This is an optimization exercise on Yosys and OpenROAD, whose aim is small area, a short achievable clock period and few clock cycles, not a production implementation. Where RTL was checked, it was by simulation tests only, not by an equivalence proof against the original. Not every run is shown, and edits may drop behaviour that the tests do not exercise. Function not checked in run 5: the RTL went through the layout flow alone. No activity file was given, so power comes from the tool's default toggle rates.

### design/flow/design.v
`timescale 1ns / 1ps
module ADD4_32(
  input [31:0] pc_before,
  output [31:0] pc_new
    );
	assign pc_new = pc_before + 4;
endmodule	
`timescale 1ns / 1ps
module ADDMulti4_32(
    input [31:0] A,
    input [31:0] B,
    output [31:0] out
    );
  assign out = A + (B << 2);
endmodule
`timescale 1ns / 1ps
module EXT(
  input [1:0]op_ext,              
  input [15:0] src_immed,         
  output [31:0] new_immed   			
    );
  assign new_immed[4:0] = (op_ext == 2'b00) ? src_immed[10:6] : src_immed[4:0];
  assign new_immed[15:5] = (op_ext == 2'b00) ? 11'b00000000000 : src_immed[15:5];
	assign new_immed[31:16] = (op_ext == 2'b10) ? (src_immed[15] ? 16'hffff : 16'h0000) : 16'h0000;
endmodule
`timescale 1ns / 1ps
module PCJUMP(
  	input [31:0] PC4,          
    input [25:0] in_addr,    
    output [31:0] out_addr    
    );
  	assign out_addr[31:28] = PC4[31:28];
    assign out_addr[27:2] = in_addr;
    assign out_addr[1:0] = 2'b00;
endmodule
`timescale 1ns / 1ps
module MUX2L_32(
	  input slc,
    input [31:0] in_0,
    input [31:0] in_1,
    output [31:0] out_0
    );
	assign out_0 = slc ? in_1 : in_0;
endmodule
`timescale 1ns / 1ps
module MUX4L_32(
  input [1:0] slc,
  input [31:0] in_0,
  input [31:0] in_1,
  input [31:0] in_2,
  input [31:0] in_3,
  output [31:0] out_0
    );
	assign out_0 = slc[0] ? (slc[1] ? in_3 : in_1) : (slc[1] ? in_2 : in_0);
endmodule
`timescale 1ns / 1ps
module MUX4L_5(
	 input [1:0] slc,
   input [4:0] in_0,
   input [4:0] in_1,
	 input [4:0] in_2,
	 input [4:0] in_3,
   output [4:0] out_0
    );
	assign out_0 = slc[0] ? (slc[1] ? in_3 : in_1) : (slc[1] ? in_2 : in_0);
endmodule
`timescale 1ns / 1ps
module ALU(
  input [3:0] op_ALU,            
  input [31:0] src_A,
  input [31:0] src_B,
    output reg zero,             
  output reg[31:0] result
    );
	always@(*)
	 begin
		case (op_ALU)
			4'b0000 :  result = src_A + src_B;
			4'b0001 :  result = src_A - src_B;
      4'b0010 :  result = ($signed(src_A) < $signed(src_B)) ? 1 : 0;    
			4'b0011 :  result = src_A >> src_B;
			4'b0100 :  result = src_A << src_B;
			4'b0101 :  result = src_A | src_B;
			4'b0110 :  result = src_A & src_B;
			4'b0111 :  result = src_A ^ src_B;
      4'b1000 :  result = src_B;											 
      4'b1001 :  result = src_A + 4;									 
      default: result = 32'd0;
		endcase
		if (result != 0)  zero = 0;
		else  zero = 1;
	 end
endmodule
`timescale 1ns / 1ps
module RF(
		input CLK,
	 	input w_RF,                   
  input [4:0] readReg_addrA,
  input [4:0] readReg_addrB,
  input [4:0] writeReg_addr,
  input [31:0] writeData,
  output [31:0] out_dataA,
  output [31:0] out_dataB
    );
 reg [31:0] register[1:31];  		 
	assign out_dataA = (readReg_addrA == 0) ? 32'd0 : register[readReg_addrA];
	assign out_dataB = (readReg_addrB == 0) ? 32'd0 : register[readReg_addrB];
  always@(posedge CLK)
	 begin
		if (w_RF && writeReg_addr != 0)  register[writeReg_addr] <= writeData;
	 end
endmodule
`timescale 1ns / 1ps
module PC(
    input CLK,
    input reset,
    input w_pc,                   
  input [31:0] in_addr,           
  output reg[31:0] out_addr       
    );
	always@(posedge CLK or posedge reset)
	 begin
		if (reset == 1)
      out_addr <= 0;
		else
		 begin
			if (w_pc)
        out_addr <= in_addr;
			else
        out_addr <= out_addr;
		 end
	 end
endmodule
`timescale 1ns / 1ps
module CU(
     input CLK,
     input reset,
  input [5:0] op_instruction,      
  input [5:0] func_instruction,    
    input zero,                    
    output reg w_pc,               
    output reg slc_ALUB,           
    output reg slc_ALUA,           
    output reg[1:0] slc_RFWriteData,   
    output reg w_RF,               
    output reg w_dataMem,          
  output reg[1:0] op_ext,          
  output reg[1:0] slc_pcSrc,       
  output reg[1:0] slc_RFWriteAddr, 
  output reg[3:0] op_ALU           
    );
    parameter [2:0]
        IF    		= 3'b000,
        ID    		= 3'b001,
        EX_MEM		= 3'b010,
        EX_NO_MEM = 3'b011,
        EX_NO_WB	=	3'b100,
        MEM_NO_WB	= 3'b101,
        MEM_WB   	= 3'b110,
        WB 				= 3'b111;
    parameter [5:0]
      add_func  = 6'b100000,
      sub_func 	= 6'b100001,
      and_func  = 6'b100100,
      or_func  	= 6'b100101,
      movn_func = 6'b001011,
      movz_func = 6'b001010,
      sll_func  = 6'b000000,
      slt_func  = 6'b101010,
      jr_func   = 6'b001000,
      addi_op   = 6'b001100,
      ori_op    = 6'b001101,
      sw_op  		= 6'b101011,
      lw_op     = 6'b100011,
      beq_op    = 6'b000100,
      j_op  		= 6'b000010,
      jal_op 		= 6'b000011;
    reg [2:0] status;
    reg [2:0] next_status;
    always@(posedge CLK or posedge reset)
     begin
        if (reset)
          status <= IF;
        else
          status <= next_status;
     end
    always@(*)
     begin
       next_status = status;
       case (status)
         IF: next_status = ID;
         ID:
           case (op_instruction)
             6'b000000: next_status = (func_instruction == jr_func) ? EX_NO_WB : EX_NO_MEM;
             sw_op, lw_op: next_status = EX_MEM;
             j_op: next_status = EX_NO_WB;
             jal_op, addi_op, beq_op, ori_op: next_status = EX_NO_MEM;
             default: next_status = ID;         
           endcase
         EX_MEM: next_status = (op_instruction == sw_op) ? MEM_NO_WB : MEM_WB;
         EX_NO_WB: next_status = IF;
         EX_NO_MEM: next_status = WB;
         MEM_NO_WB: next_status = IF;
         MEM_WB: next_status = WB;
         WB: next_status = IF;
       endcase
     end
    always@(*)
     begin
       slc_ALUA = 1;
       slc_ALUB = 1;
       op_ALU = 4'b0000;
       op_ext = 2'b10;
       slc_RFWriteData = 2'b00;
       slc_RFWriteAddr = 2'b01;
       case (op_instruction)
         6'b000000:
           begin
             slc_ALUB = 0;
             slc_RFWriteAddr = 2'b10;
             case (func_instruction)
               add_func : op_ALU = 4'b0000;
               sub_func : op_ALU = 4'b0001;
               and_func : op_ALU = 4'b0110;
               or_func  : op_ALU = 4'b0101;
               movn_func, movz_func:
                 begin
                   op_ALU = 4'b1000;
                   slc_RFWriteData = 2'b10;
                 end
               slt_func : op_ALU = 4'b0010;
               sll_func :
                 begin
                   slc_ALUB = 1;
                   op_ext = 2'b00;
                   op_ALU = 4'b0100;
                 end
               default: ;
             endcase
           end
         addi_op : op_ALU = 4'b0000;
         ori_op  :
           begin
             op_ext = 2'b01;
             op_ALU = 4'b0101;
           end
         lw_op   : slc_RFWriteData = 2'b01;
         sw_op   : ;
         beq_op  :
           begin
             slc_ALUB = 0;
             op_ALU = 4'b0001;
           end
         jal_op  :
           begin
             slc_ALUA = 0;
             op_ALU = 4'b1001;
             slc_RFWriteAddr = 2'b00;
           end
         default: ;
       endcase
     end
    always@(*)
     begin
       case (op_instruction)
         6'b000000: slc_pcSrc = (func_instruction == jr_func) ? 2'b10 : 2'b00;
         beq_op   : slc_pcSrc = zero ? 2'b01 : 2'b00;
         j_op, jal_op: slc_pcSrc = 2'b11;
         default  : slc_pcSrc = 2'b00;
       endcase
     end
    always@(*)
     begin
       w_pc = 0;
       w_RF = 0;
       w_dataMem = 0;
       case (status)
         EX_NO_WB: w_pc = 1;
         MEM_NO_WB:
           begin
             w_dataMem = 1;
             w_pc = 1;
           end
         WB:
           begin
             w_pc = 1;
             if (op_instruction == beq_op)
               w_RF = 0;
             else if (op_instruction == 6'b000000 && func_instruction == movn_func)
               w_RF = !zero;      
             else if (op_instruction == 6'b000000 && func_instruction == movz_func)
               w_RF = zero;       
             else
               w_RF = 1;
           end
         default: ;
       endcase
     end
  endmodule
`timescale 1ns / 1ps
module multicycle_CPU(
    input CLK,
    input reset,
    output [31:0] imem_addr,       
    input  [31:0] imem_rdata,      
    output [31:0] dmem_addr,       
    output [31:0] dmem_wdata,      
    output        dmem_we,         
    input  [31:0] dmem_rdata       
    );
  wire[31:0] out_data;  
  wire[31:0] out_ADDMulti4_32;
  wire[31:0] out_pcSrc;
  wire [4:0] out_RFWriteAddr;
  wire[31:0] result, out_RFWriteData;
  wire zero;
  wire w_pc, slc_ALUB, slc_ALUA, w_RF, w_dataMem;
  wire[1:0] op_ext, slc_pcSrc, slc_RFWriteAddr, slc_RFWriteData;
  wire[3:0] op_ALU;
  wire[31:0] pc_new;  
  wire[31:0] out_addr_pc;
  PC PC_case(.CLK(CLK), .reset(reset), .w_pc(w_pc), .in_addr(out_pcSrc),
             .out_addr(out_addr_pc) );
  wire[5:0] op, func;
  wire[4:0] rs, rt, rd, sa;
  assign imem_addr = out_addr_pc;
  assign {op, rs, rt, rd, sa, func} = imem_rdata;
  wire[31:0] out_dataA, out_dataB;
  RF RF_case (.CLK(CLK), .w_RF(w_RF), .readReg_addrA(rs),
              .readReg_addrB(rt),.writeReg_addr(out_RFWriteAddr),.writeData(out_RFWriteData),
              .out_dataA(out_dataA), .out_dataB(out_dataB));
  wire[31:0] new_immed;
  EXT EXT_case (.op_ext(op_ext), .src_immed({rd,sa,func}),
                .new_immed(new_immed));
  wire[31:0] out_addr;
  PCJUMP PCJUMP_case (.PC4(pc_new), .in_addr({rs,rt,rd,sa,func}),
                      .out_addr(out_addr));
  ADD4_32 ADD4_32_case (.pc_before(out_addr_pc),
                        .pc_new(pc_new));
  wire[31:0] out_slc_ALUA, out_slc_ALUB;
  MUX2L_32 MUX2L_32_ALUA (.slc(slc_ALUA), .in_0(pc_new), .in_1(out_dataA),
                          .out_0(out_slc_ALUA));
  MUX2L_32 MUX2L_32_ALUB (.slc(slc_ALUB), .in_0(out_dataB), .in_1(new_immed),
                          .out_0(out_slc_ALUB));
  MUX4L_32 MUX4L_32_RFWriteData (.slc(slc_RFWriteData), .in_0(result), .in_1(out_data),
                                 .in_2(out_dataA), .in_3(result),
                                 .out_0(out_RFWriteData));
  ALU ALU_case (.op_ALU(op_ALU), .src_A(out_slc_ALUA),
                .src_B(out_slc_ALUB),
                .zero(zero), .result(result));
  assign dmem_addr  = result;
  assign dmem_wdata = out_dataB;
  assign dmem_we    = w_dataMem;
  assign out_data   = dmem_rdata;
  ADDMulti4_32 ADDMulti4_32_case (.A(pc_new), .B(new_immed),
                                  .out(out_ADDMulti4_32));
  MUX4L_32 MUX4L_32_pcSrc (.slc(slc_pcSrc), .in_0(pc_new),
                           .in_1(out_ADDMulti4_32),
                           .in_2(out_dataA), .in_3(out_addr),
                           .out_0(out_pcSrc));
  MUX4L_5 MUX4L_5_RFWriteAddr (.slc(slc_RFWriteAddr), .in_0(5'h1F),
                               .in_1(rt), .in_2(rd),
                               .in_3(5'b00000),
                               .out_0(out_RFWriteAddr));
  CU CU_case (.CLK(CLK), .reset(reset), .op_instruction(op),
              .func_instruction(func), .zero(zero),
              .w_pc(w_pc), .slc_ALUB(slc_ALUB), .slc_ALUA(slc_ALUA),
              .slc_RFWriteData(slc_RFWriteData), .w_RF(w_RF),
              .w_dataMem(w_dataMem), .op_ext(op_ext), .slc_pcSrc(slc_pcSrc),
              .slc_RFWriteAddr(slc_RFWriteAddr), .op_ALU(op_ALU));
endmodule
### design/flow/run.sh
#!/bin/bash
# synth_recipe.tcl (not shown) runs the flow's synth.tcl, then flattens the netlist and writes it again
# the make line also repeats each setting of config.mk as NAME=value (left out here)
make -C /OpenROAD-flow-scripts/flow DESIGN_CONFIG=/design/flow/config.mk WORK_HOME=/design/flow/orfs CLKGATE_MAP_FILE= SYNTH_SCRIPT=/design/flow/synth_recipe.tcl finish
### design/flow/config.mk
export PLATFORM = sky130hd
export DESIGN_NAME = multicycle_CPU
export DESIGN_NICKNAME = multicycle_CPU
export VERILOG_FILES = /design/flow/design.v
export SDC_FILE = /design/flow/constraint.sdc
export NUM_CORES = 4
export LEC_CHECK = 0
export CAP_MARGIN = 20
export CORE_MARGIN = 2
export CORE_UTILIZATION = 40
export SLEW_MARGIN = 20
### design/flow/constraint.sdc
create_clock -name core_clock -period 13.0 [get_ports {CLK}]
set_input_delay 2.6000 -clock core_clock [delete_from_list [all_inputs] [get_ports {CLK}]]
set_output_delay 2.6000 -clock core_clock [all_outputs]
set_load 0.01 [all_outputs]
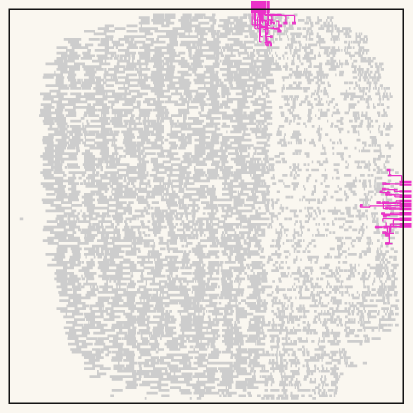
run_1/port_nets.png
Scale: 1 px per um.
- dmem_rdata: magenta (direction input; end cells 32; buffers 32; wire 950 um)
Ports: 163
IO buf count: 162

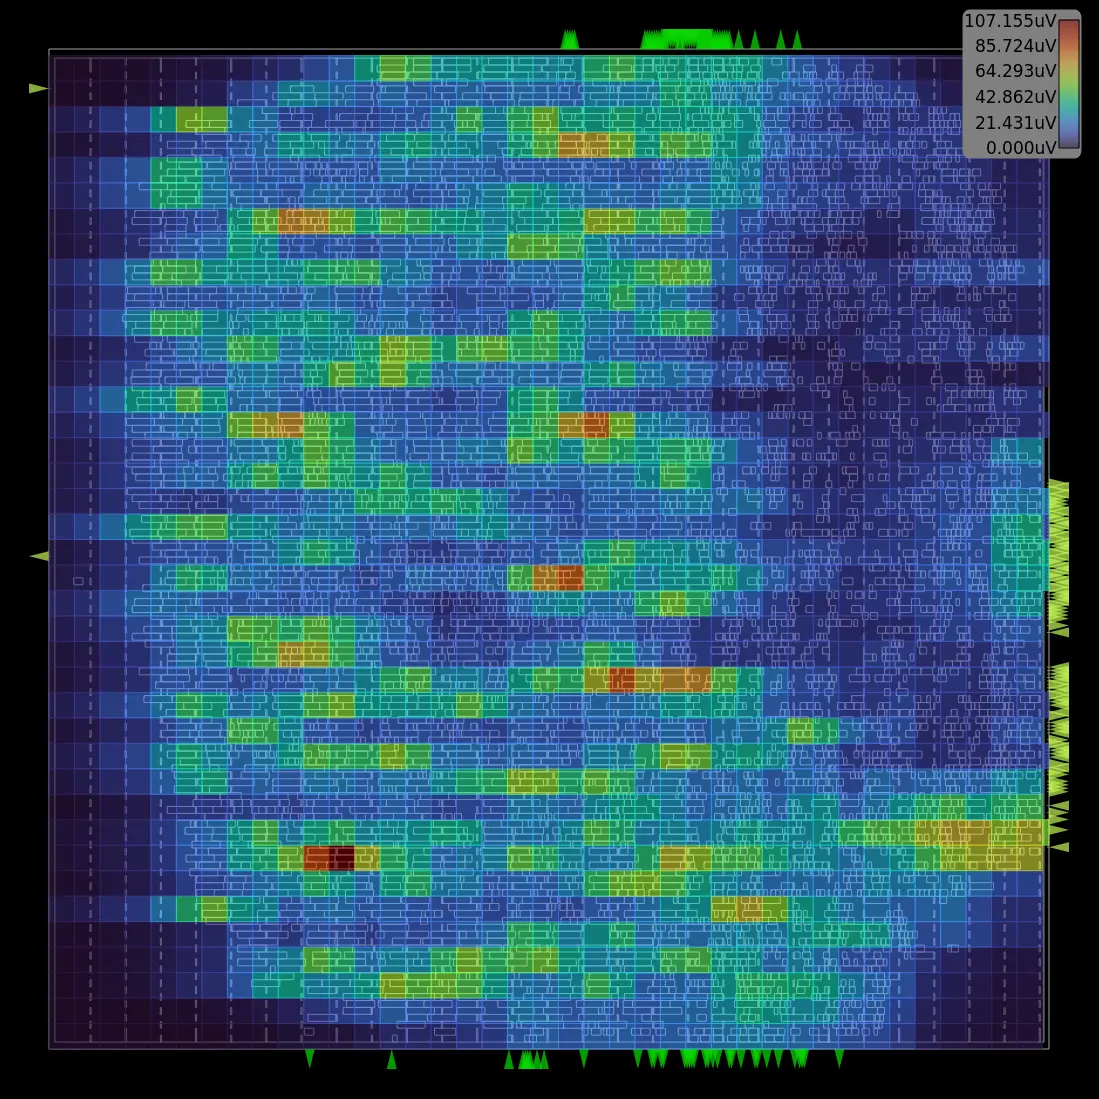
run_1/final_ir_drop.png
P_sw: 3462 uW
internal cell power: 6644 uW
power per cell area: 141.7 nW/um2
Power Total: 10110 uW

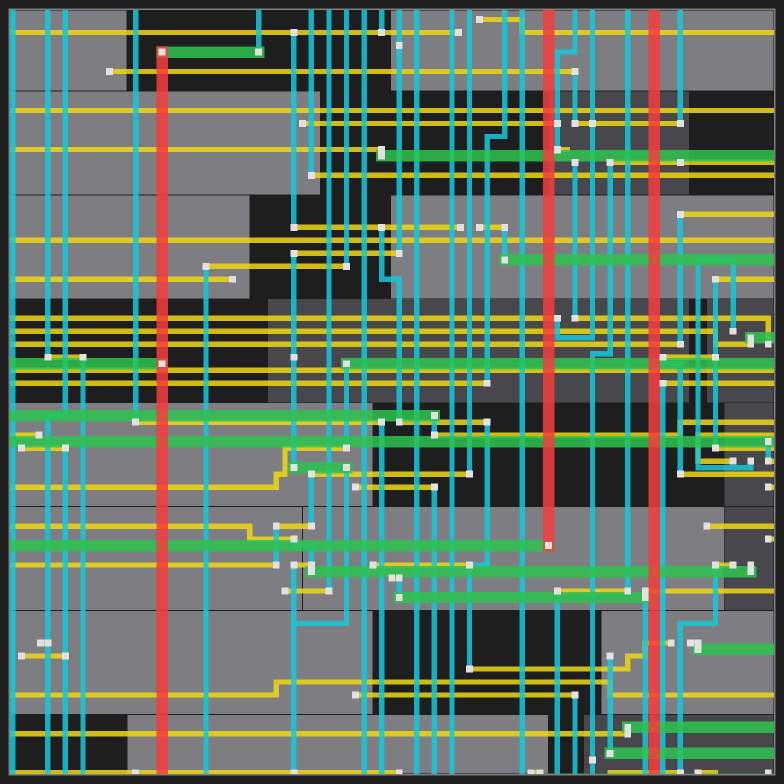
run_1/zoom.png
Window x 186 to 206, y 265 to 285 um. Cells in grey, sequential cells in the stronger grey; small squares are vias.
- met2: cyan
- met4: red
- met1: yellow
- met3: green
- most frequent: edfxtp_1 (9), o21ai_0 (2)
- netlist names of flops here include: RF_case.register (9)
- cells with their middle in the window: 15
- sequential cells in the window: 9

## run 1: report_power, final
group          switching (uW)  total [uW]  internal, uW  leakage [uW]
clock network            1350        3010          1670       0.00163
logic                    2020        3020           999        0.0139
registers                92.4        4070          3980       0.00930
## run 1: per-layer routing
layer  share of wire  wire [um]  track usage
met4           0.088      23980       0.2636
met5         0.00031         85            0
met1            0.36      96970       0.4290
met3            0.11      29950      0.08538
met2            0.44     120700       0.5309
## run 1: per-stage QoR
stage                     hold WS (ns)  utilization  power (uW)  area [um2]  TNS, ns
after detailed placement        0.5676       0.4528        7027       67900        0
final                           0.5757       0.4755       10110       71310        0
after global routing            0.6009       0.4754       10360       71280        0
after CTS                       0.5789       0.4751        9994       71240        0
after floorplan                 0.5038            -        5641       60390  -249.23
after global placement          0.5495       0.4525        7026       67860        0
## run 1: synth_stat cells (87+ instances only)
library cell,count,area [um2]
edfxtp_1,992,29790
mux4_2,371,8356
mux2i_1,339,3393
nor2_1,272,1021
nand2_1,239,897.1
a21oi_1,235,1176
clkbuf_1,175,656.9
inv_1,154,578.1
o21ai_0,149,745.7
ha_1,131,1639
nor3_1,96,480.5
buf_2,94,470.5
a22oi_1,87,653.1
==> flow_metrics.py, run 1 <==
metrics = {
    "synth": {
        "avgSynthCellArea_um2": 13.10,
        "yosys.area_share.xor_xnor": 0.01131,
        "synth_edf_count": 992,
        "synth_ff_type": "edfxtp_1",
        "synthCells": 4610,
        "synth-compound-area-share": 0.1309,
        "synth_nets": 4808,
        "synthAdderAreaFrac": 0.02747,
        "async_flop_share": 0.03408,
        "ys_seq_elements": 1027,
        "syn-cell-area_um2": 60390,
        "synth_top_family_by_area": "multiplexers",
        "synthMuxAreaShare": 0.2078,
        "ys_seq_area_frac": 0.5078,
    },
    "placement": {
        "pre_cts_slack_ns": 0.3544,
        "dpl.cell_count": 6895,
        "gp_congestion": 1.065,
    },
    "drt": {
        "firstDrtPassIters": 8,
        "drc": 0,
        "routedWlPerCell_um": 38.25,
        "wl_um": 271700,
        "drt_iter0_drc": 6751,
    },
    "finish": {
        "n_all_buffers": 607,
        "layout-drive-gt1-share": 0.2341,
        "multi_input_area_um2": 28070,
        "layout.cells.non_filler": 7102,
        "num-nonclk-inverters": 157,
        "layout.nonclk_buf_frac": 0.08538,
        "final_cell_mix": "edfxtp_1, mux4_2, buf_4, mux2i_1, nor2_1",
        "largest_class": "registers",
        "largest_register_ffs": 992,
        "fin_nets": 5188,
        "multi_input_gates": 3090,
        "multi_input_area_share": 0.3936,
        "largestRegisters": "RF_case.register x992, PC_case.out_addr x32, CU_case.status x3",
        "antennaDiodeCount": 11,
        "seq_cell_count": 1027,
        "sh_seq_area": 0.4300,
        "largest_register": "RF_case.register",
        "n_clock_buffer": 126,
        "layout_commonest_cell": "edfxtp_1",
    },
    "critical_path": {
        "worst_setup_path_end_kind": "output port",
        "r2r_start": "PC_case.out_addr[2]",
        "critPathMaxStageDelay_ns": 0.80,
        "path_buf_inv": 4,
        "reg2reg_slack_ns": 3.09,
        "crit_chain": "clkdlybuf4s50_1 > or4_1 > nor4_2 > nand2_1 > nand2b_1 > a22o_1 > inv_1 > ha_1 > nor2b_1 > a211oi_1 > o221a_2 > nor3_1 > or3_1 > a311oi_1 > o31a_1 > xnor2_1 > o2111ai_1 > nor4b_1 > inv_1 > clkdlybuf4s50_1",
        "reg2regPathDepth": 25,
        "critPathMaxFanout": 10,
        "start_kind": "primary input",
        "r2r_end": "RF_case.register[21][30]",
        "worstSetupStartpoint": "imem_rdata[29]",
        "required_ns": 10.40,
    },
    "timing": {
        "fin_skew_ns": 0.04074,
        "fin_crit_ns": 12.70,
        "setup_viol": 0,
        "maxSlewHeadroom": 0.1894,
        "worst_slack_ns": 0.2961,
        "rsz0062_at_grt": "false",
        "hold_violations": 0,
        "fmax_mhz": 78.72,
        "fin_crit_sh": 0.9772,
        "finalMaxSlewViolations": 0,
        "tightest_slew_ns": 1.203,
    },
    "grt": {
        "grt_overflow": 0,
        "grt_max_degree": 96,
        "grt_first_pass_wirelength_um": 372600,
        "track_usage": 0.3486,
    },
    "clocking": {
        "cts_root_buffer": "clkbuf_16",
        "clk_pin_slew_ns": 0.06,
        "clock_latency_ns": 0.75,
        "holdBufCountCts": 0,
        "cts_buffers": 107,
    },
    "floorplanning": {
        "dieWidth_um": 392.5,
        "rows": 142,
        "initial_core_util": 0.4027,
        "fp.dieH_um": 392.5,
        "core_area_um2": 150000,
        "dieArea_um2": 154100,
    },
    "worst_hold_path": {
        "hold_class": "reg -> reg",
        "hold_end": "CU_case.status[2]",
        "worstHoldPathCells": 1,
        "min-delay-start": "CU_case.status[2]",
    },
    "run": {
        "cap_violations": 0,
    },
    "pwr": {
        "worst_ir_drop_vdd_uv": 107.9,
        "leakage_uw": 0.02484,
    },
    "run_status": {
        "outcome": "finished clean",
    },
}
Testbench counts for the RTL of run 1, summed over its fixed seeds: cycles 239,311.
run_1/met4.png
Scale: 1 px per um. Supply wires on this layer in grey.
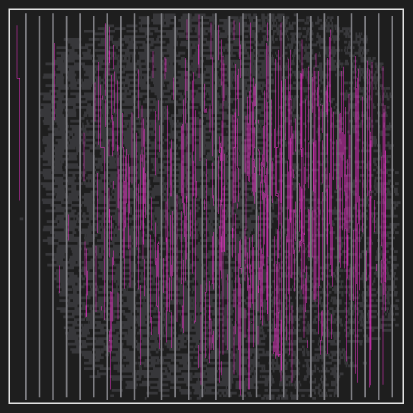

==> inputs of run 2 (changes only) <==
--- a/design/flow/design.v
+++ b/design/flow/design.v
@@ -310,62 +310,116 @@
     );
-  wire[31:0] out_data;  
-  wire[31:0] out_ADDMulti4_32;
-  wire[31:0] out_pcSrc;
-  wire [4:0] out_RFWriteAddr;
-  wire[31:0] result, out_RFWriteData;
-  wire zero;
-  wire w_pc, slc_ALUB, slc_ALUA, w_RF, w_dataMem;
-  wire[1:0] op_ext, slc_pcSrc, slc_RFWriteAddr, slc_RFWriteData;
-  wire[3:0] op_ALU;
-  wire[31:0] pc_new;  
-  wire[31:0] out_addr_pc;
-  PC PC_case(.CLK(CLK), .reset(reset), .w_pc(w_pc), .in_addr(out_pcSrc),
-             .out_addr(out_addr_pc) );
-  wire[5:0] op, func;
-  wire[4:0] rs, rt, rd, sa;
-  assign imem_addr = out_addr_pc;
-  assign {op, rs, rt, rd, sa, func} = imem_rdata;
-  wire[31:0] out_dataA, out_dataB;
-  RF RF_case (.CLK(CLK), .w_RF(w_RF), .readReg_addrA(rs),
-              .readReg_addrB(rt),.writeReg_addr(out_RFWriteAddr),.writeData(out_RFWriteData),
-              .out_dataA(out_dataA), .out_dataB(out_dataB));
-  wire[31:0] new_immed;
-  EXT EXT_case (.op_ext(op_ext), .src_immed({rd,sa,func}),
-                .new_immed(new_immed));
-  wire[31:0] out_addr;
-  PCJUMP PCJUMP_case (.PC4(pc_new), .in_addr({rs,rt,rd,sa,func}),
-                      .out_addr(out_addr));
-  ADD4_32 ADD4_32_case (.pc_before(out_addr_pc),
-                        .pc_new(pc_new));
-  wire[31:0] out_slc_ALUA, out_slc_ALUB;
-  MUX2L_32 MUX2L_32_ALUA (.slc(slc_ALUA), .in_0(pc_new), .in_1(out_dataA),
-                          .out_0(out_slc_ALUA));
-  MUX2L_32 MUX2L_32_ALUB (.slc(slc_ALUB), .in_0(out_dataB), .in_1(new_immed),
-                          .out_0(out_slc_ALUB));
-  MUX4L_32 MUX4L_32_RFWriteData (.slc(slc_RFWriteData), .in_0(result), .in_1(out_data),
-                                 .in_2(out_dataA), .in_3(result),
-                                 .out_0(out_RFWriteData));
-  ALU ALU_case (.op_ALU(op_ALU), .src_A(out_slc_ALUA),
-                .src_B(out_slc_ALUB),
-                .zero(zero), .result(result));
-  assign dmem_addr  = result;
-  assign dmem_wdata = out_dataB;
-  assign dmem_we    = w_dataMem;
-  assign out_data   = dmem_rdata;
-  ADDMulti4_32 ADDMulti4_32_case (.A(pc_new), .B(new_immed),
-                                  .out(out_ADDMulti4_32));
-  MUX4L_32 MUX4L_32_pcSrc (.slc(slc_pcSrc), .in_0(pc_new),
-                           .in_1(out_ADDMulti4_32),
-                           .in_2(out_dataA), .in_3(out_addr),
-                           .out_0(out_pcSrc));
-  MUX4L_5 MUX4L_5_RFWriteAddr (.slc(slc_RFWriteAddr), .in_0(5'h1F),
-                               .in_1(rt), .in_2(rd),
-                               .in_3(5'b00000),
-                               .out_0(out_RFWriteAddr));
-  CU CU_case (.CLK(CLK), .reset(reset), .op_instruction(op),
-              .func_instruction(func), .zero(zero),
-              .w_pc(w_pc), .slc_ALUB(slc_ALUB), .slc_ALUA(slc_ALUA),
-              .slc_RFWriteData(slc_RFWriteData), .w_RF(w_RF),
-              .w_dataMem(w_dataMem), .op_ext(op_ext), .slc_pcSrc(slc_pcSrc),
-              .slc_RFWriteAddr(slc_RFWriteAddr), .op_ALU(op_ALU));
+  localparam [5:0]
+    F_ADD = 6'b100000, F_SUB = 6'b100001, F_AND = 6'b100100, F_OR = 6'b100101,
+    F_MOVN = 6'b001011, F_MOVZ = 6'b001010, F_SLL = 6'b000000, F_SLT = 6'b101010,
+    F_JR = 6'b001000,
+    O_ADDI = 6'b001100, O_ORI = 6'b001101, O_SW = 6'b101011, O_LW = 6'b100011,
+    O_BEQ = 6'b000100, O_J = 6'b000010, O_JAL = 6'b000011;
+  reg  [31:0] pc;
+  assign imem_addr = pc;
+  wire [31:0] fi  = imem_rdata;
+  wire [31:0] pc4 = pc + 32'd4;
+  wire        f_jmp = (fi[31:27] == 5'b00001);           
+  wire [31:0] f_jtarget = {pc4[31:28], fi[25:0], 2'b00};
+  reg         xv;         
+  reg  [31:0] ir;
+  reg  [31:0] xpc4;       
+  reg  [31:0] mres;       
+  reg  [31:0] mwd;        
+  reg  [4:0]  mdst;
+  reg         mwe;        
+  reg         mload;
+  reg         mst;
+  wire [5:0] op   = ir[31:26];
+  wire [4:0] rs   = ir[25:21];
+  wire [4:0] rt   = ir[20:16];
+  wire [4:0] rd   = ir[15:11];
+  wire [4:0] sa   = ir[10:6];
+  wire [5:0] func = ir[5:0];
+  wire [15:0] imm = ir[15:0];
+  wire is_r   = (op == 6'd0);
+  wire x_add  = is_r & (func == F_ADD);
+  wire x_sub  = is_r & (func == F_SUB);
+  wire x_and  = is_r & (func == F_AND);
+  wire x_or   = is_r & (func == F_OR);
+  wire x_slt  = is_r & (func == F_SLT);
+  wire x_sll  = is_r & (func == F_SLL);
+  wire x_movn = is_r & (func == F_MOVN);
+  wire x_movz = is_r & (func == F_MOVZ);
+  wire x_jr   = is_r & (func == F_JR);
+  wire x_addi = (op == O_ADDI);
+  wire x_ori  = (op == O_ORI);
+  wire x_lw   = (op == O_LW);
+  wire x_sw   = (op == O_SW);
+  wire x_beq  = (op == O_BEQ);
+  wire x_jal  = (op == O_JAL);
+  reg [31:0] rf [1:31];
+  wire [31:0] rf_a = (rs == 5'd0) ? 32'd0 : rf[rs];
+  wire [31:0] rf_b = (rt == 5'd0) ? 32'd0 : rf[rt];
+  wire fwd_a = mwe & (mdst == rs);
+  wire fwd_b = mwe & (mdst == rt);
+  wire [31:0] va = fwd_a ? mres : rf_a;
+  wire [31:0] vb = fwd_b ? mres : rf_b;
+  wire use_rs = ~(op == O_J | op == O_JAL);
+  wire use_rt = is_r | x_sw | x_beq;
+  wire stall  = xv & mload & ((use_rs & fwd_a) | (use_rt & fwd_b));
+  wire [31:0] imm_ext = {{16{imm[15] & ~x_ori}}, imm};
+  wire [31:0] opb  = is_r ? vb : imm_ext;
+  wire        dosub = x_sub | x_slt;
+  wire [31:0] sum  = va + (dosub ? ~opb : opb) + {31'd0, dosub};
+  wire        lt   = (va[31] ^ vb[31]) ? va[31] : sum[31];
+  wire [31:0] badd = xpc4 + (x_jal ? 32'd4 : {{14{imm[15]}}, imm, 2'b00});
+  wire        b_zero = (vb == 32'd0);
+  wire        eq   = (va == vb);
+  reg [31:0] res;
+  always @(*) begin
+    if (x_and)                res = va & vb;
+    else if (x_or | x_ori)    res = va | opb;
+    else if (x_slt)           res = {31'd0, lt};
+    else if (x_sll)           res = va << sa;
+    else if (x_movn | x_movz) res = va;
+    else if (x_jal)           res = badd;
+    else                      res = sum;
+  end
+  wire x_wr = x_add | x_sub | x_and | x_or | x_slt | x_sll |
+              (x_movn & ~b_zero) | (x_movz & b_zero) |
+              x_addi | x_ori | x_lw | x_jal;
+  wire [4:0] x_dst = x_jal ? 5'd31 : (is_r ? rd : rt);
+  wire go       = xv & ~stall;
+  wire redirect = go & ((x_beq & eq) | x_jr);
+  wire [31:0] x_target = x_jr ? va : badd;
+  always @(posedge CLK or posedge reset) begin
+    if (reset) begin
+      pc    <= 32'd0;
+      xv    <= 1'b0;
+      mwe   <= 1'b0;
+      mload <= 1'b0;
+      mst   <= 1'b0;
+    end else begin
+      if (redirect) begin
+        pc <= x_target;
+        xv <= 1'b0;
+      end else if (!stall) begin
+        pc <= f_jmp ? f_jtarget : pc4;
+        xv <= 1'b1;
+      end
+      mwe   <= go & x_wr & (x_dst != 5'd0);
+      mload <= go & x_lw;
+      mst   <= go & x_sw;
+    end
+  end
+  always @(posedge CLK) begin
+    if (!stall) begin
+      ir   <= fi;
+      xpc4 <= pc4;
+    end
+    mres <= res;
+    mwd  <= vb;
+    mdst <= x_dst;
+  end
+  assign dmem_addr  = mres;
+  assign dmem_wdata = mwd;
+  assign dmem_we    = mst;
+  always @(posedge CLK) begin
+    if (mwe) rf[mdst] <= mload ? dmem_rdata : mres;
+  end
 endmodule
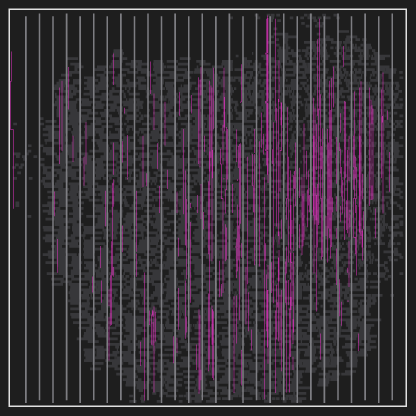
run_2/met4.png
Scale: 1 px per um. Supply wires on this layer in grey.
- share of all routed wire: 6.0%
- longest straight run: 284 um
DR vias: 42600
Total Wirelength: 226500 um

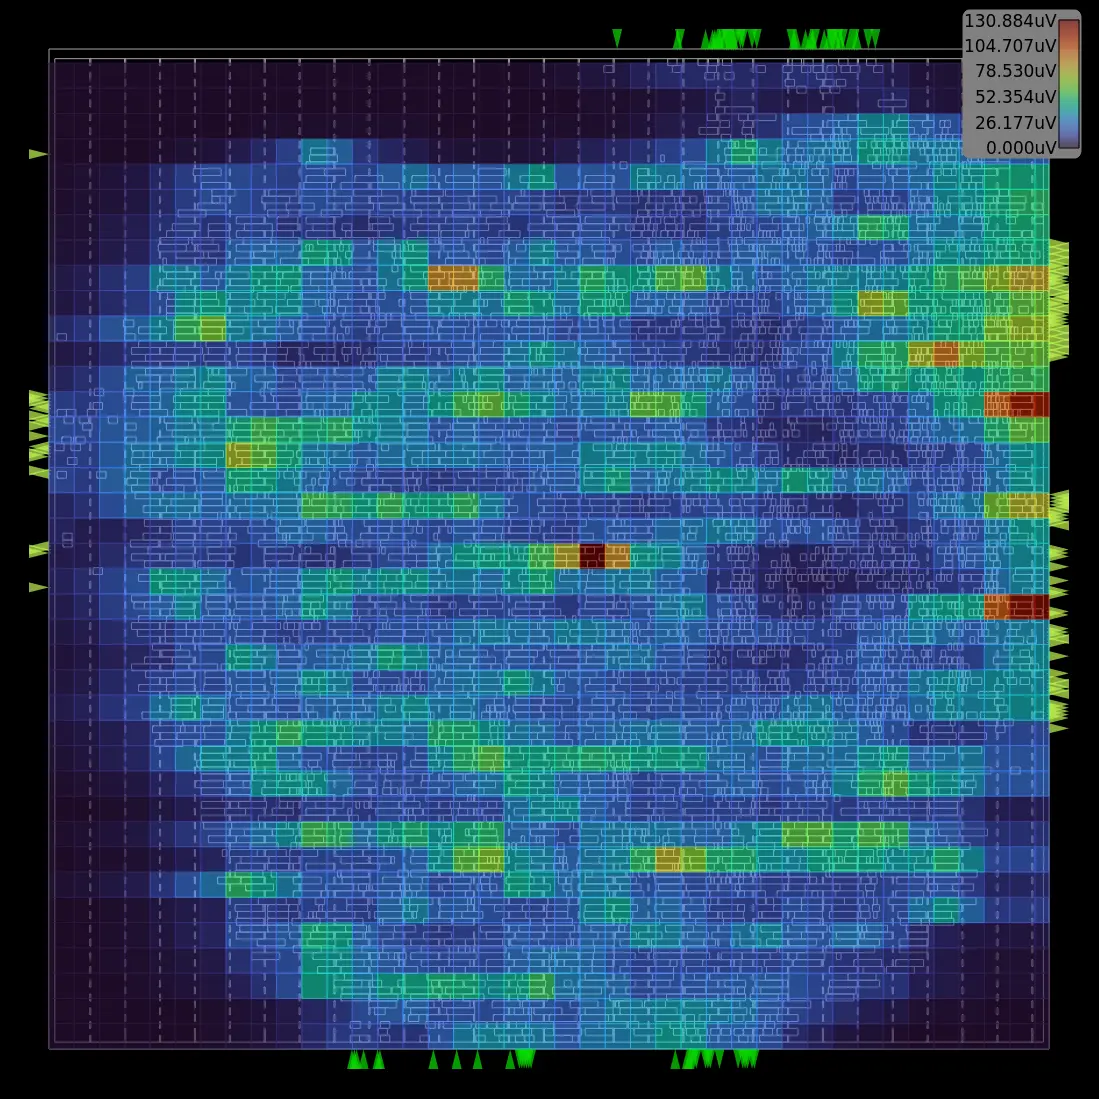
run_2/final_ir_drop.png
power per cell area: 152.7 nW/um2
internal cell power: 7397 uW

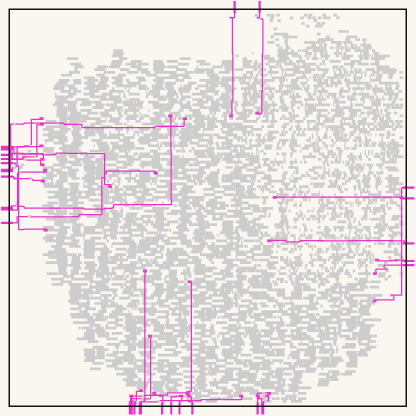
run_2/port_nets.png
Scale: 1 px per um.
- dmem_rdata: magenta (direction input; end cells 32; buffers 32; wire 2660 um)

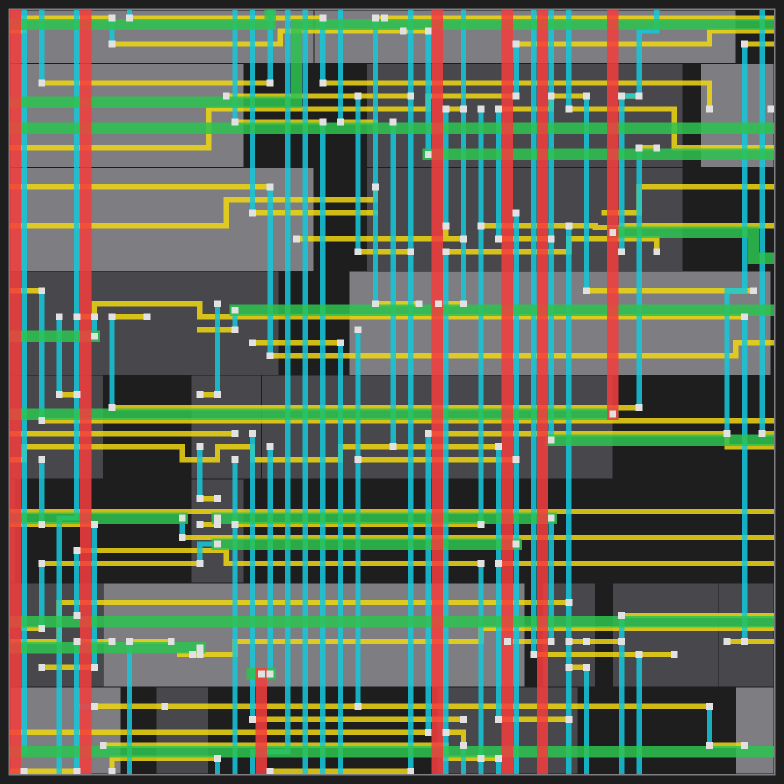
run_2/zoom.png
Window x 188 to 208, y 267 to 287 um. Cells in grey, sequential cells in the stronger grey; small squares are vias.
- met1: yellow
- met3: green
- met4: red
- met2: cyan
- cells with their middle in the window: 17
- sequential cells in the window: 6
- netlist names of flops here include: rf (6)
- most frequent: edfxtp_1 (6), mux4_2 (3)

==> run 2 against run 1 <==
Net effect:
- combinational power fell by about 30%
- via count is 11% lower
- register-to-register slack improved by 2.2 ns
- global-route usage fell by 6.3 points
- maximum frequency rose by 64%
- synthesized cell count decreased by 11%
- setup slack improved by 5.0 ns
- total power grew 4.9%
- hold slack worse by 0.026 ns
- critical endpoint is now pc[29]
- largest cell class unchanged
==> flow_metrics.py, run 2 <==
metrics = {
    "run_status": {
        "outcome": "finished clean",
    },
    "finish": {
        "fin_nets": 4421,
        "finish.utilization": 0.4564,
        "layout_commonest_cell": "edfxtp_1",
        "largest_register_ffs": 992,
        "syn2layout_area_growth_pct": 13.22,
        "layout.cells.non_filler": 6396,
        "layout-drive-gt1-share": 0.2203,
        "largest_register": "rf",
        "final_cell_mix": "edfxtp_1, mux4_2, nand2_1, nor2_1, a21oi_1",
        "final_area_um2": 69420,
    },
    "synth": {
        "yosys-top-cells-area": "edfxtp_1, mux4_2, mux2i_1",
        "synth_edf_count": 1056,
        "yosys.area.top_type": "edfxtp_1",
        "ys_seq_elements": 1171,
        "syn-cell-area_um2": 61310,
        "synth_ff_type": "edfxtp_1",
        "yosysWarnings": 1,
        "ys_types": 99,
        "async_flop_share": 0.03074,
        "synthCells": 4114,
        "synth_nets": 4274,
        "synth_commonest_cells": "edfxtp_1, mux4_2, nor2_1",
        "yosysMostFrequentCell": "edfxtp_1",
        "yosysTopAreaCellShare": 0.5172,
        "avgSynthCellArea_um2": 14.90,
        "ys_seq_area_frac": 0.5577,
    },
    "critical_path": {
        "crit_cells": 16,
        "critPathMaxFanout": 55,
        "worst_setup_path_end_kind": "flip-flop",
        "required_ns": 13.67,
        "start_kind": "flip-flop",
        "path_buf_inv": 4,
        "crit_family": "compound AO/OA/AOI/OAI gates",
        "critPathSlowestCell": "nand2_1",
        "critPathMaxStageDelay_ns": 0.79,
        "path_class": "reg -> reg",
        "critPathArrivalTime_ns": 8.42,
        "reg2regPathDepth": 16,
        "crit_chain": "buf_4 > nand2_1 > o221ai_1 > a2111oi_0 > a21oi_1 > inv_1 > ha_1 > nor4b_1 > nand4_1 > o31ai_1 > nor2b_2 > buf_4 > inv_1 > nand2_1 > o22ai_1 > a31oi_1",
    },
    "placement": {
        "place.port_buffers": 162,
        "placed_area_um2": 65280,
        "pre_cts_slack_ns": 5.545,
        "dpl.cell_count": 6155,
        "gp_congestion": 1.057,
        "dpl.hpwl_um": 143000,
    },
    "worst_hold_path": {
        "hold_class": "reg -> reg",
        "min-delay-start": "ir[22]",
        "worstHoldPathCells": 2,
    },
    "clocking": {
        "clockBufferDepth": 3,
        "cts.sinks": 1171,
        "holdBufCountCts": 0,
        "cts_tree": "yes",
        "ctsResizeCount": 0,
        "clock_latency_ns": 0.78,
        "cts_buffers": 133,
        "clk_pin_slew_ns": 0.06,
        "cts_root_buffer": "clkbuf_16",
        "cts_setup_buffers": 0,
        "cts.htree.levels": 4,
    },
    "timing": {
        "whs_ns": 0.5493,
        "worst_slack_ns": 5.257,
        "fin_skew_ns": 0.03691,
        "fmax_mhz": 129.1,
        "hold_violations": 0,
        "finalMaxSlewViolations": 0,
        "tns_ns": 0,
        "fin_crit_sh": 0.5956,
        "maxSlewHeadroom": 0.1481,
        "tightest_slew_ns": 1.264,
        "rsz0062_at_grt": "false",
        "setup_viol": 0,
        "fin_crit_ns": 7.743,
    },
    "drt": {
        "dr_wl_met2_um": 103100,
        "ant_nets": 0,
        "drt_iter0_drc": 5886,
        "routedWlPerCell_um": 35.41,
        "wl_met1_um": 85330,
        "wl_met3_um": 24440,
        "drc": 0,
        "highest_layer": "met5",
        "via_per_inst": 6.661,
        "firstDrtPassIters": 6,
    },
    "grt": {
        "grt_overflow": 0,
        "busiest_layer": "met2",
        "met3_usage": 0.06579,
        "use_met2": 0.4384,
        "grt_first_pass_wirelength_um": 316200,
        "grt_max_degree": 100,
        "antenna_found_initial": 13,
        "grt_pass1_vias": 41350,
        "use_met1": 0.3789,
        "track_usage": 0.2854,
    },
    "pwr": {
        "p_seq_frac": 0.460,
        "power_uw": 10600,
        "clockPowerShare": 0.341,
        "leakage_uw": 0.02330,
        "power_clock_uw": 3620,
        "power-top-group": "registers",
        "p_sw_uw": 3205,
        "p_seq_uw": 4880,
        "swShare": 0.3023,
        "power_frac_comb": 0.198,
        "worst_ir_drop_vdd_uv": 121.1,
        "comb-power_uw": 2100,
    },
    "floorplanning": {
        "initial_core_util": 0.4032,
        "fp.dieH_um": 395.5,
        "rows": 143,
        "core_area_um2": 152100,
        "dieArea_um2": 156400,
        "pin_count": 163,
        "dieWidth_um": 395.5,
    },
    "run": {
        "cap_violations": 0,
    },
}
Testbench counts for the RTL of run 2, summed over its fixed seeds: cycles 65,633.
==> run 2: changes by cell type in the layout (fill, tap and decap cells not counted), sizes merged, moves of 35 or more <==
cell / change
ha: -39
inv: -95
a221oi: -66
mux4: +128
edfxtp: +64
dfxtp: +79
a22oi: -60
buf: -317
a21oi: -35
nor3: -63
mux2i: -159
clkbuf: +48
==> run 2: cells by family after synthesis <==
kind of cell	synth area share
buffers and inverters	0.02979
AOI/OAI and AO/OA	0.08914
adders and majority gates	0.01943
DFF	0.5577
xor gates and xnor gates	0.01743
muxes	0.2236
and+or+nand+nor	0.06296
==> run 2: cell type report <==
class,count,area [um2]
clock inverters,61,446.7
well taps,2030,2540
multi-input cells,2595,25590
clock buffers,175,3672
diodes,4,10.01
inverters,61,230.2
fillers,13360,82670
repair buffers,299,2698
flip-flops and latches,1171,34230
==> run 2: worst paths after layout <==
kind                             endpoint  slack [ns]
worst max-delay path               pc[29]        5.26
worst min-delay path            flip-flop        0.55
worst max register to register     pc[29]        5.26
worst min register to register  flip-flop        0.55
max in group asynchronous           mload       10.31
min in group asynchronous          pc[15]        2.27
==> inputs of run 3 (changes only) <==
--- a/design/flow/config.mk
+++ b/design/flow/config.mk
@@ -7,2 +7,3 @@
 export LEC_CHECK = 0
+export ABC_CLOCK_PERIOD_IN_PS = 4000
 export CAP_MARGIN = 20
@@ -10,2 +11,3 @@
 export CORE_UTILIZATION = 40
+export SETUP_SLACK_MARGIN = 5
 export SLEW_MARGIN = 20
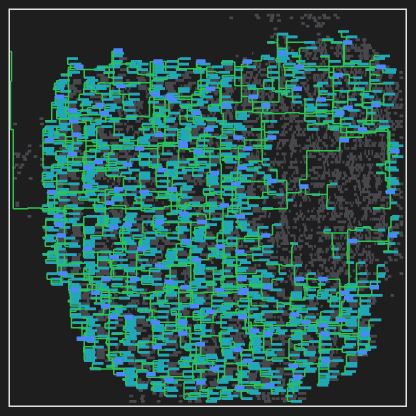
run_3/clock_map.png
Scale: 1 px per um.
- flip-flops: cyan (count 1171)
- cells driving clock nets: blue (count 133)
- clock wires: green (length 15200 um)
- flops lie: all over the die
Clk power: 3620 uW
worst clock skew: 0.03691 ns

==> run 3 against run 2 <==
Net effect:
- still clean
- die area unchanged
- cell count unchanged
- clock skew unchanged
- routed wire length unchanged
- utilization unchanged
- critical path depth unchanged
- via count unchanged
- non-clock buffer count unchanged
- flip-flop and latch count unchanged
- critical endpoint unchanged
- largest cell class unchanged
==> flow_metrics.py, run 3 <==
metrics = {
    "run_status": {
        "outcome": "finished clean",
    },
    "timing": {
        "fin_crit_sh": 0.5956,
        "tightest_slew_ns": 1.264,
        "tns_ns": 0,
        "rsz0062_at_grt": "false",
        "worst_slack_ns": 5.257,
        "fmax_mhz": 129.1,
        "hold_violations": 0,
        "maxSlewHeadroom": 0.1481,
        "finalMaxSlewViolations": 0,
        "setup_viol": 0,
        "fin_crit_ns": 7.743,
        "whs_ns": 0.5493,
    },
    "synth": {
        "avgSynthCellArea_um2": 14.90,
        "synthMuxAreaShare": 0.2236,
        "syn-cell-area_um2": 61310,
        "ys_seq_area_frac": 0.5577,
        "yosys.area.top_type": "edfxtp_1",
        "synthAdderAreaFrac": 0.01943,
        "synth-compound-area-share": 0.08914,
        "yosysWarnings": 1,
        "synthCells": 4114,
        "yosys.area_share.xor_xnor": 0.01743,
        "ys_types": 99,
        "yosys.area_share.simple": 0.06296,
        "synth_ff_type": "edfxtp_1",
        "async_flop_share": 0.03074,
        "ys_seq_elements": 1171,
        "synth_edf_count": 1056,
        "yosys-top-cells-area": "edfxtp_1, mux4_2, mux2i_1",
        "synth_commonest_cells": "edfxtp_1, mux4_2, nor2_1",
        "synth_nets": 4274,
        "yosysTopAreaCellShare": 0.5172,
        "synth_top_family_by_area": "multiplexers",
        "yosysMostFrequentCell": "edfxtp_1",
    },
    "grt": {
        "grt_max_degree": 100,
        "track_usage": 0.2854,
        "antenna_found_initial": 13,
        "grt_pass1_vias": 41350,
        "grt_first_pass_wirelength_um": 316200,
        "grt_overflow": 0,
    },
    "drt": {
        "ant_nets": 0,
        "drt_iter0_drc": 5886,
        "via_per_inst": 6.661,
        "wl_um": 226500,
        "dr_total_vias": 42600,
        "firstDrtPassIters": 6,
        "drc": 0,
        "routedWlPerCell_um": 35.41,
    },
    "placement": {
        "dpl.hpwl_um": 143000,
        "placed_area_um2": 65280,
        "place.port_buffers": 162,
        "pre_cts_slack_ns": 5.545,
        "dpl.cell_count": 6155,
        "gp_congestion": 1.057,
    },
    "finish": {
        "largest_register_ffs": 992,
        "largest_register": "rf",
        "layout_commonest_cell": "edfxtp_1",
        "finish.utilization": 0.4564,
        "final_cell_mix": "edfxtp_1, mux4_2, nand2_1, nor2_1, a21oi_1",
        "fin_nets": 4421,
        "layout-drive-gt1-share": 0.2203,
        "layout.cells.non_filler": 6396,
        "syn2layout_area_growth_pct": 13.22,
        "final_area_um2": 69420,
    },
    "critical_path": {
        "reg2reg_slack_ns": 5.26,
        "required_ns": 13.67,
        "crit_chain": "buf_4 > nand2_1 > o221ai_1 > a2111oi_0 > a21oi_1 > inv_1 > ha_1 > nor4b_1 > nand4_1 > o31ai_1 > nor2b_2 > buf_4 > inv_1 > nand2_1 > o22ai_1 > a31oi_1",
        "reg2regPathDepth": 16,
        "critPathSlowestCell": "nand2_1",
        "path_class": "reg -> reg",
        "critPathMaxFanout": 55,
        "crit_family": "compound AO/OA/AOI/OAI gates",
        "critPathMaxStageDelay_ns": 0.79,
        "start_kind": "flip-flop",
        "endpoint": "pc[29]",
        "crit_cells": 16,
        "r2r_end": "pc[29]",
        "path_buf_inv": 4,
        "worst_setup_path_end_kind": "flip-flop",
        "critPathArrivalTime_ns": 8.42,
    },
    "clocking": {
        "clock_latency_ns": 0.78,
        "cts.sinks": 1171,
        "holdBufCountCts": 0,
        "cts_root_buffer": "clkbuf_16",
        "cts_setup_buffers": 0,
        "cts_tree": "yes",
        "ctsResizeCount": 0,
        "cts.htree.levels": 4,
        "clockBufferDepth": 3,
        "cts_buffers": 133,
        "clk_pin_slew_ns": 0.06,
    },
    "floorplanning": {
        "dieWidth_um": 395.5,
        "dieArea_um2": 156400,
        "rows": 143,
        "pin_count": 163,
        "fp.dieH_um": 395.5,
        "initial_core_util": 0.4032,
        "core_area_um2": 152100,
    },
    "worst_hold_path": {
        "min-delay-start": "ir[22]",
        "hold_class": "reg -> reg",
        "worstHoldPathCells": 2,
    },
    "pwr": {
        "leakage_uw": 0.02330,
        "power.density_nw_per_um2": 152.7,
        "worst_ir_drop_vdd_uv": 121.1,
        "power_uw": 10600,
    },
    "run": {
        "cap_violations": 0,
    },
}
-- run 3: area by class of cell --
class | instances | area (um2)
repair buffers | 299 | 2698
clock buffers | 175 | 3672
multi-input cells | 2595 | 25590
flip-flops and latches | 1171 | 34230
clock inverters | 61 | 446.7
fillers | 13360 | 82670
diodes | 4 | 10.01
inverters | 61 | 230.2
well taps | 2030 | 2540
-- run 3: kinds of logic after synthesis --
kind of cell             Yosys count
AO/OA/AOI/OAI                    809
buffers and inverters            348
AND/OR/NAND/NOR                  838
XOR/XNOR                         122
multiplexers                     732
adder cells (fa/ha/maj)           94
flip-flops                      1171
-- run 3: routing by layer --
metal / part of all wire / GRT usage / wire, um / vias up
met5: 0.00037 / 0 / 83 / -
met4: 0.060 / 0.1484 / 13540 / 10
met3: 0.11 / 0.06579 / 24440 / 577
met2: 0.46 / 0.4384 / 103100 / 2832
met1: 0.38 / 0.3789 / 85330 / 22100
li1: - / - / - / 17080
-- run 3: power breakdown --
group / switching [uW] / total (uW) / internal (uW)
combinational: 1330 / 2100 / 771
clock: 1570 / 3620 / 2050
sequential: 308 / 4880 / 4570
total: 3200 / 10600 / 7400
==> inputs of run 4 (changes only) <==
--- a/design/flow/config.mk
+++ b/design/flow/config.mk
@@ -10,3 +10,3 @@
 export CORE_MARGIN = 2
-export CORE_UTILIZATION = 40
+export CORE_UTILIZATION = 65
 export SETUP_SLACK_MARGIN = 5
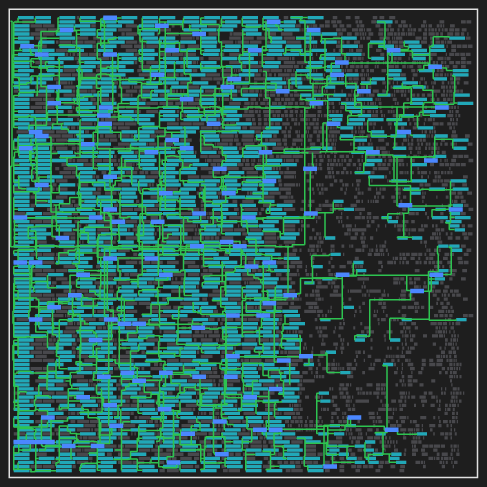
run_4/clock_map.png
Scale: 1.5 px per um.
- flip-flops: cyan (count 1171)
- cells driving clock nets: blue (count 115)
- clock wires: green (length 14300 um)
- routed clock nets: 116
- flops lie: all over the die
clock latency on the worst-skew pair: 0.75 ns
worst clock skew: 0.04143 ns

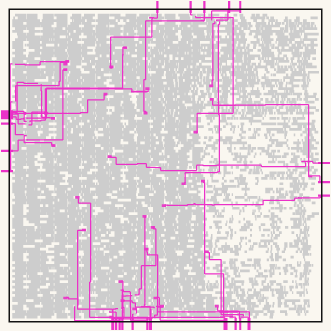
run_4/port_nets.png
Scale: 1 px per um.
- dmem_rdata: magenta (direction input; end cells 32; buffers 32; wire 4150 um)

==> run 4 against run 3 <==
Net effect:
- still clean
- first-iteration DRC count is 58% higher
- non-clock buffer count stayed put
- die area is 38% lower
- global-route usage is 23 points higher
- setup slack better by 0.019 ns
- clock power is 5% lower
- total power is 1.1% lower
- cell area is 1.8% lower
- cell count is 12% lower
- area after synthesis stayed put
==> flow_metrics.py, run 4 <==
metrics = {
    "timing": {
        "whs_ns": 0.5438,
        "setup_viol": 0,
        "fin_crit_ns": 7.724,
        "finalMaxSlewViolations": 0,
        "rsz0062_at_grt": "false",
        "fmax_mhz": 129.5,
        "hold_violations": 0,
        "tns_ns": 0,
        "tightest_slew_ns": 1.286,
        "maxSlewHeadroom": 0.1354,
        "fin_crit_sh": 0.5941,
    },
    "finish": {
        "layout.nonclk_buf_frac": 0.03990,
        "layout.cells.non_filler": 5608,
        "multi_input_area_share": 0.3760,
        "fin_nets": 4403,
        "n_all_buffers": 299,
        "seq_cell_count": 1171,
        "n_clock_buffer": 148,
        "antennaDiodeCount": 8,
        "multi_input_area_um2": 25630,
        "num-nonclk-inverters": 61,
        "multi_input_gates": 2595,
        "n_fill_cell": 5384,
        "clkCellAreaFrac": 0.05539,
        "largest_class": "registers",
        "regArea_um2": 34220,
        "sh_seq_area": 0.5021,
        "layout-drive-gt1-share": 0.2186,
        "syn2layout_area_growth_pct": 11.18,
        "largest_register_ffs": 992,
        "final_cell_mix": "edfxtp_1, mux4_2, nand2_1, nor2_1, a21oi_1",
        "largest_register": "rf",
        "layout_commonest_cell": "edfxtp_1",
    },
    "synth": {
        "synth_nets": 4274,
        "ys_types": 99,
        "yosys-top-cells-area": "edfxtp_1, mux4_2, mux2i_1",
        "synthCells": 4114,
        "async_flop_share": 0.03074,
        "syn-cell-area_um2": 61310,
        "yosysTopAreaCellShare": 0.5172,
        "ys_seq_elements": 1171,
        "synth_commonest_cells": "edfxtp_1, mux4_2, nor2_1",
        "synth_edf_count": 1056,
        "yosysMostFrequentCell": "edfxtp_1",
        "avgSynthCellArea_um2": 14.90,
        "yosysWarnings": 1,
        "yosys.area.top_type": "edfxtp_1",
        "synth_ff_type": "edfxtp_1",
        "ys_seq_area_frac": 0.5577,
    },
    "critical_path": {
        "critPathArrivalTime_ns": 8.39,
        "crit_family": "buffers and inverters",
        "worst_setup_path_end_kind": "flip-flop",
        "reg2reg_slack_ns": 5.28,
        "reg2regPathDepth": 17,
        "start_kind": "flip-flop",
        "critPathMaxStageDelay_ns": 0.77,
        "path_common_cell": "buf_4",
        "crit_cells": 17,
        "r2r_end": "pc[29]",
        "path_class": "reg -> reg",
        "path_buf_inv": 5,
        "critPathMaxFanout": 39,
        "endpoint": "pc[29]",
        "required_ns": 13.67,
        "crit_chain": "buf_4 > buf_4 > mux4_2 > o22ai_1 > or3_1 > o221a_2 > inv_1 > ha_1 > nor4_1 > nand4_1 > o31ai_1 > nor2b_2 > buf_4 > inv_1 > nand2_1 > o22ai_1 > a31oi_1",
        "critPathSlowestCell": "buf_4",
    },
    "grt": {
        "use_met2": 0.7409,
        "track_usage": 0.5147,
        "busiest_layer": "met2",
        "grt_max_degree": 134,
        "grt_overflow": 0,
        "met3_usage": 0.2194,
        "grt_first_pass_wirelength_um": 347900,
        "use_met1": 0.5990,
        "antenna_found_initial": 22,
        "grt_pass1_vias": 46290,
    },
    "drt": {
        "via_per_inst": 8.389,
        "ant_nets": 0,
        "dr_wl_met2_um": 106800,
        "routedWlPerCell_um": 44.62,
        "wl_met1_um": 73150,
        "drt_iter0_drc": 9312,
        "wl_met3_um": 42160,
        "highest_layer": "met5",
        "firstDrtPassIters": 12,
        "drc": 0,
    },
    "pwr": {
        "power.density_nw_per_um2": 153.9,
        "power_uw": 10490,
        "leakage_uw": 0.02311,
        "worst_ir_drop_vdd_uv": 258.1,
    },
    "floorplanning": {
        "rows": 112,
        "taps": 1254,
        "initial_core_util": 0.6560,
        "core_area_um2": 93470,
        "pin_count": 163,
        "dieArea_um2": 96800,
        "dieWidth_um": 311.1,
        "fp.dieH_um": 311.1,
    },
    "clocking": {
        "cts_root_buffer": "clkbuf_16",
        "cts_tree": "yes",
        "clockBufferDepth": 3,
        "cts.sinks": 1171,
        "cts_buffers": 115,
        "holdBufCountCts": 0,
        "cts.htree.levels": 3,
        "clk_pin_slew_ns": 0.06,
    },
    "placement": {
        "dpl.cell_count": 5378,
        "place.port_buffers": 162,
        "gp_congestion": 1.067,
        "dpl.hpwl_um": 143000,
    },
    "worst_hold_path": {
        "min-delay-start": "ir[25]",
        "hold_class": "reg -> reg",
        "worstHoldPathCells": 2,
    },
    "run": {
        "cap_violations": 0,
    },
    "run_status": {
        "outcome": "finished clean",
    },
}
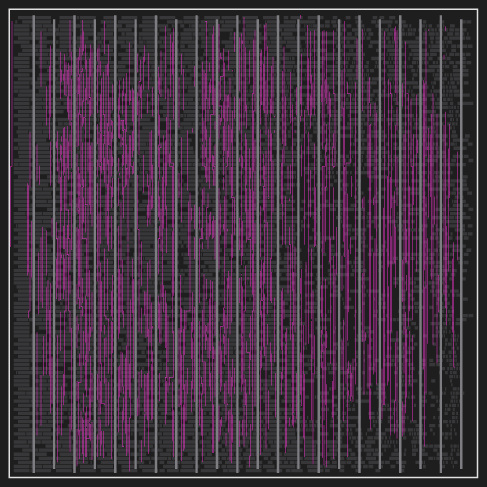
run_4/met4.png
Scale: 1.5 px per um. Supply wires on this layer in grey.
- nets with wire on the layer: 393
- wire length on this layer: 27.9 mm
- main direction: vertical
- longest straight run: 249 um
- share of all routed wire: 11%
DR vias: 47050
Total Wirelength: 250300 um

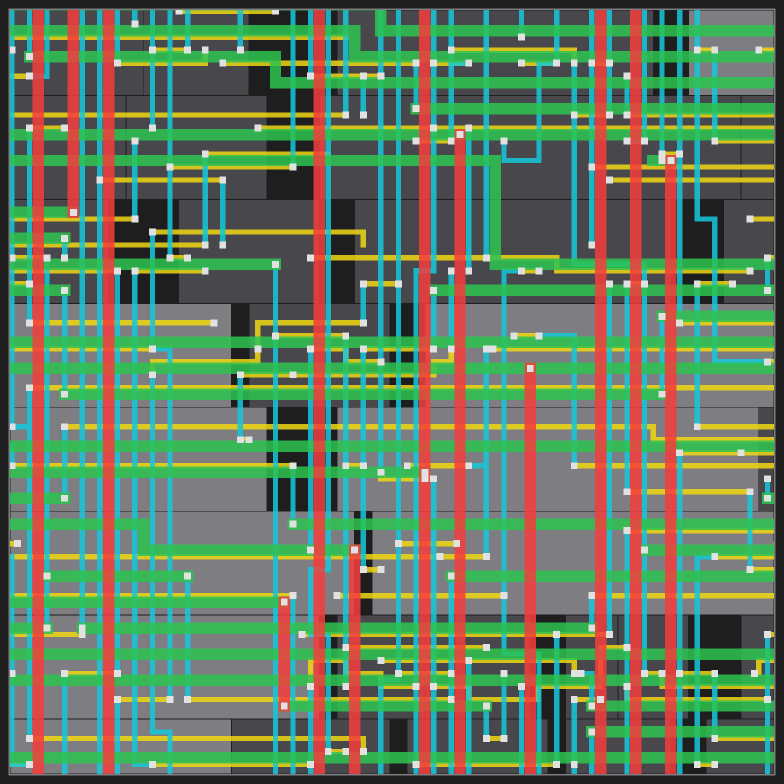
run_4/zoom.png
Window x 146 to 166, y 208 to 228 um. Cells in grey, sequential cells in the stronger grey; small squares are vias.
- met4: red
- met3: green
- met1: yellow
- met2: cyan
- netlist names of flops here include: rf (8)
- most frequent: edfxtp_1 (8), mux2i_1 (4)
- sequential cells in the window: 8
- cells with their middle in the window: 26

==> run 4: cell counts after synthesis <==
Identical to the previous run, type by type.
==> run 4: what timing repair did <==
item                       CTS  global route
buffers inserted             0             1
gates resized for setup      0             3
setup endpoints to repair    0            13
==> run 4: cell families (layout without fill, tap and decap cells) <==
| group | Yosys count | after routing | share of synthesized area |
|---|---|---|---|
| flops | 1171 | 1171 | 0.5577 |
| simple gates | 838 | 838 | 0.06296 |
| compound gates | 809 | 809 | 0.08914 |
| mux | 732 | 732 | 0.2236 |
| buf+inv | 348 | 580 | 0.02979 |
| xor+xnor | 122 | 122 | 0.01743 |
| fa+ha+maj | 94 | 94 | 0.01943 |
| other cells | 0 | 8 | 0 |
==> run 4: stage by stage <==
step / area [um2] / worst slack, ns / util
5_1_grt: 68150 / 5.113 / 0.7291
3_3_place_gp: 64330 / 5.559 / 0.6882
6_report: 68170 / 5.276 / 0.7293
2_1_floorplan: 61310 / 7.641 / -
3_5_place_dp: 64330 / 5.502 / 0.6883
4_1_cts: 68110 / 5.356 / 0.7287
==> run 4: power breakdown <==
part	switching (uW)	internal [uW]	total, uW
Sequential	272	4570	4840
Combinational	1430	775	2210
Clock	1560	1870	3440
Total	3270	7220	10500
run_4/final_ir_drop.png
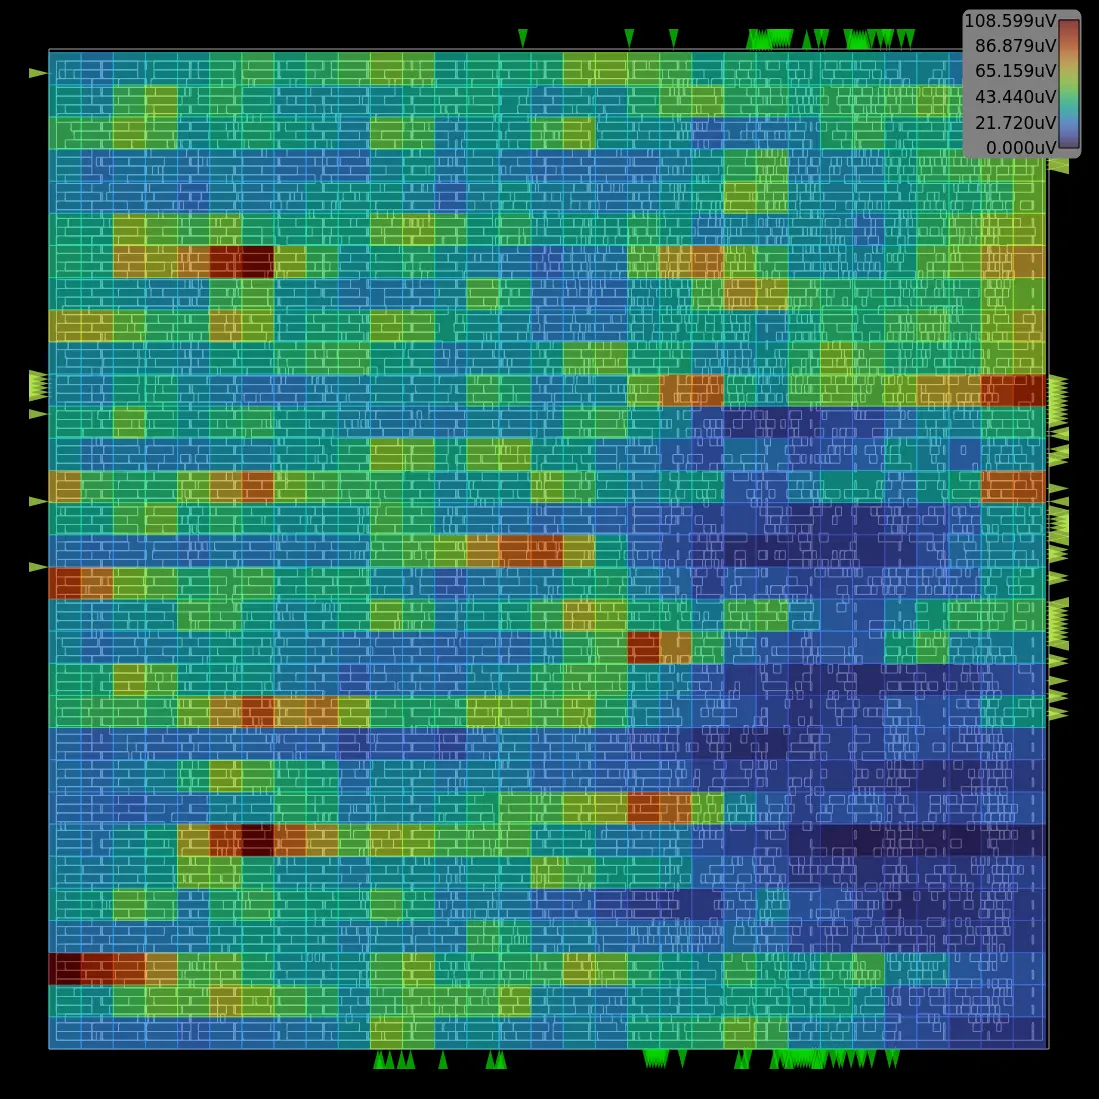

==> run 5: a larger rewrite; changed files in full <==
removed: design/flow/run.sh
==> design/flow/design.v <==
`timescale 1ns / 1ps
module ADD4_32(
  input [31:0] pc_before,
  output [31:0] pc_new
    );
	assign pc_new = pc_before + 4;
endmodule	
`timescale 1ns / 1ps
module ADDMulti4_32(
    input [31:0] A,
    input [31:0] B,
    output [31:0] out
    );
  assign out = A + (B << 2);
endmodule
`timescale 1ns / 1ps
module EXT(
  input [1:0]op_ext,              
  input [15:0] src_immed,         
  output [31:0] new_immed   			
    );
  assign new_immed[4:0] = (op_ext == 2'b00) ? src_immed[10:6] : src_immed[4:0];
  assign new_immed[15:5] = (op_ext == 2'b00) ? 11'b00000000000 : src_immed[15:5];
	assign new_immed[31:16] = (op_ext == 2'b10) ? (src_immed[15] ? 16'hffff : 16'h0000) : 16'h0000;
endmodule
`timescale 1ns / 1ps
module PCJUMP(
  	input [31:0] PC4,          
    input [25:0] in_addr,    
    output [31:0] out_addr    
    );
  	assign out_addr[31:28] = PC4[31:28];
    assign out_addr[27:2] = in_addr;
    assign out_addr[1:0] = 2'b00;
endmodule
`timescale 1ns / 1ps
module MUX2L_32(
	  input slc,
    input [31:0] in_0,
    input [31:0] in_1,
    output [31:0] out_0
    );
	assign out_0 = slc ? in_1 : in_0;
endmodule
`timescale 1ns / 1ps
module MUX4L_32(
  input [1:0] slc,
  input [31:0] in_0,
  input [31:0] in_1,
  input [31:0] in_2,
  input [31:0] in_3,
  output [31:0] out_0
    );
	assign out_0 = slc[0] ? (slc[1] ? in_3 : in_1) : (slc[1] ? in_2 : in_0);
endmodule
`timescale 1ns / 1ps
module MUX4L_5(
	 input [1:0] slc,
   input [4:0] in_0,
   input [4:0] in_1,
	 input [4:0] in_2,
	 input [4:0] in_3,
   output [4:0] out_0
    );
	assign out_0 = slc[0] ? (slc[1] ? in_3 : in_1) : (slc[1] ? in_2 : in_0);
endmodule
`timescale 1ns / 1ps
module ALU(
  input [3:0] op_ALU,            
  input [31:0] src_A,
  input [31:0] src_B,
    output reg zero,             
  output reg[31:0] result
    );
	always@(*)
	 begin
		case (op_ALU)
			4'b0000 :  result = src_A + src_B;
			4'b0001 :  result = src_A - src_B;
      4'b0010 :  result = ($signed(src_A) < $signed(src_B)) ? 1 : 0;    
			4'b0011 :  result = src_A >> src_B;
			4'b0100 :  result = src_A << src_B;
			4'b0101 :  result = src_A | src_B;
			4'b0110 :  result = src_A & src_B;
			4'b0111 :  result = src_A ^ src_B;
      4'b1000 :  result = src_B;											 
      4'b1001 :  result = src_A + 4;									 
      default: result = 32'd0;
		endcase
		if (result != 0)  zero = 0;
		else  zero = 1;
	 end
endmodule
`timescale 1ns / 1ps
module RF(
		input CLK,
	 	input w_RF,                   
  input [4:0] readReg_addrA,
  input [4:0] readReg_addrB,
  input [4:0] writeReg_addr,
  input [31:0] writeData,
  output [31:0] out_dataA,
  output [31:0] out_dataB
    );
 reg [31:0] register[1:31];  		 
	assign out_dataA = (readReg_addrA == 0) ? 32'd0 : register[readReg_addrA];
	assign out_dataB = (readReg_addrB == 0) ? 32'd0 : register[readReg_addrB];
  always@(posedge CLK)
	 begin
		if (w_RF && writeReg_addr != 0)  register[writeReg_addr] <= writeData;
	 end
endmodule
`timescale 1ns / 1ps
module PC(
    input CLK,
    input reset,
    input w_pc,                   
  input [31:0] in_addr,           
  output reg[31:0] out_addr       
    );
	always@(posedge CLK or posedge reset)
	 begin
		if (reset == 1)
      out_addr <= 0;
		else
		 begin
			if (w_pc)
        out_addr <= in_addr;
			else
        out_addr <= out_addr;
		 end
	 end
endmodule
`timescale 1ns / 1ps
module CU(
     input CLK,
     input reset,
  input [5:0] op_instruction,      
  input [5:0] func_instruction,    
    input zero,                    
    output reg w_pc,               
    output reg slc_ALUB,           
    output reg slc_ALUA,           
    output reg[1:0] slc_RFWriteData,   
    output reg w_RF,               
    output reg w_dataMem,          
  output reg[1:0] op_ext,          
  output reg[1:0] slc_pcSrc,       
  output reg[1:0] slc_RFWriteAddr, 
  output reg[3:0] op_ALU           
    );
    parameter [2:0]
        IF    		= 3'b000,
        ID    		= 3'b001,
        EX_MEM		= 3'b010,
        EX_NO_MEM = 3'b011,
        EX_NO_WB	=	3'b100,
        MEM_NO_WB	= 3'b101,
        MEM_WB   	= 3'b110,
        WB 				= 3'b111;
    parameter [5:0]
      add_func  = 6'b100000,
      sub_func 	= 6'b100001,
      and_func  = 6'b100100,
      or_func  	= 6'b100101,
      movn_func = 6'b001011,
      movz_func = 6'b001010,
      sll_func  = 6'b000000,
      slt_func  = 6'b101010,
      jr_func   = 6'b001000,
      addi_op   = 6'b001100,
      ori_op    = 6'b001101,
      sw_op  		= 6'b101011,
      lw_op     = 6'b100011,
      beq_op    = 6'b000100,
      j_op  		= 6'b000010,
      jal_op 		= 6'b000011;
    reg [2:0] status;
    reg [2:0] next_status;
    always@(posedge CLK or posedge reset)
     begin
        if (reset)
          status <= IF;
        else
          status <= next_status;
     end
    always@(*)
     begin
       next_status = status;
       case (status)
         IF: next_status = ID;
         ID:
           case (op_instruction)
             6'b000000: next_status = (func_instruction == jr_func) ? EX_NO_WB : EX_NO_MEM;
             sw_op, lw_op: next_status = EX_MEM;
             j_op: next_status = EX_NO_WB;
             jal_op, addi_op, beq_op, ori_op: next_status = EX_NO_MEM;
             default: next_status = ID;         
           endcase
         EX_MEM: next_status = (op_instruction == sw_op) ? MEM_NO_WB : MEM_WB;
         EX_NO_WB: next_status = IF;
         EX_NO_MEM: next_status = WB;
         MEM_NO_WB: next_status = IF;
         MEM_WB: next_status = WB;
         WB: next_status = IF;
       endcase
     end
    always@(*)
     begin
       slc_ALUA = 1;
       slc_ALUB = 1;
       op_ALU = 4'b0000;
       op_ext = 2'b10;
       slc_RFWriteData = 2'b00;
       slc_RFWriteAddr = 2'b01;
       case (op_instruction)
         6'b000000:
           begin
             slc_ALUB = 0;
             slc_RFWriteAddr = 2'b10;
             case (func_instruction)
               add_func : op_ALU = 4'b0000;
               sub_func : op_ALU = 4'b0001;
               and_func : op_ALU = 4'b0110;
               or_func  : op_ALU = 4'b0101;
               movn_func, movz_func:
                 begin
                   op_ALU = 4'b1000;
                   slc_RFWriteData = 2'b10;
                 end
               slt_func : op_ALU = 4'b0010;
               sll_func :
                 begin
                   slc_ALUB = 1;
                   op_ext = 2'b00;
                   op_ALU = 4'b0100;
                 end
               default: ;
             endcase
           end
         addi_op : op_ALU = 4'b0000;
         ori_op  :
           begin
             op_ext = 2'b01;
             op_ALU = 4'b0101;
           end
         lw_op   : slc_RFWriteData = 2'b01;
         sw_op   : ;
         beq_op  :
           begin
             slc_ALUB = 0;
             op_ALU = 4'b0001;
           end
         jal_op  :
           begin
             slc_ALUA = 0;
             op_ALU = 4'b1001;
             slc_RFWriteAddr = 2'b00;
           end
         default: ;
       endcase
     end
    always@(*)
     begin
       case (op_instruction)
         6'b000000: slc_pcSrc = (func_instruction == jr_func) ? 2'b10 : 2'b00;
         beq_op   : slc_pcSrc = zero ? 2'b01 : 2'b00;
         j_op, jal_op: slc_pcSrc = 2'b11;
         default  : slc_pcSrc = 2'b00;
       endcase
     end
    always@(*)
     begin
       w_pc = 0;
       w_RF = 0;
       w_dataMem = 0;
       case (status)
         EX_NO_WB: w_pc = 1;
         MEM_NO_WB:
           begin
             w_dataMem = 1;
             w_pc = 1;
           end
         WB:
           begin
             w_pc = 1;
             if (op_instruction == beq_op)
               w_RF = 0;
             else if (op_instruction == 6'b000000 && func_instruction == movn_func)
               w_RF = !zero;      
             else if (op_instruction == 6'b000000 && func_instruction == movz_func)
               w_RF = zero;       
             else
               w_RF = 1;
           end
         default: ;
       endcase
     end
  endmodule
`timescale 1ns / 1ps
module multicycle_CPU(
    input CLK,
    input reset,
    output [31:0] imem_addr,       
    input  [31:0] imem_rdata,      
    output [31:0] dmem_addr,       
    output [31:0] dmem_wdata,      
    output        dmem_we,         
    input  [31:0] dmem_rdata       
    );
  localparam [5:0]
    F_ADD = 6'b100000, F_SUB = 6'b100001, F_AND = 6'b100100, F_OR = 6'b100101,
    F_MOVN = 6'b001011, F_MOVZ = 6'b001010, F_SLL = 6'b000000, F_SLT = 6'b101010,
    F_JR = 6'b001000,
    O_ADDI = 6'b001100, O_ORI = 6'b001101, O_SW = 6'b101011, O_LW = 6'b100011,
    O_BEQ = 6'b000100, O_J = 6'b000010, O_JAL = 6'b000011;
  reg  [31:0] pc;                  
  reg  [31:0] ras;                 
  reg         ras_v;
  reg         dv;                  
  reg  [31:0] d_ir;
  reg  [31:0] dpc;
  reg         xv;                  
  reg  [31:0] xa, xb;
  reg  [15:0] ximm;
  reg  [4:0]  xdst;
  reg         xfa, xfb;            
  reg         x_and, x_or, x_slt, x_sll, x_pass, x_sub, x_useimm, x_sext;
  reg         x_movn, x_movz, x_beq, x_jr, x_lw, x_sw, x_wr, x_wm;
  reg  [31:0] mres;                
  reg  [31:0] mwd;
  reg  [4:0]  mdst;
  reg         mwe, mload, mst;
  reg  [31:0] rf [1:31];
  assign dmem_addr  = mres;
  assign dmem_wdata = mwd;
  assign dmem_we    = mst;
  wire [31:0] m_wdata = mload ? dmem_rdata : mres;
  always @(posedge CLK) begin
    if (mwe) rf[mdst] <= m_wdata;
  end
  wire [31:0] a = (xfa & mwe) ? mres : xa;
  wire [31:0] b = (xfb & mwe) ? mres : xb;
  wire [31:0] ximm_ext = {{16{ximm[15] & x_sext}}, ximm};
  wire [31:0] opb  = x_useimm ? ximm_ext : b;
  wire [31:0] sum  = a + (x_sub ? ~opb : opb) + {31'd0, x_sub};
  wire        lt   = (a[31] ^ b[31]) ? a[31] : sum[31];
  wire        b_zero = (b == 32'd0);
  wire        eq   = (a == b);
  reg [31:0] res;
  always @(*) begin
    if (x_and)       res = a & b;
    else if (x_or)   res = a | opb;
    else if (x_slt)  res = {31'd0, lt};
    else if (x_sll)  res = a << ximm[10:6];
    else if (x_pass) res = a;
    else             res = sum;
  end
  wire x_we = x_wr | (x_movn & ~b_zero) | (x_movz & b_zero);
  wire [31:0] x_btarget = dpc + {{14{ximm[15]}}, ximm, 2'b00};
  wire x_redirect = xv & ((x_beq & eq) | (x_jr & ~(dv & (a == dpc))));
  wire [31:0] x_target = x_jr ? a : x_btarget;
  wire [5:0] op   = d_ir[31:26];
  wire [4:0] rs   = d_ir[25:21];
  wire [4:0] rt   = d_ir[20:16];
  wire [4:0] rd   = d_ir[15:11];
  wire [5:0] func = d_ir[5:0];
  wire [15:0] imm = d_ir[15:0];
  wire is_r   = (op == 6'd0);
  wire d_add  = is_r & (func == F_ADD);
  wire d_sub  = is_r & (func == F_SUB);
  wire d_and  = is_r & (func == F_AND);
  wire d_or   = is_r & (func == F_OR);
  wire d_slt  = is_r & (func == F_SLT);
  wire d_sll  = is_r & (func == F_SLL);
  wire d_movn = is_r & (func == F_MOVN);
  wire d_movz = is_r & (func == F_MOVZ);
  wire d_jr   = is_r & (func == F_JR);
  wire d_addi = (op == O_ADDI);
  wire d_ori  = (op == O_ORI);
  wire d_lw   = (op == O_LW);
  wire d_sw   = (op == O_SW);
  wire d_beq  = (op == O_BEQ);
  wire d_j    = (op == O_J);
  wire d_jal  = (op == O_JAL);
  wire d_pred = d_beq & (rs == rt);
  wire [4:0] d_dst = d_jal ? 5'd31 : (is_r ? rd : rt);
  wire d_wr  = (d_add | d_sub | d_and | d_or | d_slt | d_sll | d_addi | d_ori | d_lw | d_jal)
               & (d_dst != 5'd0);
  wire d_wm  = (d_wr | d_movn | d_movz) & (d_dst != 5'd0);
  wire use_rs = ~(d_j | d_jal | d_pred);
  wire use_rt = is_r | d_sw | (d_beq & ~d_pred);
  reg [31:0] rf_a, rf_b;
  integer k;
  always @(*) begin
    rf_a = 32'd0;
    rf_b = 32'd0;
    for (k = 1; k < 32; k = k + 1) begin
      rf_a = rf_a | ({32{rs == k}} & rf[k]);
      rf_b = rf_b | ({32{rt == k}} & rf[k]);
    end
  end
  wire [31:0] da = (mwe & (mdst == rs)) ? m_wdata : rf_a;
  wire [31:0] db = (mwe & (mdst == rt)) ? m_wdata : rf_b;
  wire hit_a = xv & x_wm & (xdst == rs);
  wire hit_b = xv & x_wm & (xdst == rt);
  wire ld_stall = dv & xv & x_lw & ((use_rs & hit_a) | (use_rt & hit_b));
  wire [31:0] d_sum = dpc + {(d_jal ? 30'd2 : ({{14{imm[15]}}, imm} + 30'd1)), 2'b00};
  wire d_redirect = dv & d_pred & ~x_redirect;
  assign imem_addr = pc;
  wire [31:0] fi  = imem_rdata;
  wire [31:0] pc4 = pc + 32'd4;
  wire f_jmp = (fi[31:27] == 5'b00001);                       
  wire f_jr  = (fi[31:26] == 6'd0) & (fi[5:0] == F_JR) & ras_v;
  wire [31:0] f_next = f_jmp ? {pc4[31:28], fi[25:0], 2'b00} :
                       f_jr  ? ras : pc4;
  wire d_go = dv & ~x_redirect & ~ld_stall & ~d_pred;
  always @(posedge CLK or posedge reset) begin
    if (reset) begin
      pc    <= 32'd0;
      ras_v <= 1'b0;
      dv    <= 1'b0;
      xv    <= 1'b0;
      mwe   <= 1'b0;
      mload <= 1'b0;
      mst   <= 1'b0;
    end else begin
      if (x_redirect) begin
        pc <= x_target;
        dv <= 1'b0;
      end else if (d_redirect) begin
        pc <= d_sum;
        dv <= 1'b0;
      end else if (ld_stall) begin
        pc <= dpc;               
        dv <= 1'b0;
      end else begin
        pc <= f_next;
        dv <= 1'b1;
      end
      if (dv & d_jal) ras_v <= 1'b1;
      xv    <= d_go;
      mwe   <= xv & x_we;
      mload <= xv & x_lw;
      mst   <= xv & x_sw;
    end
  end
  always @(posedge CLK) begin
    d_ir <= fi;
    dpc  <= pc;
    if (dv & d_jal) ras <= d_sum;
    xa       <= d_jal ? d_sum : da;
    xb       <= db;
    ximm     <= imm;
    xdst     <= d_dst;
    xfa      <= hit_a & use_rs;
    xfb      <= hit_b & use_rt;
    x_and    <= d_and;
    x_or     <= d_or | d_ori;
    x_slt    <= d_slt;
    x_sll    <= d_sll;
    x_pass   <= d_movn | d_movz | d_jal;
    x_sub    <= d_sub | d_slt;
    x_useimm <= ~is_r;
    x_sext   <= ~d_ori;
    x_movn   <= d_movn & (d_dst != 5'd0);
    x_movz   <= d_movz & (d_dst != 5'd0);
    x_beq    <= d_beq;
    x_jr     <= d_jr;
    x_lw     <= d_lw & (d_dst != 5'd0);
    x_sw     <= d_sw;
    x_wr     <= d_wr;
    x_wm     <= d_wm;
    mres     <= res;
    mwd      <= b;
    mdst     <= xdst;
  end
endmodule
==> design/flow/flow/run.sh <==
#!/bin/bash
# The standard layout (standard.sh: standard synthesis, then ORFS
# floorplan to finish), with timing repair aiming for a larger setup slack
# than the clock period asks for. Each step's output goes to a log here.
set -euo pipefail
MARGIN=9
bash standard.sh synth > synth.log 2>&1
bash standard.sh SETUP_SLACK_MARGIN=$MARGIN finish > layout.log 2>&1
==> design/flow/standard.sh <==
#!/bin/bash
# synth_recipe.tcl (not shown) runs the flow's synth.tcl, then flattens the netlist and writes it again
# the make line also repeats each setting of config.mk as NAME=value (left out here)
make -C /OpenROAD-flow-scripts/flow DESIGN_CONFIG=/design/flow/config.mk WORK_HOME=/design/flow/orfs CLKGATE_MAP_FILE= SYNTH_SCRIPT=/design/flow/synth_recipe.tcl "${@:-finish}"
==> design/flow/config.mk <==
export PLATFORM = sky130hd
export DESIGN_NAME = multicycle_CPU
export DESIGN_NICKNAME = multicycle_CPU
export VERILOG_FILES = /design/flow/design.v
export SDC_FILE = /design/flow/constraint.sdc
export NUM_CORES = 4
export LEC_CHECK = 0
export CAP_MARGIN = 20
export CORE_MARGIN = 2
export CORE_UTILIZATION = 40
export SLEW_MARGIN = 20
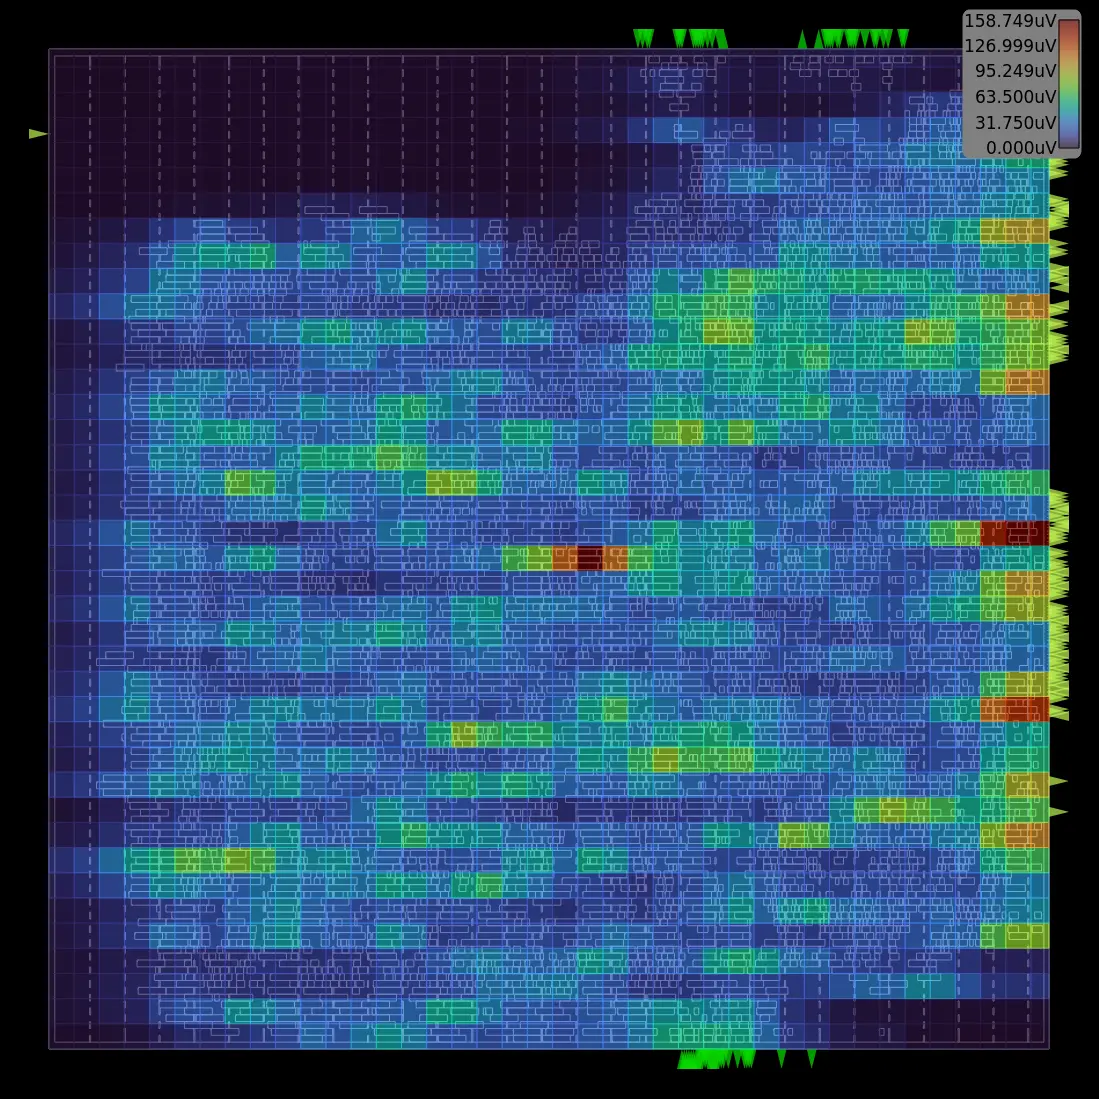
run_5/final_ir_drop.png
P_sw: 4198 uW
internal cell power: 8506 uW

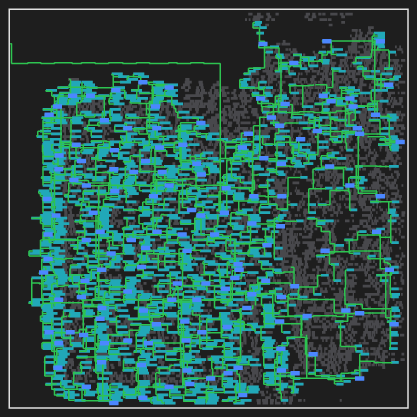
run_5/clock_map.png
Scale: 1 px per um.
Clock power frac: 0.332
Clk power: 4220 uW
worst clock skew: 0.07679 ns
clock latency on the worst-skew pair: 0.84 ns

==> run 5 against run 4 <==
Net effect:
- cell area increased by 10%
- via count rose by 20%
- setup slack gained 3.6 ns
- sequential share of layout area decreased by 1.3 points
- non-clock buffer count grew 231
- routed wire length up 31%
- maximum frequency grew 85%
- area after synthesis is 0.85% higher
- hold slack worse by 0.16 ns
- global-route usage shrank 11 points
- sequential power rose by 12%
- largest cell class unchanged
==> flow_metrics.py, run 5 <==
metrics = {
    "finish": {
        "regArea_um2": 36630,
        "layout.cells.non_filler": 7540,
        "finish.utilization": 0.4872,
        "n_clock_buffer": 175,
        "final_cell_mix": "edfxtp_1, a22oi_1, buf_4, nor2_1, a21oi_1",
        "final_area_um2": 74970,
        "multi_input_gates": 3306,
        "n_fill_cell": 13410,
        "layout-drive-gt1-share": 0.2181,
        "syn2layout_area_growth_pct": 21.24,
        "multi_input_area_share": 0.3465,
        "layout.nonclk_buf_frac": 0.06209,
        "antennaDiodeCount": 21,
        "multi_input_area_um2": 25970,
        "clkCellAreaFrac": 0.06361,
        "fin_nets": 5554,
        "layout_commonest_cell": "edfxtp_1",
        "largest_register_ffs": 992,
        "sh_seq_area": 0.4887,
        "seq_cell_count": 1298,
        "n_all_buffers": 530,
        "largest_register": "rf",
        "num-nonclk-inverters": 84,
        "largest_class": "registers",
    },
    "synth": {
        "ys_seq_elements": 1298,
        "synth_nets": 5227,
        "yosys.area.top_type": "edfxtp_1",
        "synth_edf_count": 1024,
        "synthCells": 5033,
        "yosysWarnings": 1,
        "ys_seq_area_frac": 0.5891,
        "avgSynthCellArea_um2": 12.29,
        "yosysTopAreaCellShare": 0.4973,
        "synth_ff_type": "edfxtp_1",
        "yosys-top-cells-area": "edfxtp_1, dfxtp_1, a22oi_1",
        "async_flop_share": 0.02928,
        "syn-cell-area_um2": 61830,
        "yosysMostFrequentCell": "edfxtp_1",
        "ys_types": 87,
        "synth_commonest_cells": "edfxtp_1, a22oi_1, nor2_1",
    },
    "clocking": {
        "cts.htree.levels": 4,
        "cts_tree": "yes",
        "cts_buffers": 140,
        "clk_pin_slew_ns": 0.06,
        "holdBufCountCts": 0,
        "cts_setup_buffers": 131,
        "cts_root_buffer": "clkbuf_16",
        "ctsResizeCount": 698,
        "cts.sinks": 1298,
        "clockBufferDepth": 3,
    },
    "timing": {
        "tns_ns": 0,
        "tightest_slew_ns": 1.290,
        "setup_viol": 0,
        "hold_violations": 0,
        "whs_ns": 0.3863,
        "rsz0062_at_grt": "true",
        "finalMaxSlewViolations": 0,
        "fin_crit_ns": 4.167,
        "fmax_mhz": 240.0,
        "maxSlewHeadroom": 0.1333,
        "fin_crit_sh": 0.3205,
        "worst_slack_ns": 8.833,
    },
    "pwr": {
        "leakage_uw": 0.02577,
        "p_seq_frac": 0.426,
        "power-top-group": "registers",
        "power.density_nw_per_um2": 169.5,
        "worst_ir_drop_vdd_uv": 122.5,
        "comb-power_uw": 3070,
        "power_uw": 12700,
        "p_seq_uw": 5410,
        "power_frac_comb": 0.242,
        "swShare": 0.3305,
    },
    "floorplanning": {
        "pin_count": 163,
        "initial_core_util": 0.4019,
        "core_area_um2": 153900,
        "fp.dieH_um": 397.2,
        "dieWidth_um": 397.2,
        "taps": 2044,
        "rows": 144,
        "dieArea_um2": 157700,
    },
    "critical_path": {
        "crit_chain": "nand2_4 > buf_12 > buf_12 > buf_16 > mux2_4 > mux2i_4 > xnor2_2 > ha_2 > o211a_1 > o31ai_4 > buf_6 > a2111oi_4 > a211oi_2 > buf_4 > o21ai_4 > a221o_1 > a211oi_2 > a211oi_1 > o41ai_1 > a221o_1",
        "path_buf_inv": 5,
        "critPathSlowestCell": "dfrtp_2",
        "critPathArrivalTime_ns": 4.89,
        "start_kind": "flip-flop",
        "reg2regPathDepth": 20,
        "crit_family": "compound AO/OA/AOI/OAI gates",
        "crit_cells": 20,
        "critPathMaxFanout": 8,
        "worst_setup_path_end_kind": "flip-flop",
        "critPathMaxStageDelay_ns": 0.45,
        "required_ns": 13.72,
        "path_class": "reg -> reg",
    },
    "run_status": {
        "outcome": "finished clean",
    },
    "drt": {
        "ant_nets": 0,
        "drc": 0,
        "routedWlPerCell_um": 43.59,
        "drt_iter0_drc": 12350,
        "wl_met3_um": 55250,
        "via_per_inst": 7.503,
        "dr_wl_met2_um": 135400,
        "wl_met1_um": 104200,
        "highest_layer": "met5",
        "firstDrtPassIters": 14,
    },
    "grt": {
        "track_usage": 0.4012,
        "met3_usage": 0.1777,
        "grt_overflow": 0,
        "grt_first_pass_wirelength_um": 436000,
        "busiest_layer": "met2",
        "grt_max_degree": 59,
        "grt_pass1_vias": 51960,
        "use_met2": 0.5755,
        "antenna_found_initial": 26,
        "use_met1": 0.4661,
    },
    "run": {
        "cap_violations": 0,
    },
    "placement": {
        "placed_area_um2": 66640,
        "dpl.cell_count": 7049,
        "place.port_buffers": 162,
        "pre_cts_slack_ns": 7.442,
        "gp_congestion": 1.022,
        "dpl.hpwl_um": 187200,
    },
    "worst_hold_path": {
        "hold_class": "reg -> reg",
        "worstHoldPathCells": 0,
    },
}
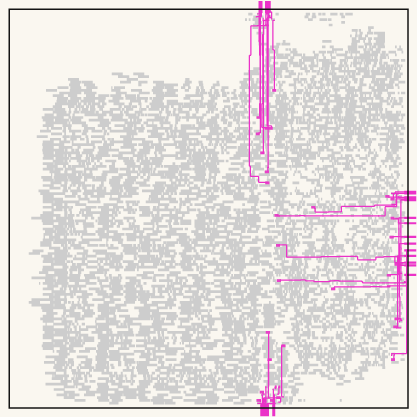
run_5/port_nets.png
Scale: 1 px per um.
- dmem_rdata: magenta (direction input; end cells 32; buffers 32; wire 2640 um)

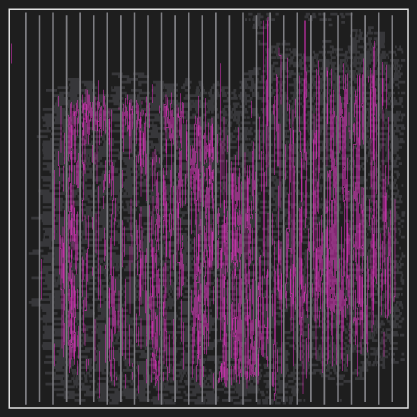
run_5/met4.png
Scale: 1 px per um. Supply wires on this layer in grey.
- longest straight run: 236 um
- wire length on this layer: 33.6 mm
- main direction: vertical
- nets with wire on the layer: 404
DR vias: 56580
Total Wirelength: 328700 um

==> run 5: cell types whose count changed in the layout (fill, tap and decap cells not counted), sizes merged, moves of 104 or more <==
cell / delta
dfxtp: +157
buf: +302
mux4: -475
nand2: -104
a22o: +200
a221oi: +208
nand4: +123
clkdlybuf4s50: -109
a22oi: +442
==> run 5: worst paths after layout <==
| path | endpoint | slack (ns) | from |
|---|---|---|---|
| max in group asynchronous | pc[5] | 9.85 | reset |
| min in group asynchronous | pc[21] | 2.38 | reset |
| min | ximm[8] | 0.39 | d_ir[8] |
| max reg2reg | mres[30] | 8.83 | mwe |
| min reg2reg | ximm[8] | 0.39 | d_ir[8] |
| max | mres[30] | 8.83 | mwe |
==> run 5: cells by family after synthesis <==
kind of cell               Yosys count  synth area share
DFF                               1298            0.5891
and+or+nand+nor                   1080           0.08640
buffers and inverters              430           0.02744
muxes                              222           0.04251
xor gates and xnor gates           190           0.02691
AOI/OAI and AO/OA                 1685            0.2014
adders and majority gates          128           0.02627
run_5/zoom.png
Window x 189 to 209, y 268 to 288 um. Cells in grey, sequential cells in the stronger grey; small squares are vias.
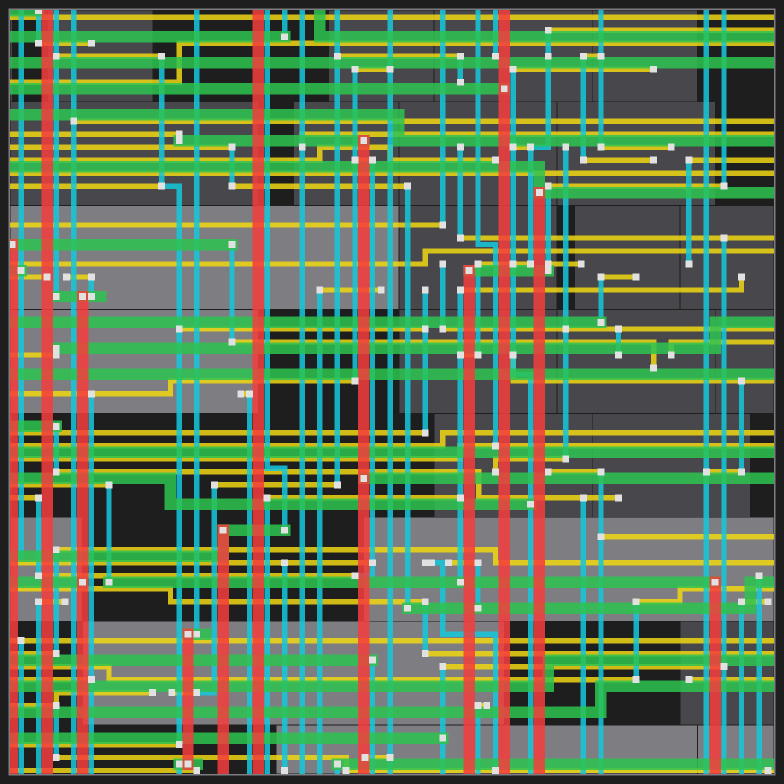

==> inputs of run 6 (changes only) <==
--- a/design/flow/design.v
+++ b/design/flow/design.v
@@ -323,8 +323,9 @@
   reg         xv;                  
-  reg  [31:0] xa, xb;
-  reg  [15:0] ximm;
+  reg  [31:0] xa;                  
+  reg  [31:0] xb;                  
+  reg  [31:0] xc;                  
   reg  [4:0]  xdst;
-  reg         xfa, xfb;            
-  reg         x_and, x_or, x_slt, x_sll, x_pass, x_sub, x_useimm, x_sext;
-  reg         x_movn, x_movz, x_beq, x_jr, x_lw, x_sw, x_wr, x_wm;
+  reg         xfa, xfb, xfc;       
+  reg         x_and, x_or, x_slt, x_sll, x_pass, x_sub;
+  reg         x_movn, x_movz, x_beq, x_jr, x_lw, x_sw, x_wr, x_wm, x_hold;
   reg  [31:0] mres;                
@@ -341,7 +342,6 @@
   end
-  wire [31:0] a = (xfa & mwe) ? mres : xa;
-  wire [31:0] b = (xfb & mwe) ? mres : xb;
-  wire [31:0] ximm_ext = {{16{ximm[15] & x_sext}}, ximm};
-  wire [31:0] opb  = x_useimm ? ximm_ext : b;
-  wire [31:0] sum  = a + (x_sub ? ~opb : opb) + {31'd0, x_sub};
+  wire [31:0] a = xfa ? mres : xa;
+  wire [31:0] b = xfb ? mres : xb;
+  wire [31:0] c = xfc ? mres : xc;
+  wire [31:0] sum  = a + (x_sub ? ~b : b) + {31'd0, x_sub};
   wire        lt   = (a[31] ^ b[31]) ? a[31] : sum[31];
@@ -352,5 +352,5 @@
     if (x_and)       res = a & b;
-    else if (x_or)   res = a | opb;
+    else if (x_or)   res = a | b;
     else if (x_slt)  res = {31'd0, lt};
-    else if (x_sll)  res = a << ximm[10:6];
+    else if (x_sll)  res = a << b[4:0];
     else if (x_pass) res = a;
@@ -359,5 +359,4 @@
   wire x_we = x_wr | (x_movn & ~b_zero) | (x_movz & b_zero);
-  wire [31:0] x_btarget = dpc + {{14{ximm[15]}}, ximm, 2'b00};
   wire x_redirect = xv & ((x_beq & eq) | (x_jr & ~(dv & (a == dpc))));
-  wire [31:0] x_target = x_jr ? a : x_btarget;
+  wire [31:0] x_target = x_jr ? a : xc;
   wire [5:0] op   = d_ir[31:26];
@@ -366,2 +365,3 @@
   wire [4:0] rd   = d_ir[15:11];
+  wire [4:0] sa   = d_ir[10:6];
   wire [5:0] func = d_ir[5:0];
@@ -387,7 +387,8 @@
   wire [4:0] d_dst = d_jal ? 5'd31 : (is_r ? rd : rt);
-  wire d_wr  = (d_add | d_sub | d_and | d_or | d_slt | d_sll | d_addi | d_ori | d_lw | d_jal)
-               & (d_dst != 5'd0);
-  wire d_wm  = (d_wr | d_movn | d_movz) & (d_dst != 5'd0);
+  wire d_nz  = (d_dst != 5'd0);
+  wire d_wr  = (d_add | d_sub | d_and | d_or | d_slt | d_sll | d_addi | d_ori | d_lw | d_jal) & d_nz;
+  wire d_cw  = (d_movn | d_movz) & d_nz;             
   wire use_rs = ~(d_j | d_jal | d_pred);
-  wire use_rt = is_r | d_sw | (d_beq & ~d_pred);
+  wire use_rb = (is_r & ~d_sll) | (d_beq & ~d_pred);   
+  wire use_rc = d_sw;                                 
   reg [31:0] rf_a, rf_b;
@@ -406,5 +407,7 @@
   wire hit_b = xv & x_wm & (xdst == rt);
-  wire ld_stall = dv & xv & x_lw & ((use_rs & hit_a) | (use_rt & hit_b));
+  wire ld_stall = dv & xv & x_hold & ((use_rs & hit_a) | ((use_rb | use_rc) & hit_b));
   wire [31:0] d_sum = dpc + {(d_jal ? 30'd2 : ({{14{imm[15]}}, imm} + 30'd1)), 2'b00};
   wire d_redirect = dv & d_pred & ~x_redirect;
+  wire [31:0] d_opb = d_sll ? {27'd0, sa} : (is_r | d_beq) ? db :
+                      d_ori ? {16'd0, imm} : {{16{imm[15]}}, imm};
   assign imem_addr = pc;
@@ -452,7 +455,8 @@
     xa       <= d_jal ? d_sum : da;
-    xb       <= db;
-    ximm     <= imm;
+    xb       <= d_opb;
+    xc       <= d_beq ? d_sum : db;
     xdst     <= d_dst;
     xfa      <= hit_a & use_rs;
-    xfb      <= hit_b & use_rt;
+    xfb      <= hit_b & use_rb;
+    xfc      <= hit_b & use_rc;
     x_and    <= d_and;
@@ -463,14 +467,13 @@
     x_sub    <= d_sub | d_slt;
-    x_useimm <= ~is_r;
-    x_sext   <= ~d_ori;
-    x_movn   <= d_movn & (d_dst != 5'd0);
-    x_movz   <= d_movz & (d_dst != 5'd0);
+    x_movn   <= d_movn & d_nz;
+    x_movz   <= d_movz & d_nz;
     x_beq    <= d_beq;
     x_jr     <= d_jr;
-    x_lw     <= d_lw & (d_dst != 5'd0);
+    x_lw     <= d_lw & d_nz;
     x_sw     <= d_sw;
     x_wr     <= d_wr;
-    x_wm     <= d_wm;
+    x_wm     <= d_wr | d_cw;
+    x_hold   <= (d_lw & d_nz) | d_cw;
     mres     <= res;
-    mwd      <= b;
+    mwd      <= c;
     mdst     <= xdst;
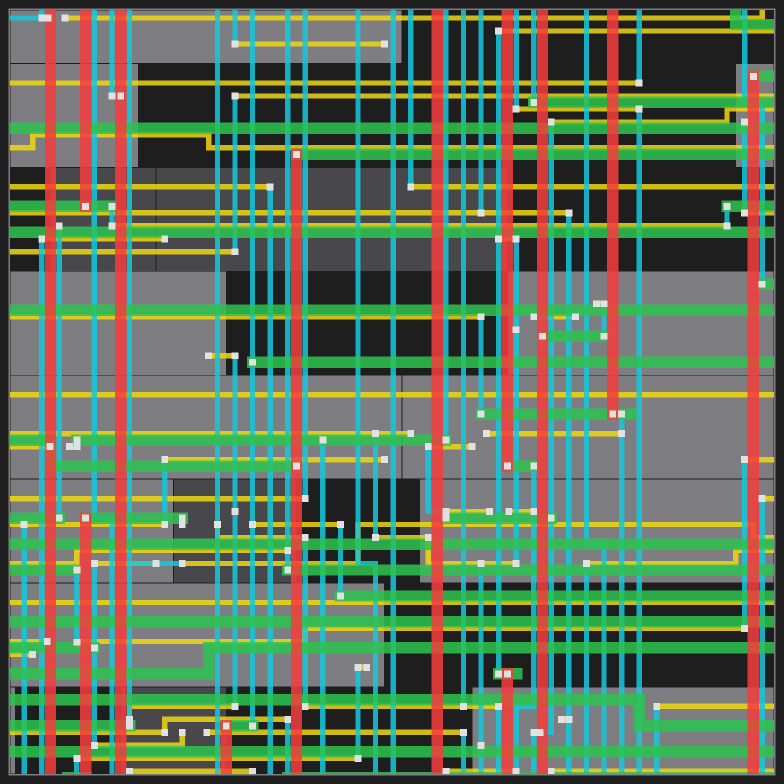
run_6/zoom.png
Window x 188 to 208, y 267 to 287 um. Cells in grey, sequential cells in the stronger grey; small squares are vias.
- met4: red
- met2: cyan
- met1: yellow
- met3: green
- netlist names of flops here include: rf (8)
- cells with their middle in the window: 12
- sequential cells in the window: 8
- most frequent: edfxtp_1 (8)

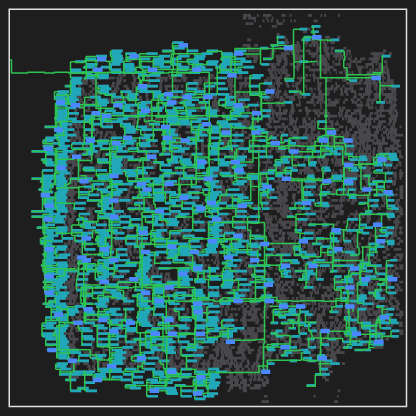
run_6/clock_map.png
Scale: 1 px per um.
Clock power frac: 0.336
clock latency on the worst-skew pair: 0.82 ns
worst clock skew: 0.03474 ns
Clk power: 4160 uW

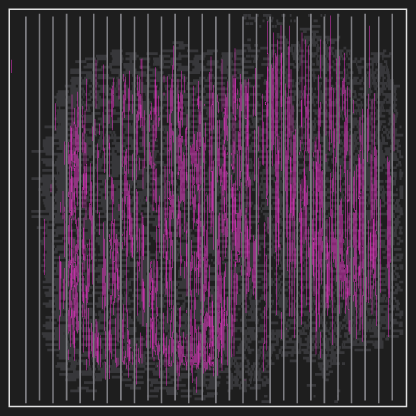
run_6/met4.png
Scale: 1 px per um. Supply wires on this layer in grey.
Total Wirelength: 321500 um
DR vias: 55700

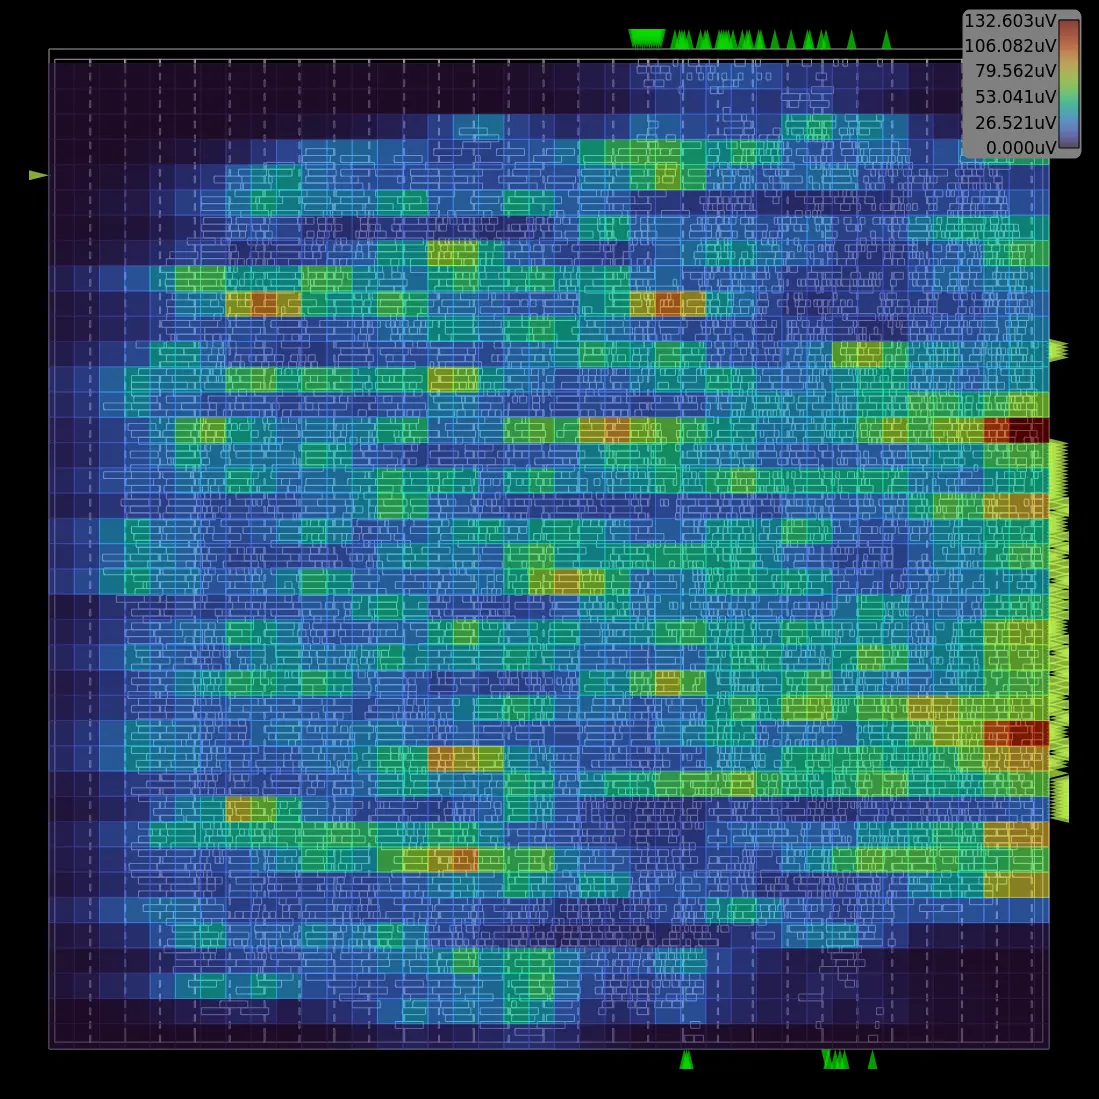
run_6/final_ir_drop.png
internal cell power: 8373 uW
power per cell area: 166.8 nW/um2
Power Total: 12390 uW

==> run 6 against run 5 <==
Net effect:
- sequential power hardly changed
- critical path depth shrank 10
- largest power group unchanged
- combinational power down 8.1%
- largest cell class unchanged
==> flow_metrics.py, run 6 <==
metrics = {
    "grt": {
        "met3_usage": 0.1667,
        "grt_overflow": 0,
        "use_met2": 0.5537,
        "antenna_found_initial": 21,
        "track_usage": 0.3898,
        "use_met1": 0.4708,
    },
    "timing": {
        "finalMaxSlewViolations": 0,
        "worst_slack_ns": 8.784,
        "hold_violations": 0,
        "fmax_mhz": 237.2,
        "maxSlewHeadroom": 0.2199,
        "setup_viol": 0,
    },
    "drt": {
        "drc": 0,
        "routedWlPerCell_um": 42.79,
        "firstDrtPassIters": 14,
        "via_per_inst": 7.414,
        "drt_iter0_drc": 12330,
        "ant_nets": 0,
    },
    "placement": {
        "gp_congestion": 0.9946,
        "pre_cts_slack_ns": 7.527,
        "dpl.cell_count": 7024,
    },
    "finish": {
        "layout-drive-gt1-share": 0.2085,
        "multi_input_area_share": 0.3348,
        "final_cell_mix": "edfxtp_1, a22oi_1, buf_4, nand2_1, a221oi_1",
        "largest_class": "registers",
        "seq_cell_count": 1314,
        "sh_seq_area": 0.4974,
        "layout_commonest_cell": "edfxtp_1",
        "regArea_um2": 36940,
        "n_clock_buffer": 182,
        "layout.nonclk_buf_frac": 0.06380,
        "largest_register_ffs": 992,
        "num-nonclk-inverters": 107,
        "finish.utilization": 0.4884,
        "n_fill_cell": 13250,
        "antennaDiodeCount": 25,
        "layout.cells.non_filler": 7513,
        "fin_nets": 5537,
    },
    "synth": {
        "yosysMostFrequentCell": "edfxtp_1",
        "async_flop_share": 0.02892,
        "yosys.area_share.xor_xnor": 0.02497,
        "yosysWarnings": 1,
        "synth_top_family_by_area": "compound AO/OA/AOI/OAI gates",
        "yosysTopAreaCellShare": 0.5009,
        "yosys.area_share.simple": 0.08572,
        "synthMuxAreaShare": 0.03999,
        "synth-compound-area-share": 0.1949,
        "yosys-top-cells-area": "edfxtp_1, dfxtp_1, a22oi_1",
        "avgSynthCellArea_um2": 12.27,
        "syn-cell-area_um2": 61390,
        "synth_edf_count": 1024,
        "ys_seq_elements": 1314,
        "synth_nets": 5202,
    },
    "pwr": {
        "worst_ir_drop_vdd_uv": 150.9,
        "power-top-group": "registers",
        "swShare": 0.3239,
        "p_seq_frac": 0.437,
    },
    "critical_path": {
        "required_ns": 13.69,
        "worst_setup_path_end_kind": "flip-flop",
        "critPathArrivalTime_ns": 4.90,
        "path_class": "reg -> reg",
    },
    "clocking": {
        "cts.htree.levels": 4,
        "cts_tree": "yes",
        "holdBufCountCts": 0,
        "clockBufferDepth": 3,
    },
    "floorplanning": {
        "core_area_um2": 152100,
        "dieWidth_um": 395.8,
    },
    "run_status": {
        "outcome": "finished clean",
    },
}
Testbench counts for the RTL of run 6, summed over its fixed seeds: cycles 64,690.
-- run 6: per-layer routing --
| metal | vias up | wire, um |
|---|---|---|
| met4 | 34 | 31670 |
| met5 | - | 593 |
| met3 | 1871 | 55250 |
| li1 | 20790 | - |
| met2 | 6224 | 128800 |
| met1 | 26790 | 105100 |
-- run 6: path summary, 6_finish.rpt --
kind,from,to,slack [ns],cells past startpoint
setup / recovery,d_ir[18],xb[11],8.78,10
hold / removal,xdst[2],mdst[2],0.38,0
setup reg to reg,d_ir[18],xb[11],8.78,10
hold reg to reg,xdst[2],mdst[2],0.38,0
max in group asynchronous,reset,pc[25],10.13,3
min in group asynchronous,reset,mst,2.30,3
-- run 6: worst max-delay path: stages, from the launching register on --
cell and delay [ns]:
dfxtp_1 0.65, nand3b_1 0.43, nor2_4 0.86, buf_4 0.66, a22o_1 0.24, a221oi_1 0.05, nand4_1 0.15, nor3_1 0.11
a21oi_1 0.55, nand2_1 0.11, a21oi_1 0.28
-- run 6: what timing repair did --
action                     in CTS  in global routing
pin swaps                      20                 41
cloned                          6                 12
buffers inserted               92                 90
gates resized for setup       542                165
setup endpoints to repair     208                132
run_6/port_nets.png
Scale: 1 px per um.
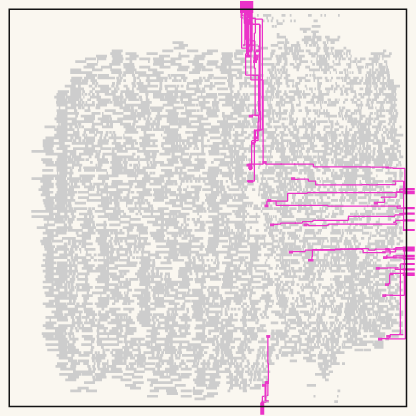

==> inputs of run 7 (changes only) <==
--- a/design/flow/config.mk
+++ b/design/flow/config.mk
@@ -10,2 +10,4 @@
 export CORE_UTILIZATION = 40
+export CTS_CLUSTER_DIAMETER = 100
+export CTS_CLUSTER_SIZE = 20
 export SLEW_MARGIN = 20
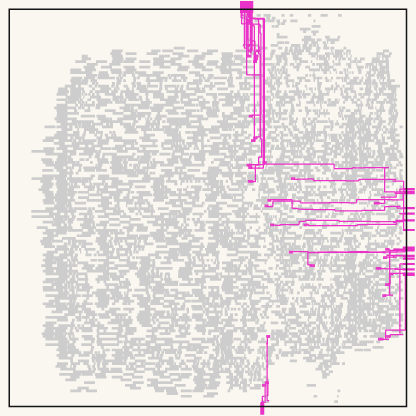
run_7/port_nets.png
Scale: 1 px per um.

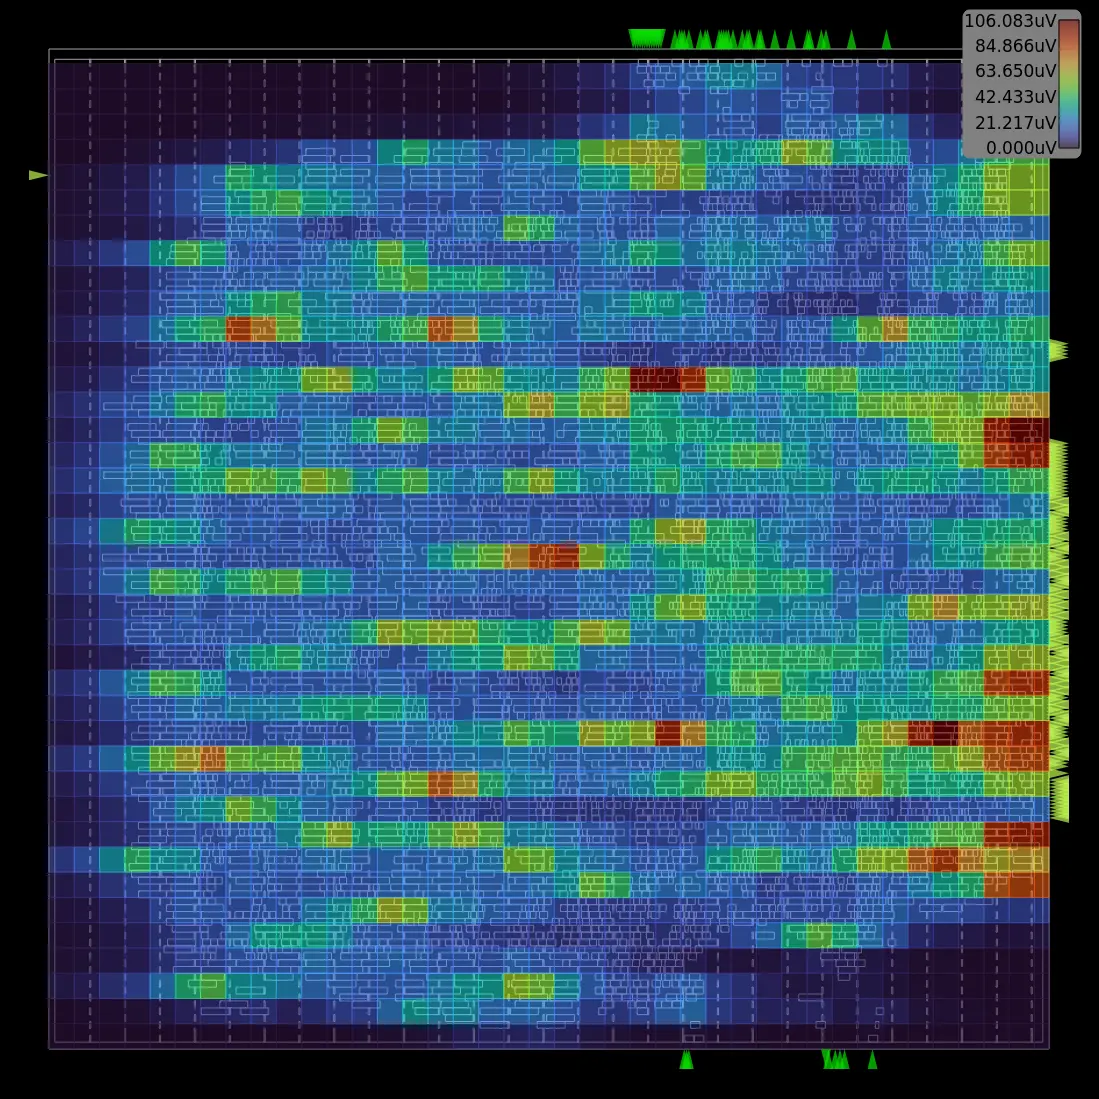
run_7/final_ir_drop.png
P_sw: 3666 uW
power per cell area: 151.0 nW/um2
internal cell power: 7159 uW
Power Total: 10820 uW

==> run 7 against run 6 <==
Net effect:
- largest cell class unchanged
- cell area down 3.5%
- sequential power about the same
- hold slack better by 0.014 ns
- combinational power about the same
- routed wire length down 0.83%
- clock power down 37%
- synthesized cell count unchanged
- clock-buffer cell count down 88
- maximum frequency down 1.1%
==> flow_metrics.py, run 7 <==
metrics = {
    "finish": {
        "clkCellAreaFrac": 0.03127,
        "sh_seq_area": 0.5154,
        "finish.utilization": 0.4714,
        "n_fill_cell": 13480,
        "layout.nonclk_buf_frac": 0.06579,
        "n_clock_buffer": 94,
        "multi_input_gates": 3240,
        "layout-drive-gt1-share": 0.1827,
        "fin_nets": 5476,
        "n_all_buffers": 538,
        "num-nonclk-inverters": 107,
        "largest_class": "registers",
        "final_cell_mix": "edfxtp_1, a22oi_1, buf_4, nand2_1, a221oi_1",
        "antennaDiodeCount": 22,
        "regArea_um2": 36950,
        "layout_commonest_cell": "edfxtp_1",
        "largest_register_ffs": 992,
        "seq_cell_count": 1314,
        "final_area_um2": 71700,
        "syn2layout_area_growth_pct": 16.79,
        "multi_input_area_share": 0.3457,
    },
    "pwr": {
        "p_seq_frac": 0.498,
        "worst_ir_drop_vdd_uv": 112.1,
        "comb-power_uw": 2800,
        "swShare": 0.3387,
        "power_clock_uw": 2630,
        "power-top-group": "registers",
        "clockPowerShare": 0.243,
    },
    "critical_path": {
        "worst_setup_path_end_kind": "flip-flop",
        "critPathMaxStageDelay_ns": 0.87,
        "crit_family": "simple AND/OR/NAND/NOR gates",
        "required_ns": 13.64,
        "start_kind": "flip-flop",
        "path_class": "reg -> reg",
        "critPathSlowestCell": "nor2_4",
        "crit_chain": "nand3b_1 > nor2_4 > buf_4 > a22o_1 > a221oi_1 > nand4_1 > nor3_1 > a21oi_1 > mux2i_1 > o21ai_0",
        "critPathArrivalTime_ns": 4.90,
        "path_buf_inv": 1,
        "worstSetupStartpoint": "d_ir[19]",
        "r2r_start": "d_ir[19]",
    },
    "synth": {
        "avgSynthCellArea_um2": 12.27,
        "yosysWarnings": 1,
        "ys_seq_elements": 1314,
        "synth_edf_count": 1024,
        "yosys-top-cells-area": "edfxtp_1, dfxtp_1, a22oi_1",
        "synthMuxAreaShare": 0.03999,
        "yosys.area.top_type": "edfxtp_1",
        "syn-cell-area_um2": 61390,
        "synth_top_family_by_area": "compound AO/OA/AOI/OAI gates",
        "async_flop_share": 0.02892,
        "synthCells": 5005,
        "synth-compound-area-share": 0.1949,
        "yosys.area_share.simple": 0.08572,
        "synth_commonest_cells": "edfxtp_1, a22oi_1, nor2_1",
        "synth_nets": 5202,
        "yosysMostFrequentCell": "edfxtp_1",
        "yosysTopAreaCellShare": 0.5009,
        "ys_types": 87,
        "yosys.area_share.xor_xnor": 0.02497,
        "synthAdderAreaFrac": 0.02694,
    },
    "floorplanning": {
        "dieWidth_um": 395.8,
        "core_area_um2": 152100,
        "fp.dieH_um": 395.8,
        "dieArea_um2": 156600,
    },
    "drt": {
        "wl_met3_um": 52440,
        "routedWlPerCell_um": 43.31,
        "drt_iter0_drc": 12080,
        "highest_layer": "met5",
        "drc": 0,
        "via_per_inst": 7.467,
        "ant_nets": 0,
        "firstDrtPassIters": 14,
        "wl_met1_um": 106400,
        "dr_wl_met2_um": 128100,
    },
    "grt": {
        "grt_first_pass_wirelength_um": 419900,
        "met3_usage": 0.1584,
        "grt_overflow": 0,
        "use_met1": 0.4737,
        "track_usage": 0.3877,
        "use_met2": 0.5525,
        "antenna_found_initial": 15,
    },
    "timing": {
        "whs_ns": 0.3979,
        "hold_violations": 0,
        "finalMaxSlewViolations": 0,
        "fin_skew_ns": 0.05665,
        "fmax_mhz": 234.7,
        "worst_slack_ns": 8.738,
        "maxSlewHeadroom": 0.1903,
        "rsz0062_at_grt": "true",
        "tightest_slew_ns": 1.205,
        "setup_viol": 0,
    },
    "clocking": {
        "holdBufCountCts": 0,
        "cts_tree": "yes",
        "cts_buffers": 78,
        "clockBufferDepth": 3,
        "cts.htree.levels": 3,
        "cts_root_buffer": "clkbuf_16",
        "ctsResizeCount": 422,
        "clk_pin_slew_ns": 0.09,
        "cts.sinks": 1314,
        "cts_setup_buffers": 91,
        "clock_latency_ns": 0.78,
    },
    "run": {
        "cap_violations": 0,
    },
    "worst_hold_path": {
        "min-delay-start": "xdst[2]",
    },
    "placement": {
        "pre_cts_slack_ns": 7.527,
        "gp_congestion": 0.9946,
    },
    "run_status": {
        "outcome": "finished clean",
    },
}
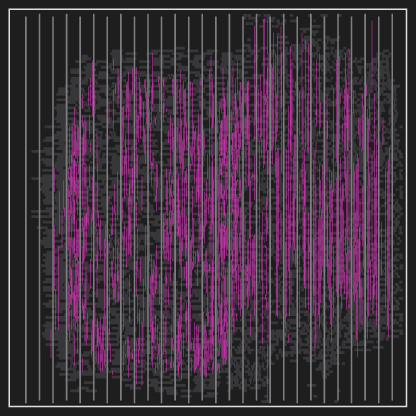
run_7/met4.png
Scale: 1 px per um. Supply wires on this layer in grey.
- share of all routed wire: 9.9%
- longest straight run: 204 um
- main direction: vertical
DR vias: 54960
Total Wirelength: 318800 um

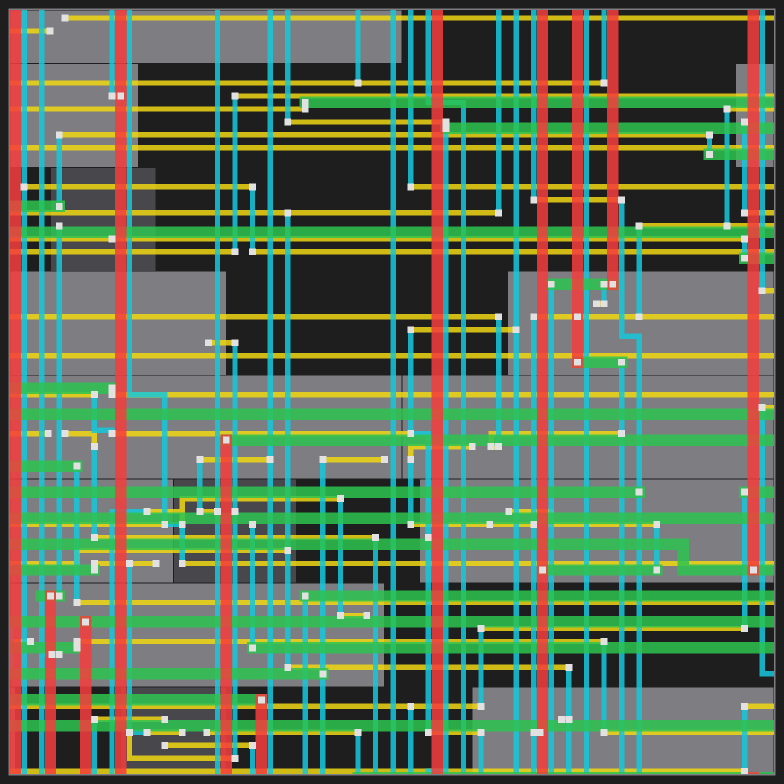
run_7/zoom.png
Window x 188 to 208, y 267 to 287 um. Cells in grey, sequential cells in the stronger grey; small squares are vias.

[run 7: cell types whose count changed in the layout (fill, tap and decap cells not counted), moves of 11 or more]
cell / before / now
clkinv_1: 21 / 3
buf_6: 29 / 9
clkinv_2: 28 / 1
buf_2: 39 / 24
clkbuf_16: 154 / 81
dlygate4sd2_1: 1 / 38
clkbuf_1: 27 / 16
[run 7: worst reg2reg max path, cell delays in order, from the launching register on]
cell and delay, ns:
dfxtp_1 0.64, nand3b_1 0.45, nor2_4 0.87, buf_4 0.67
a22o_1 0.22, a221oi_1 0.05, nand4_1 0.16, nor3_1 0.07
a21oi_1 0.58, mux2i_1 0.16, o21ai_0 0.28
[run 7: final timing paths]
path | to | slack, ns | cells after the start
worst max-delay path | xb[0] | 8.74 | 10
worst min-delay path | mdst[2] | 0.40 | 0
worst max register to register | xb[0] | 8.74 | 10
worst min register to register | mdst[2] | 0.40 | 0
max in group asynchronous | pc[3] | 10.09 | 3
min in group asynchronous | mst | 2.34 | 3
[run 7: through the flow]
stage	instances	total power, uW
3_5_place_dp	7024	7842
3_3_place_gp	7024	7834
5_1_grt	7339	11020
2_1_floorplan	5005	6587
4_1_cts	7232	10540
6_report	7360	10820

-- separate check: timing with driven ports --
Ports are ideal in the flow. The routed layouts listed here were re-timed in OpenROAD.
Step 1 sets driving cells, clkbuf_16 on the clock port and buf_2 on the other inputs (assumed; they add their load-dependent delay and slew).
Step 2, shift: input delay + t, output delay - t, t = (earliest + latest rising clock arrival at the registers) / 2. This alone moves slack from input paths to output paths.
Slacks: ideal ports / drivers / drivers and shift; pairs: ideal ports / drivers.
run	t (ns)	slack for setup (ns)	worst hold slack (ns)	slew at the worst register clock pin (ns)	worst data-port slew with drivers (ns)
run 1	0.809	0.296 / 0.217 / 0.217	0.576 / 0.576 / 0.576	0.07 / 0.07	0.16
run 2	0.839	5.257 / 5.257 / 5.257	0.549 / 0.549 / 0.549	0.07 / 0.07	0.08
run 3	0.839	5.257 / 5.257 / 5.257	0.549 / 0.549 / 0.549	0.07 / 0.07	0.08
run 4	0.801	5.276 / 5.276 / 5.276	0.544 / 0.544 / 0.544	0.07 / 0.07	0.07
run 5	0.877	8.833 / 8.833 / 8.062	0.386 / 0.386 / 0.386	0.08 / 0.08	0.08
run 6	0.885	8.784 / 8.784 / 8.117	0.383 / 0.383 / 0.383	0.07 / 0.07	0.07
run 7	0.831	8.738 / 8.738 / 8.151	0.398 / 0.398 / 0.398	0.10 / 0.10	0.07
After both steps every run listed still meets setup and hold. For run 5, which loses most, drivers alone change the setup slack by 0.000 ns; drivers and shift together by -0.771 ns.
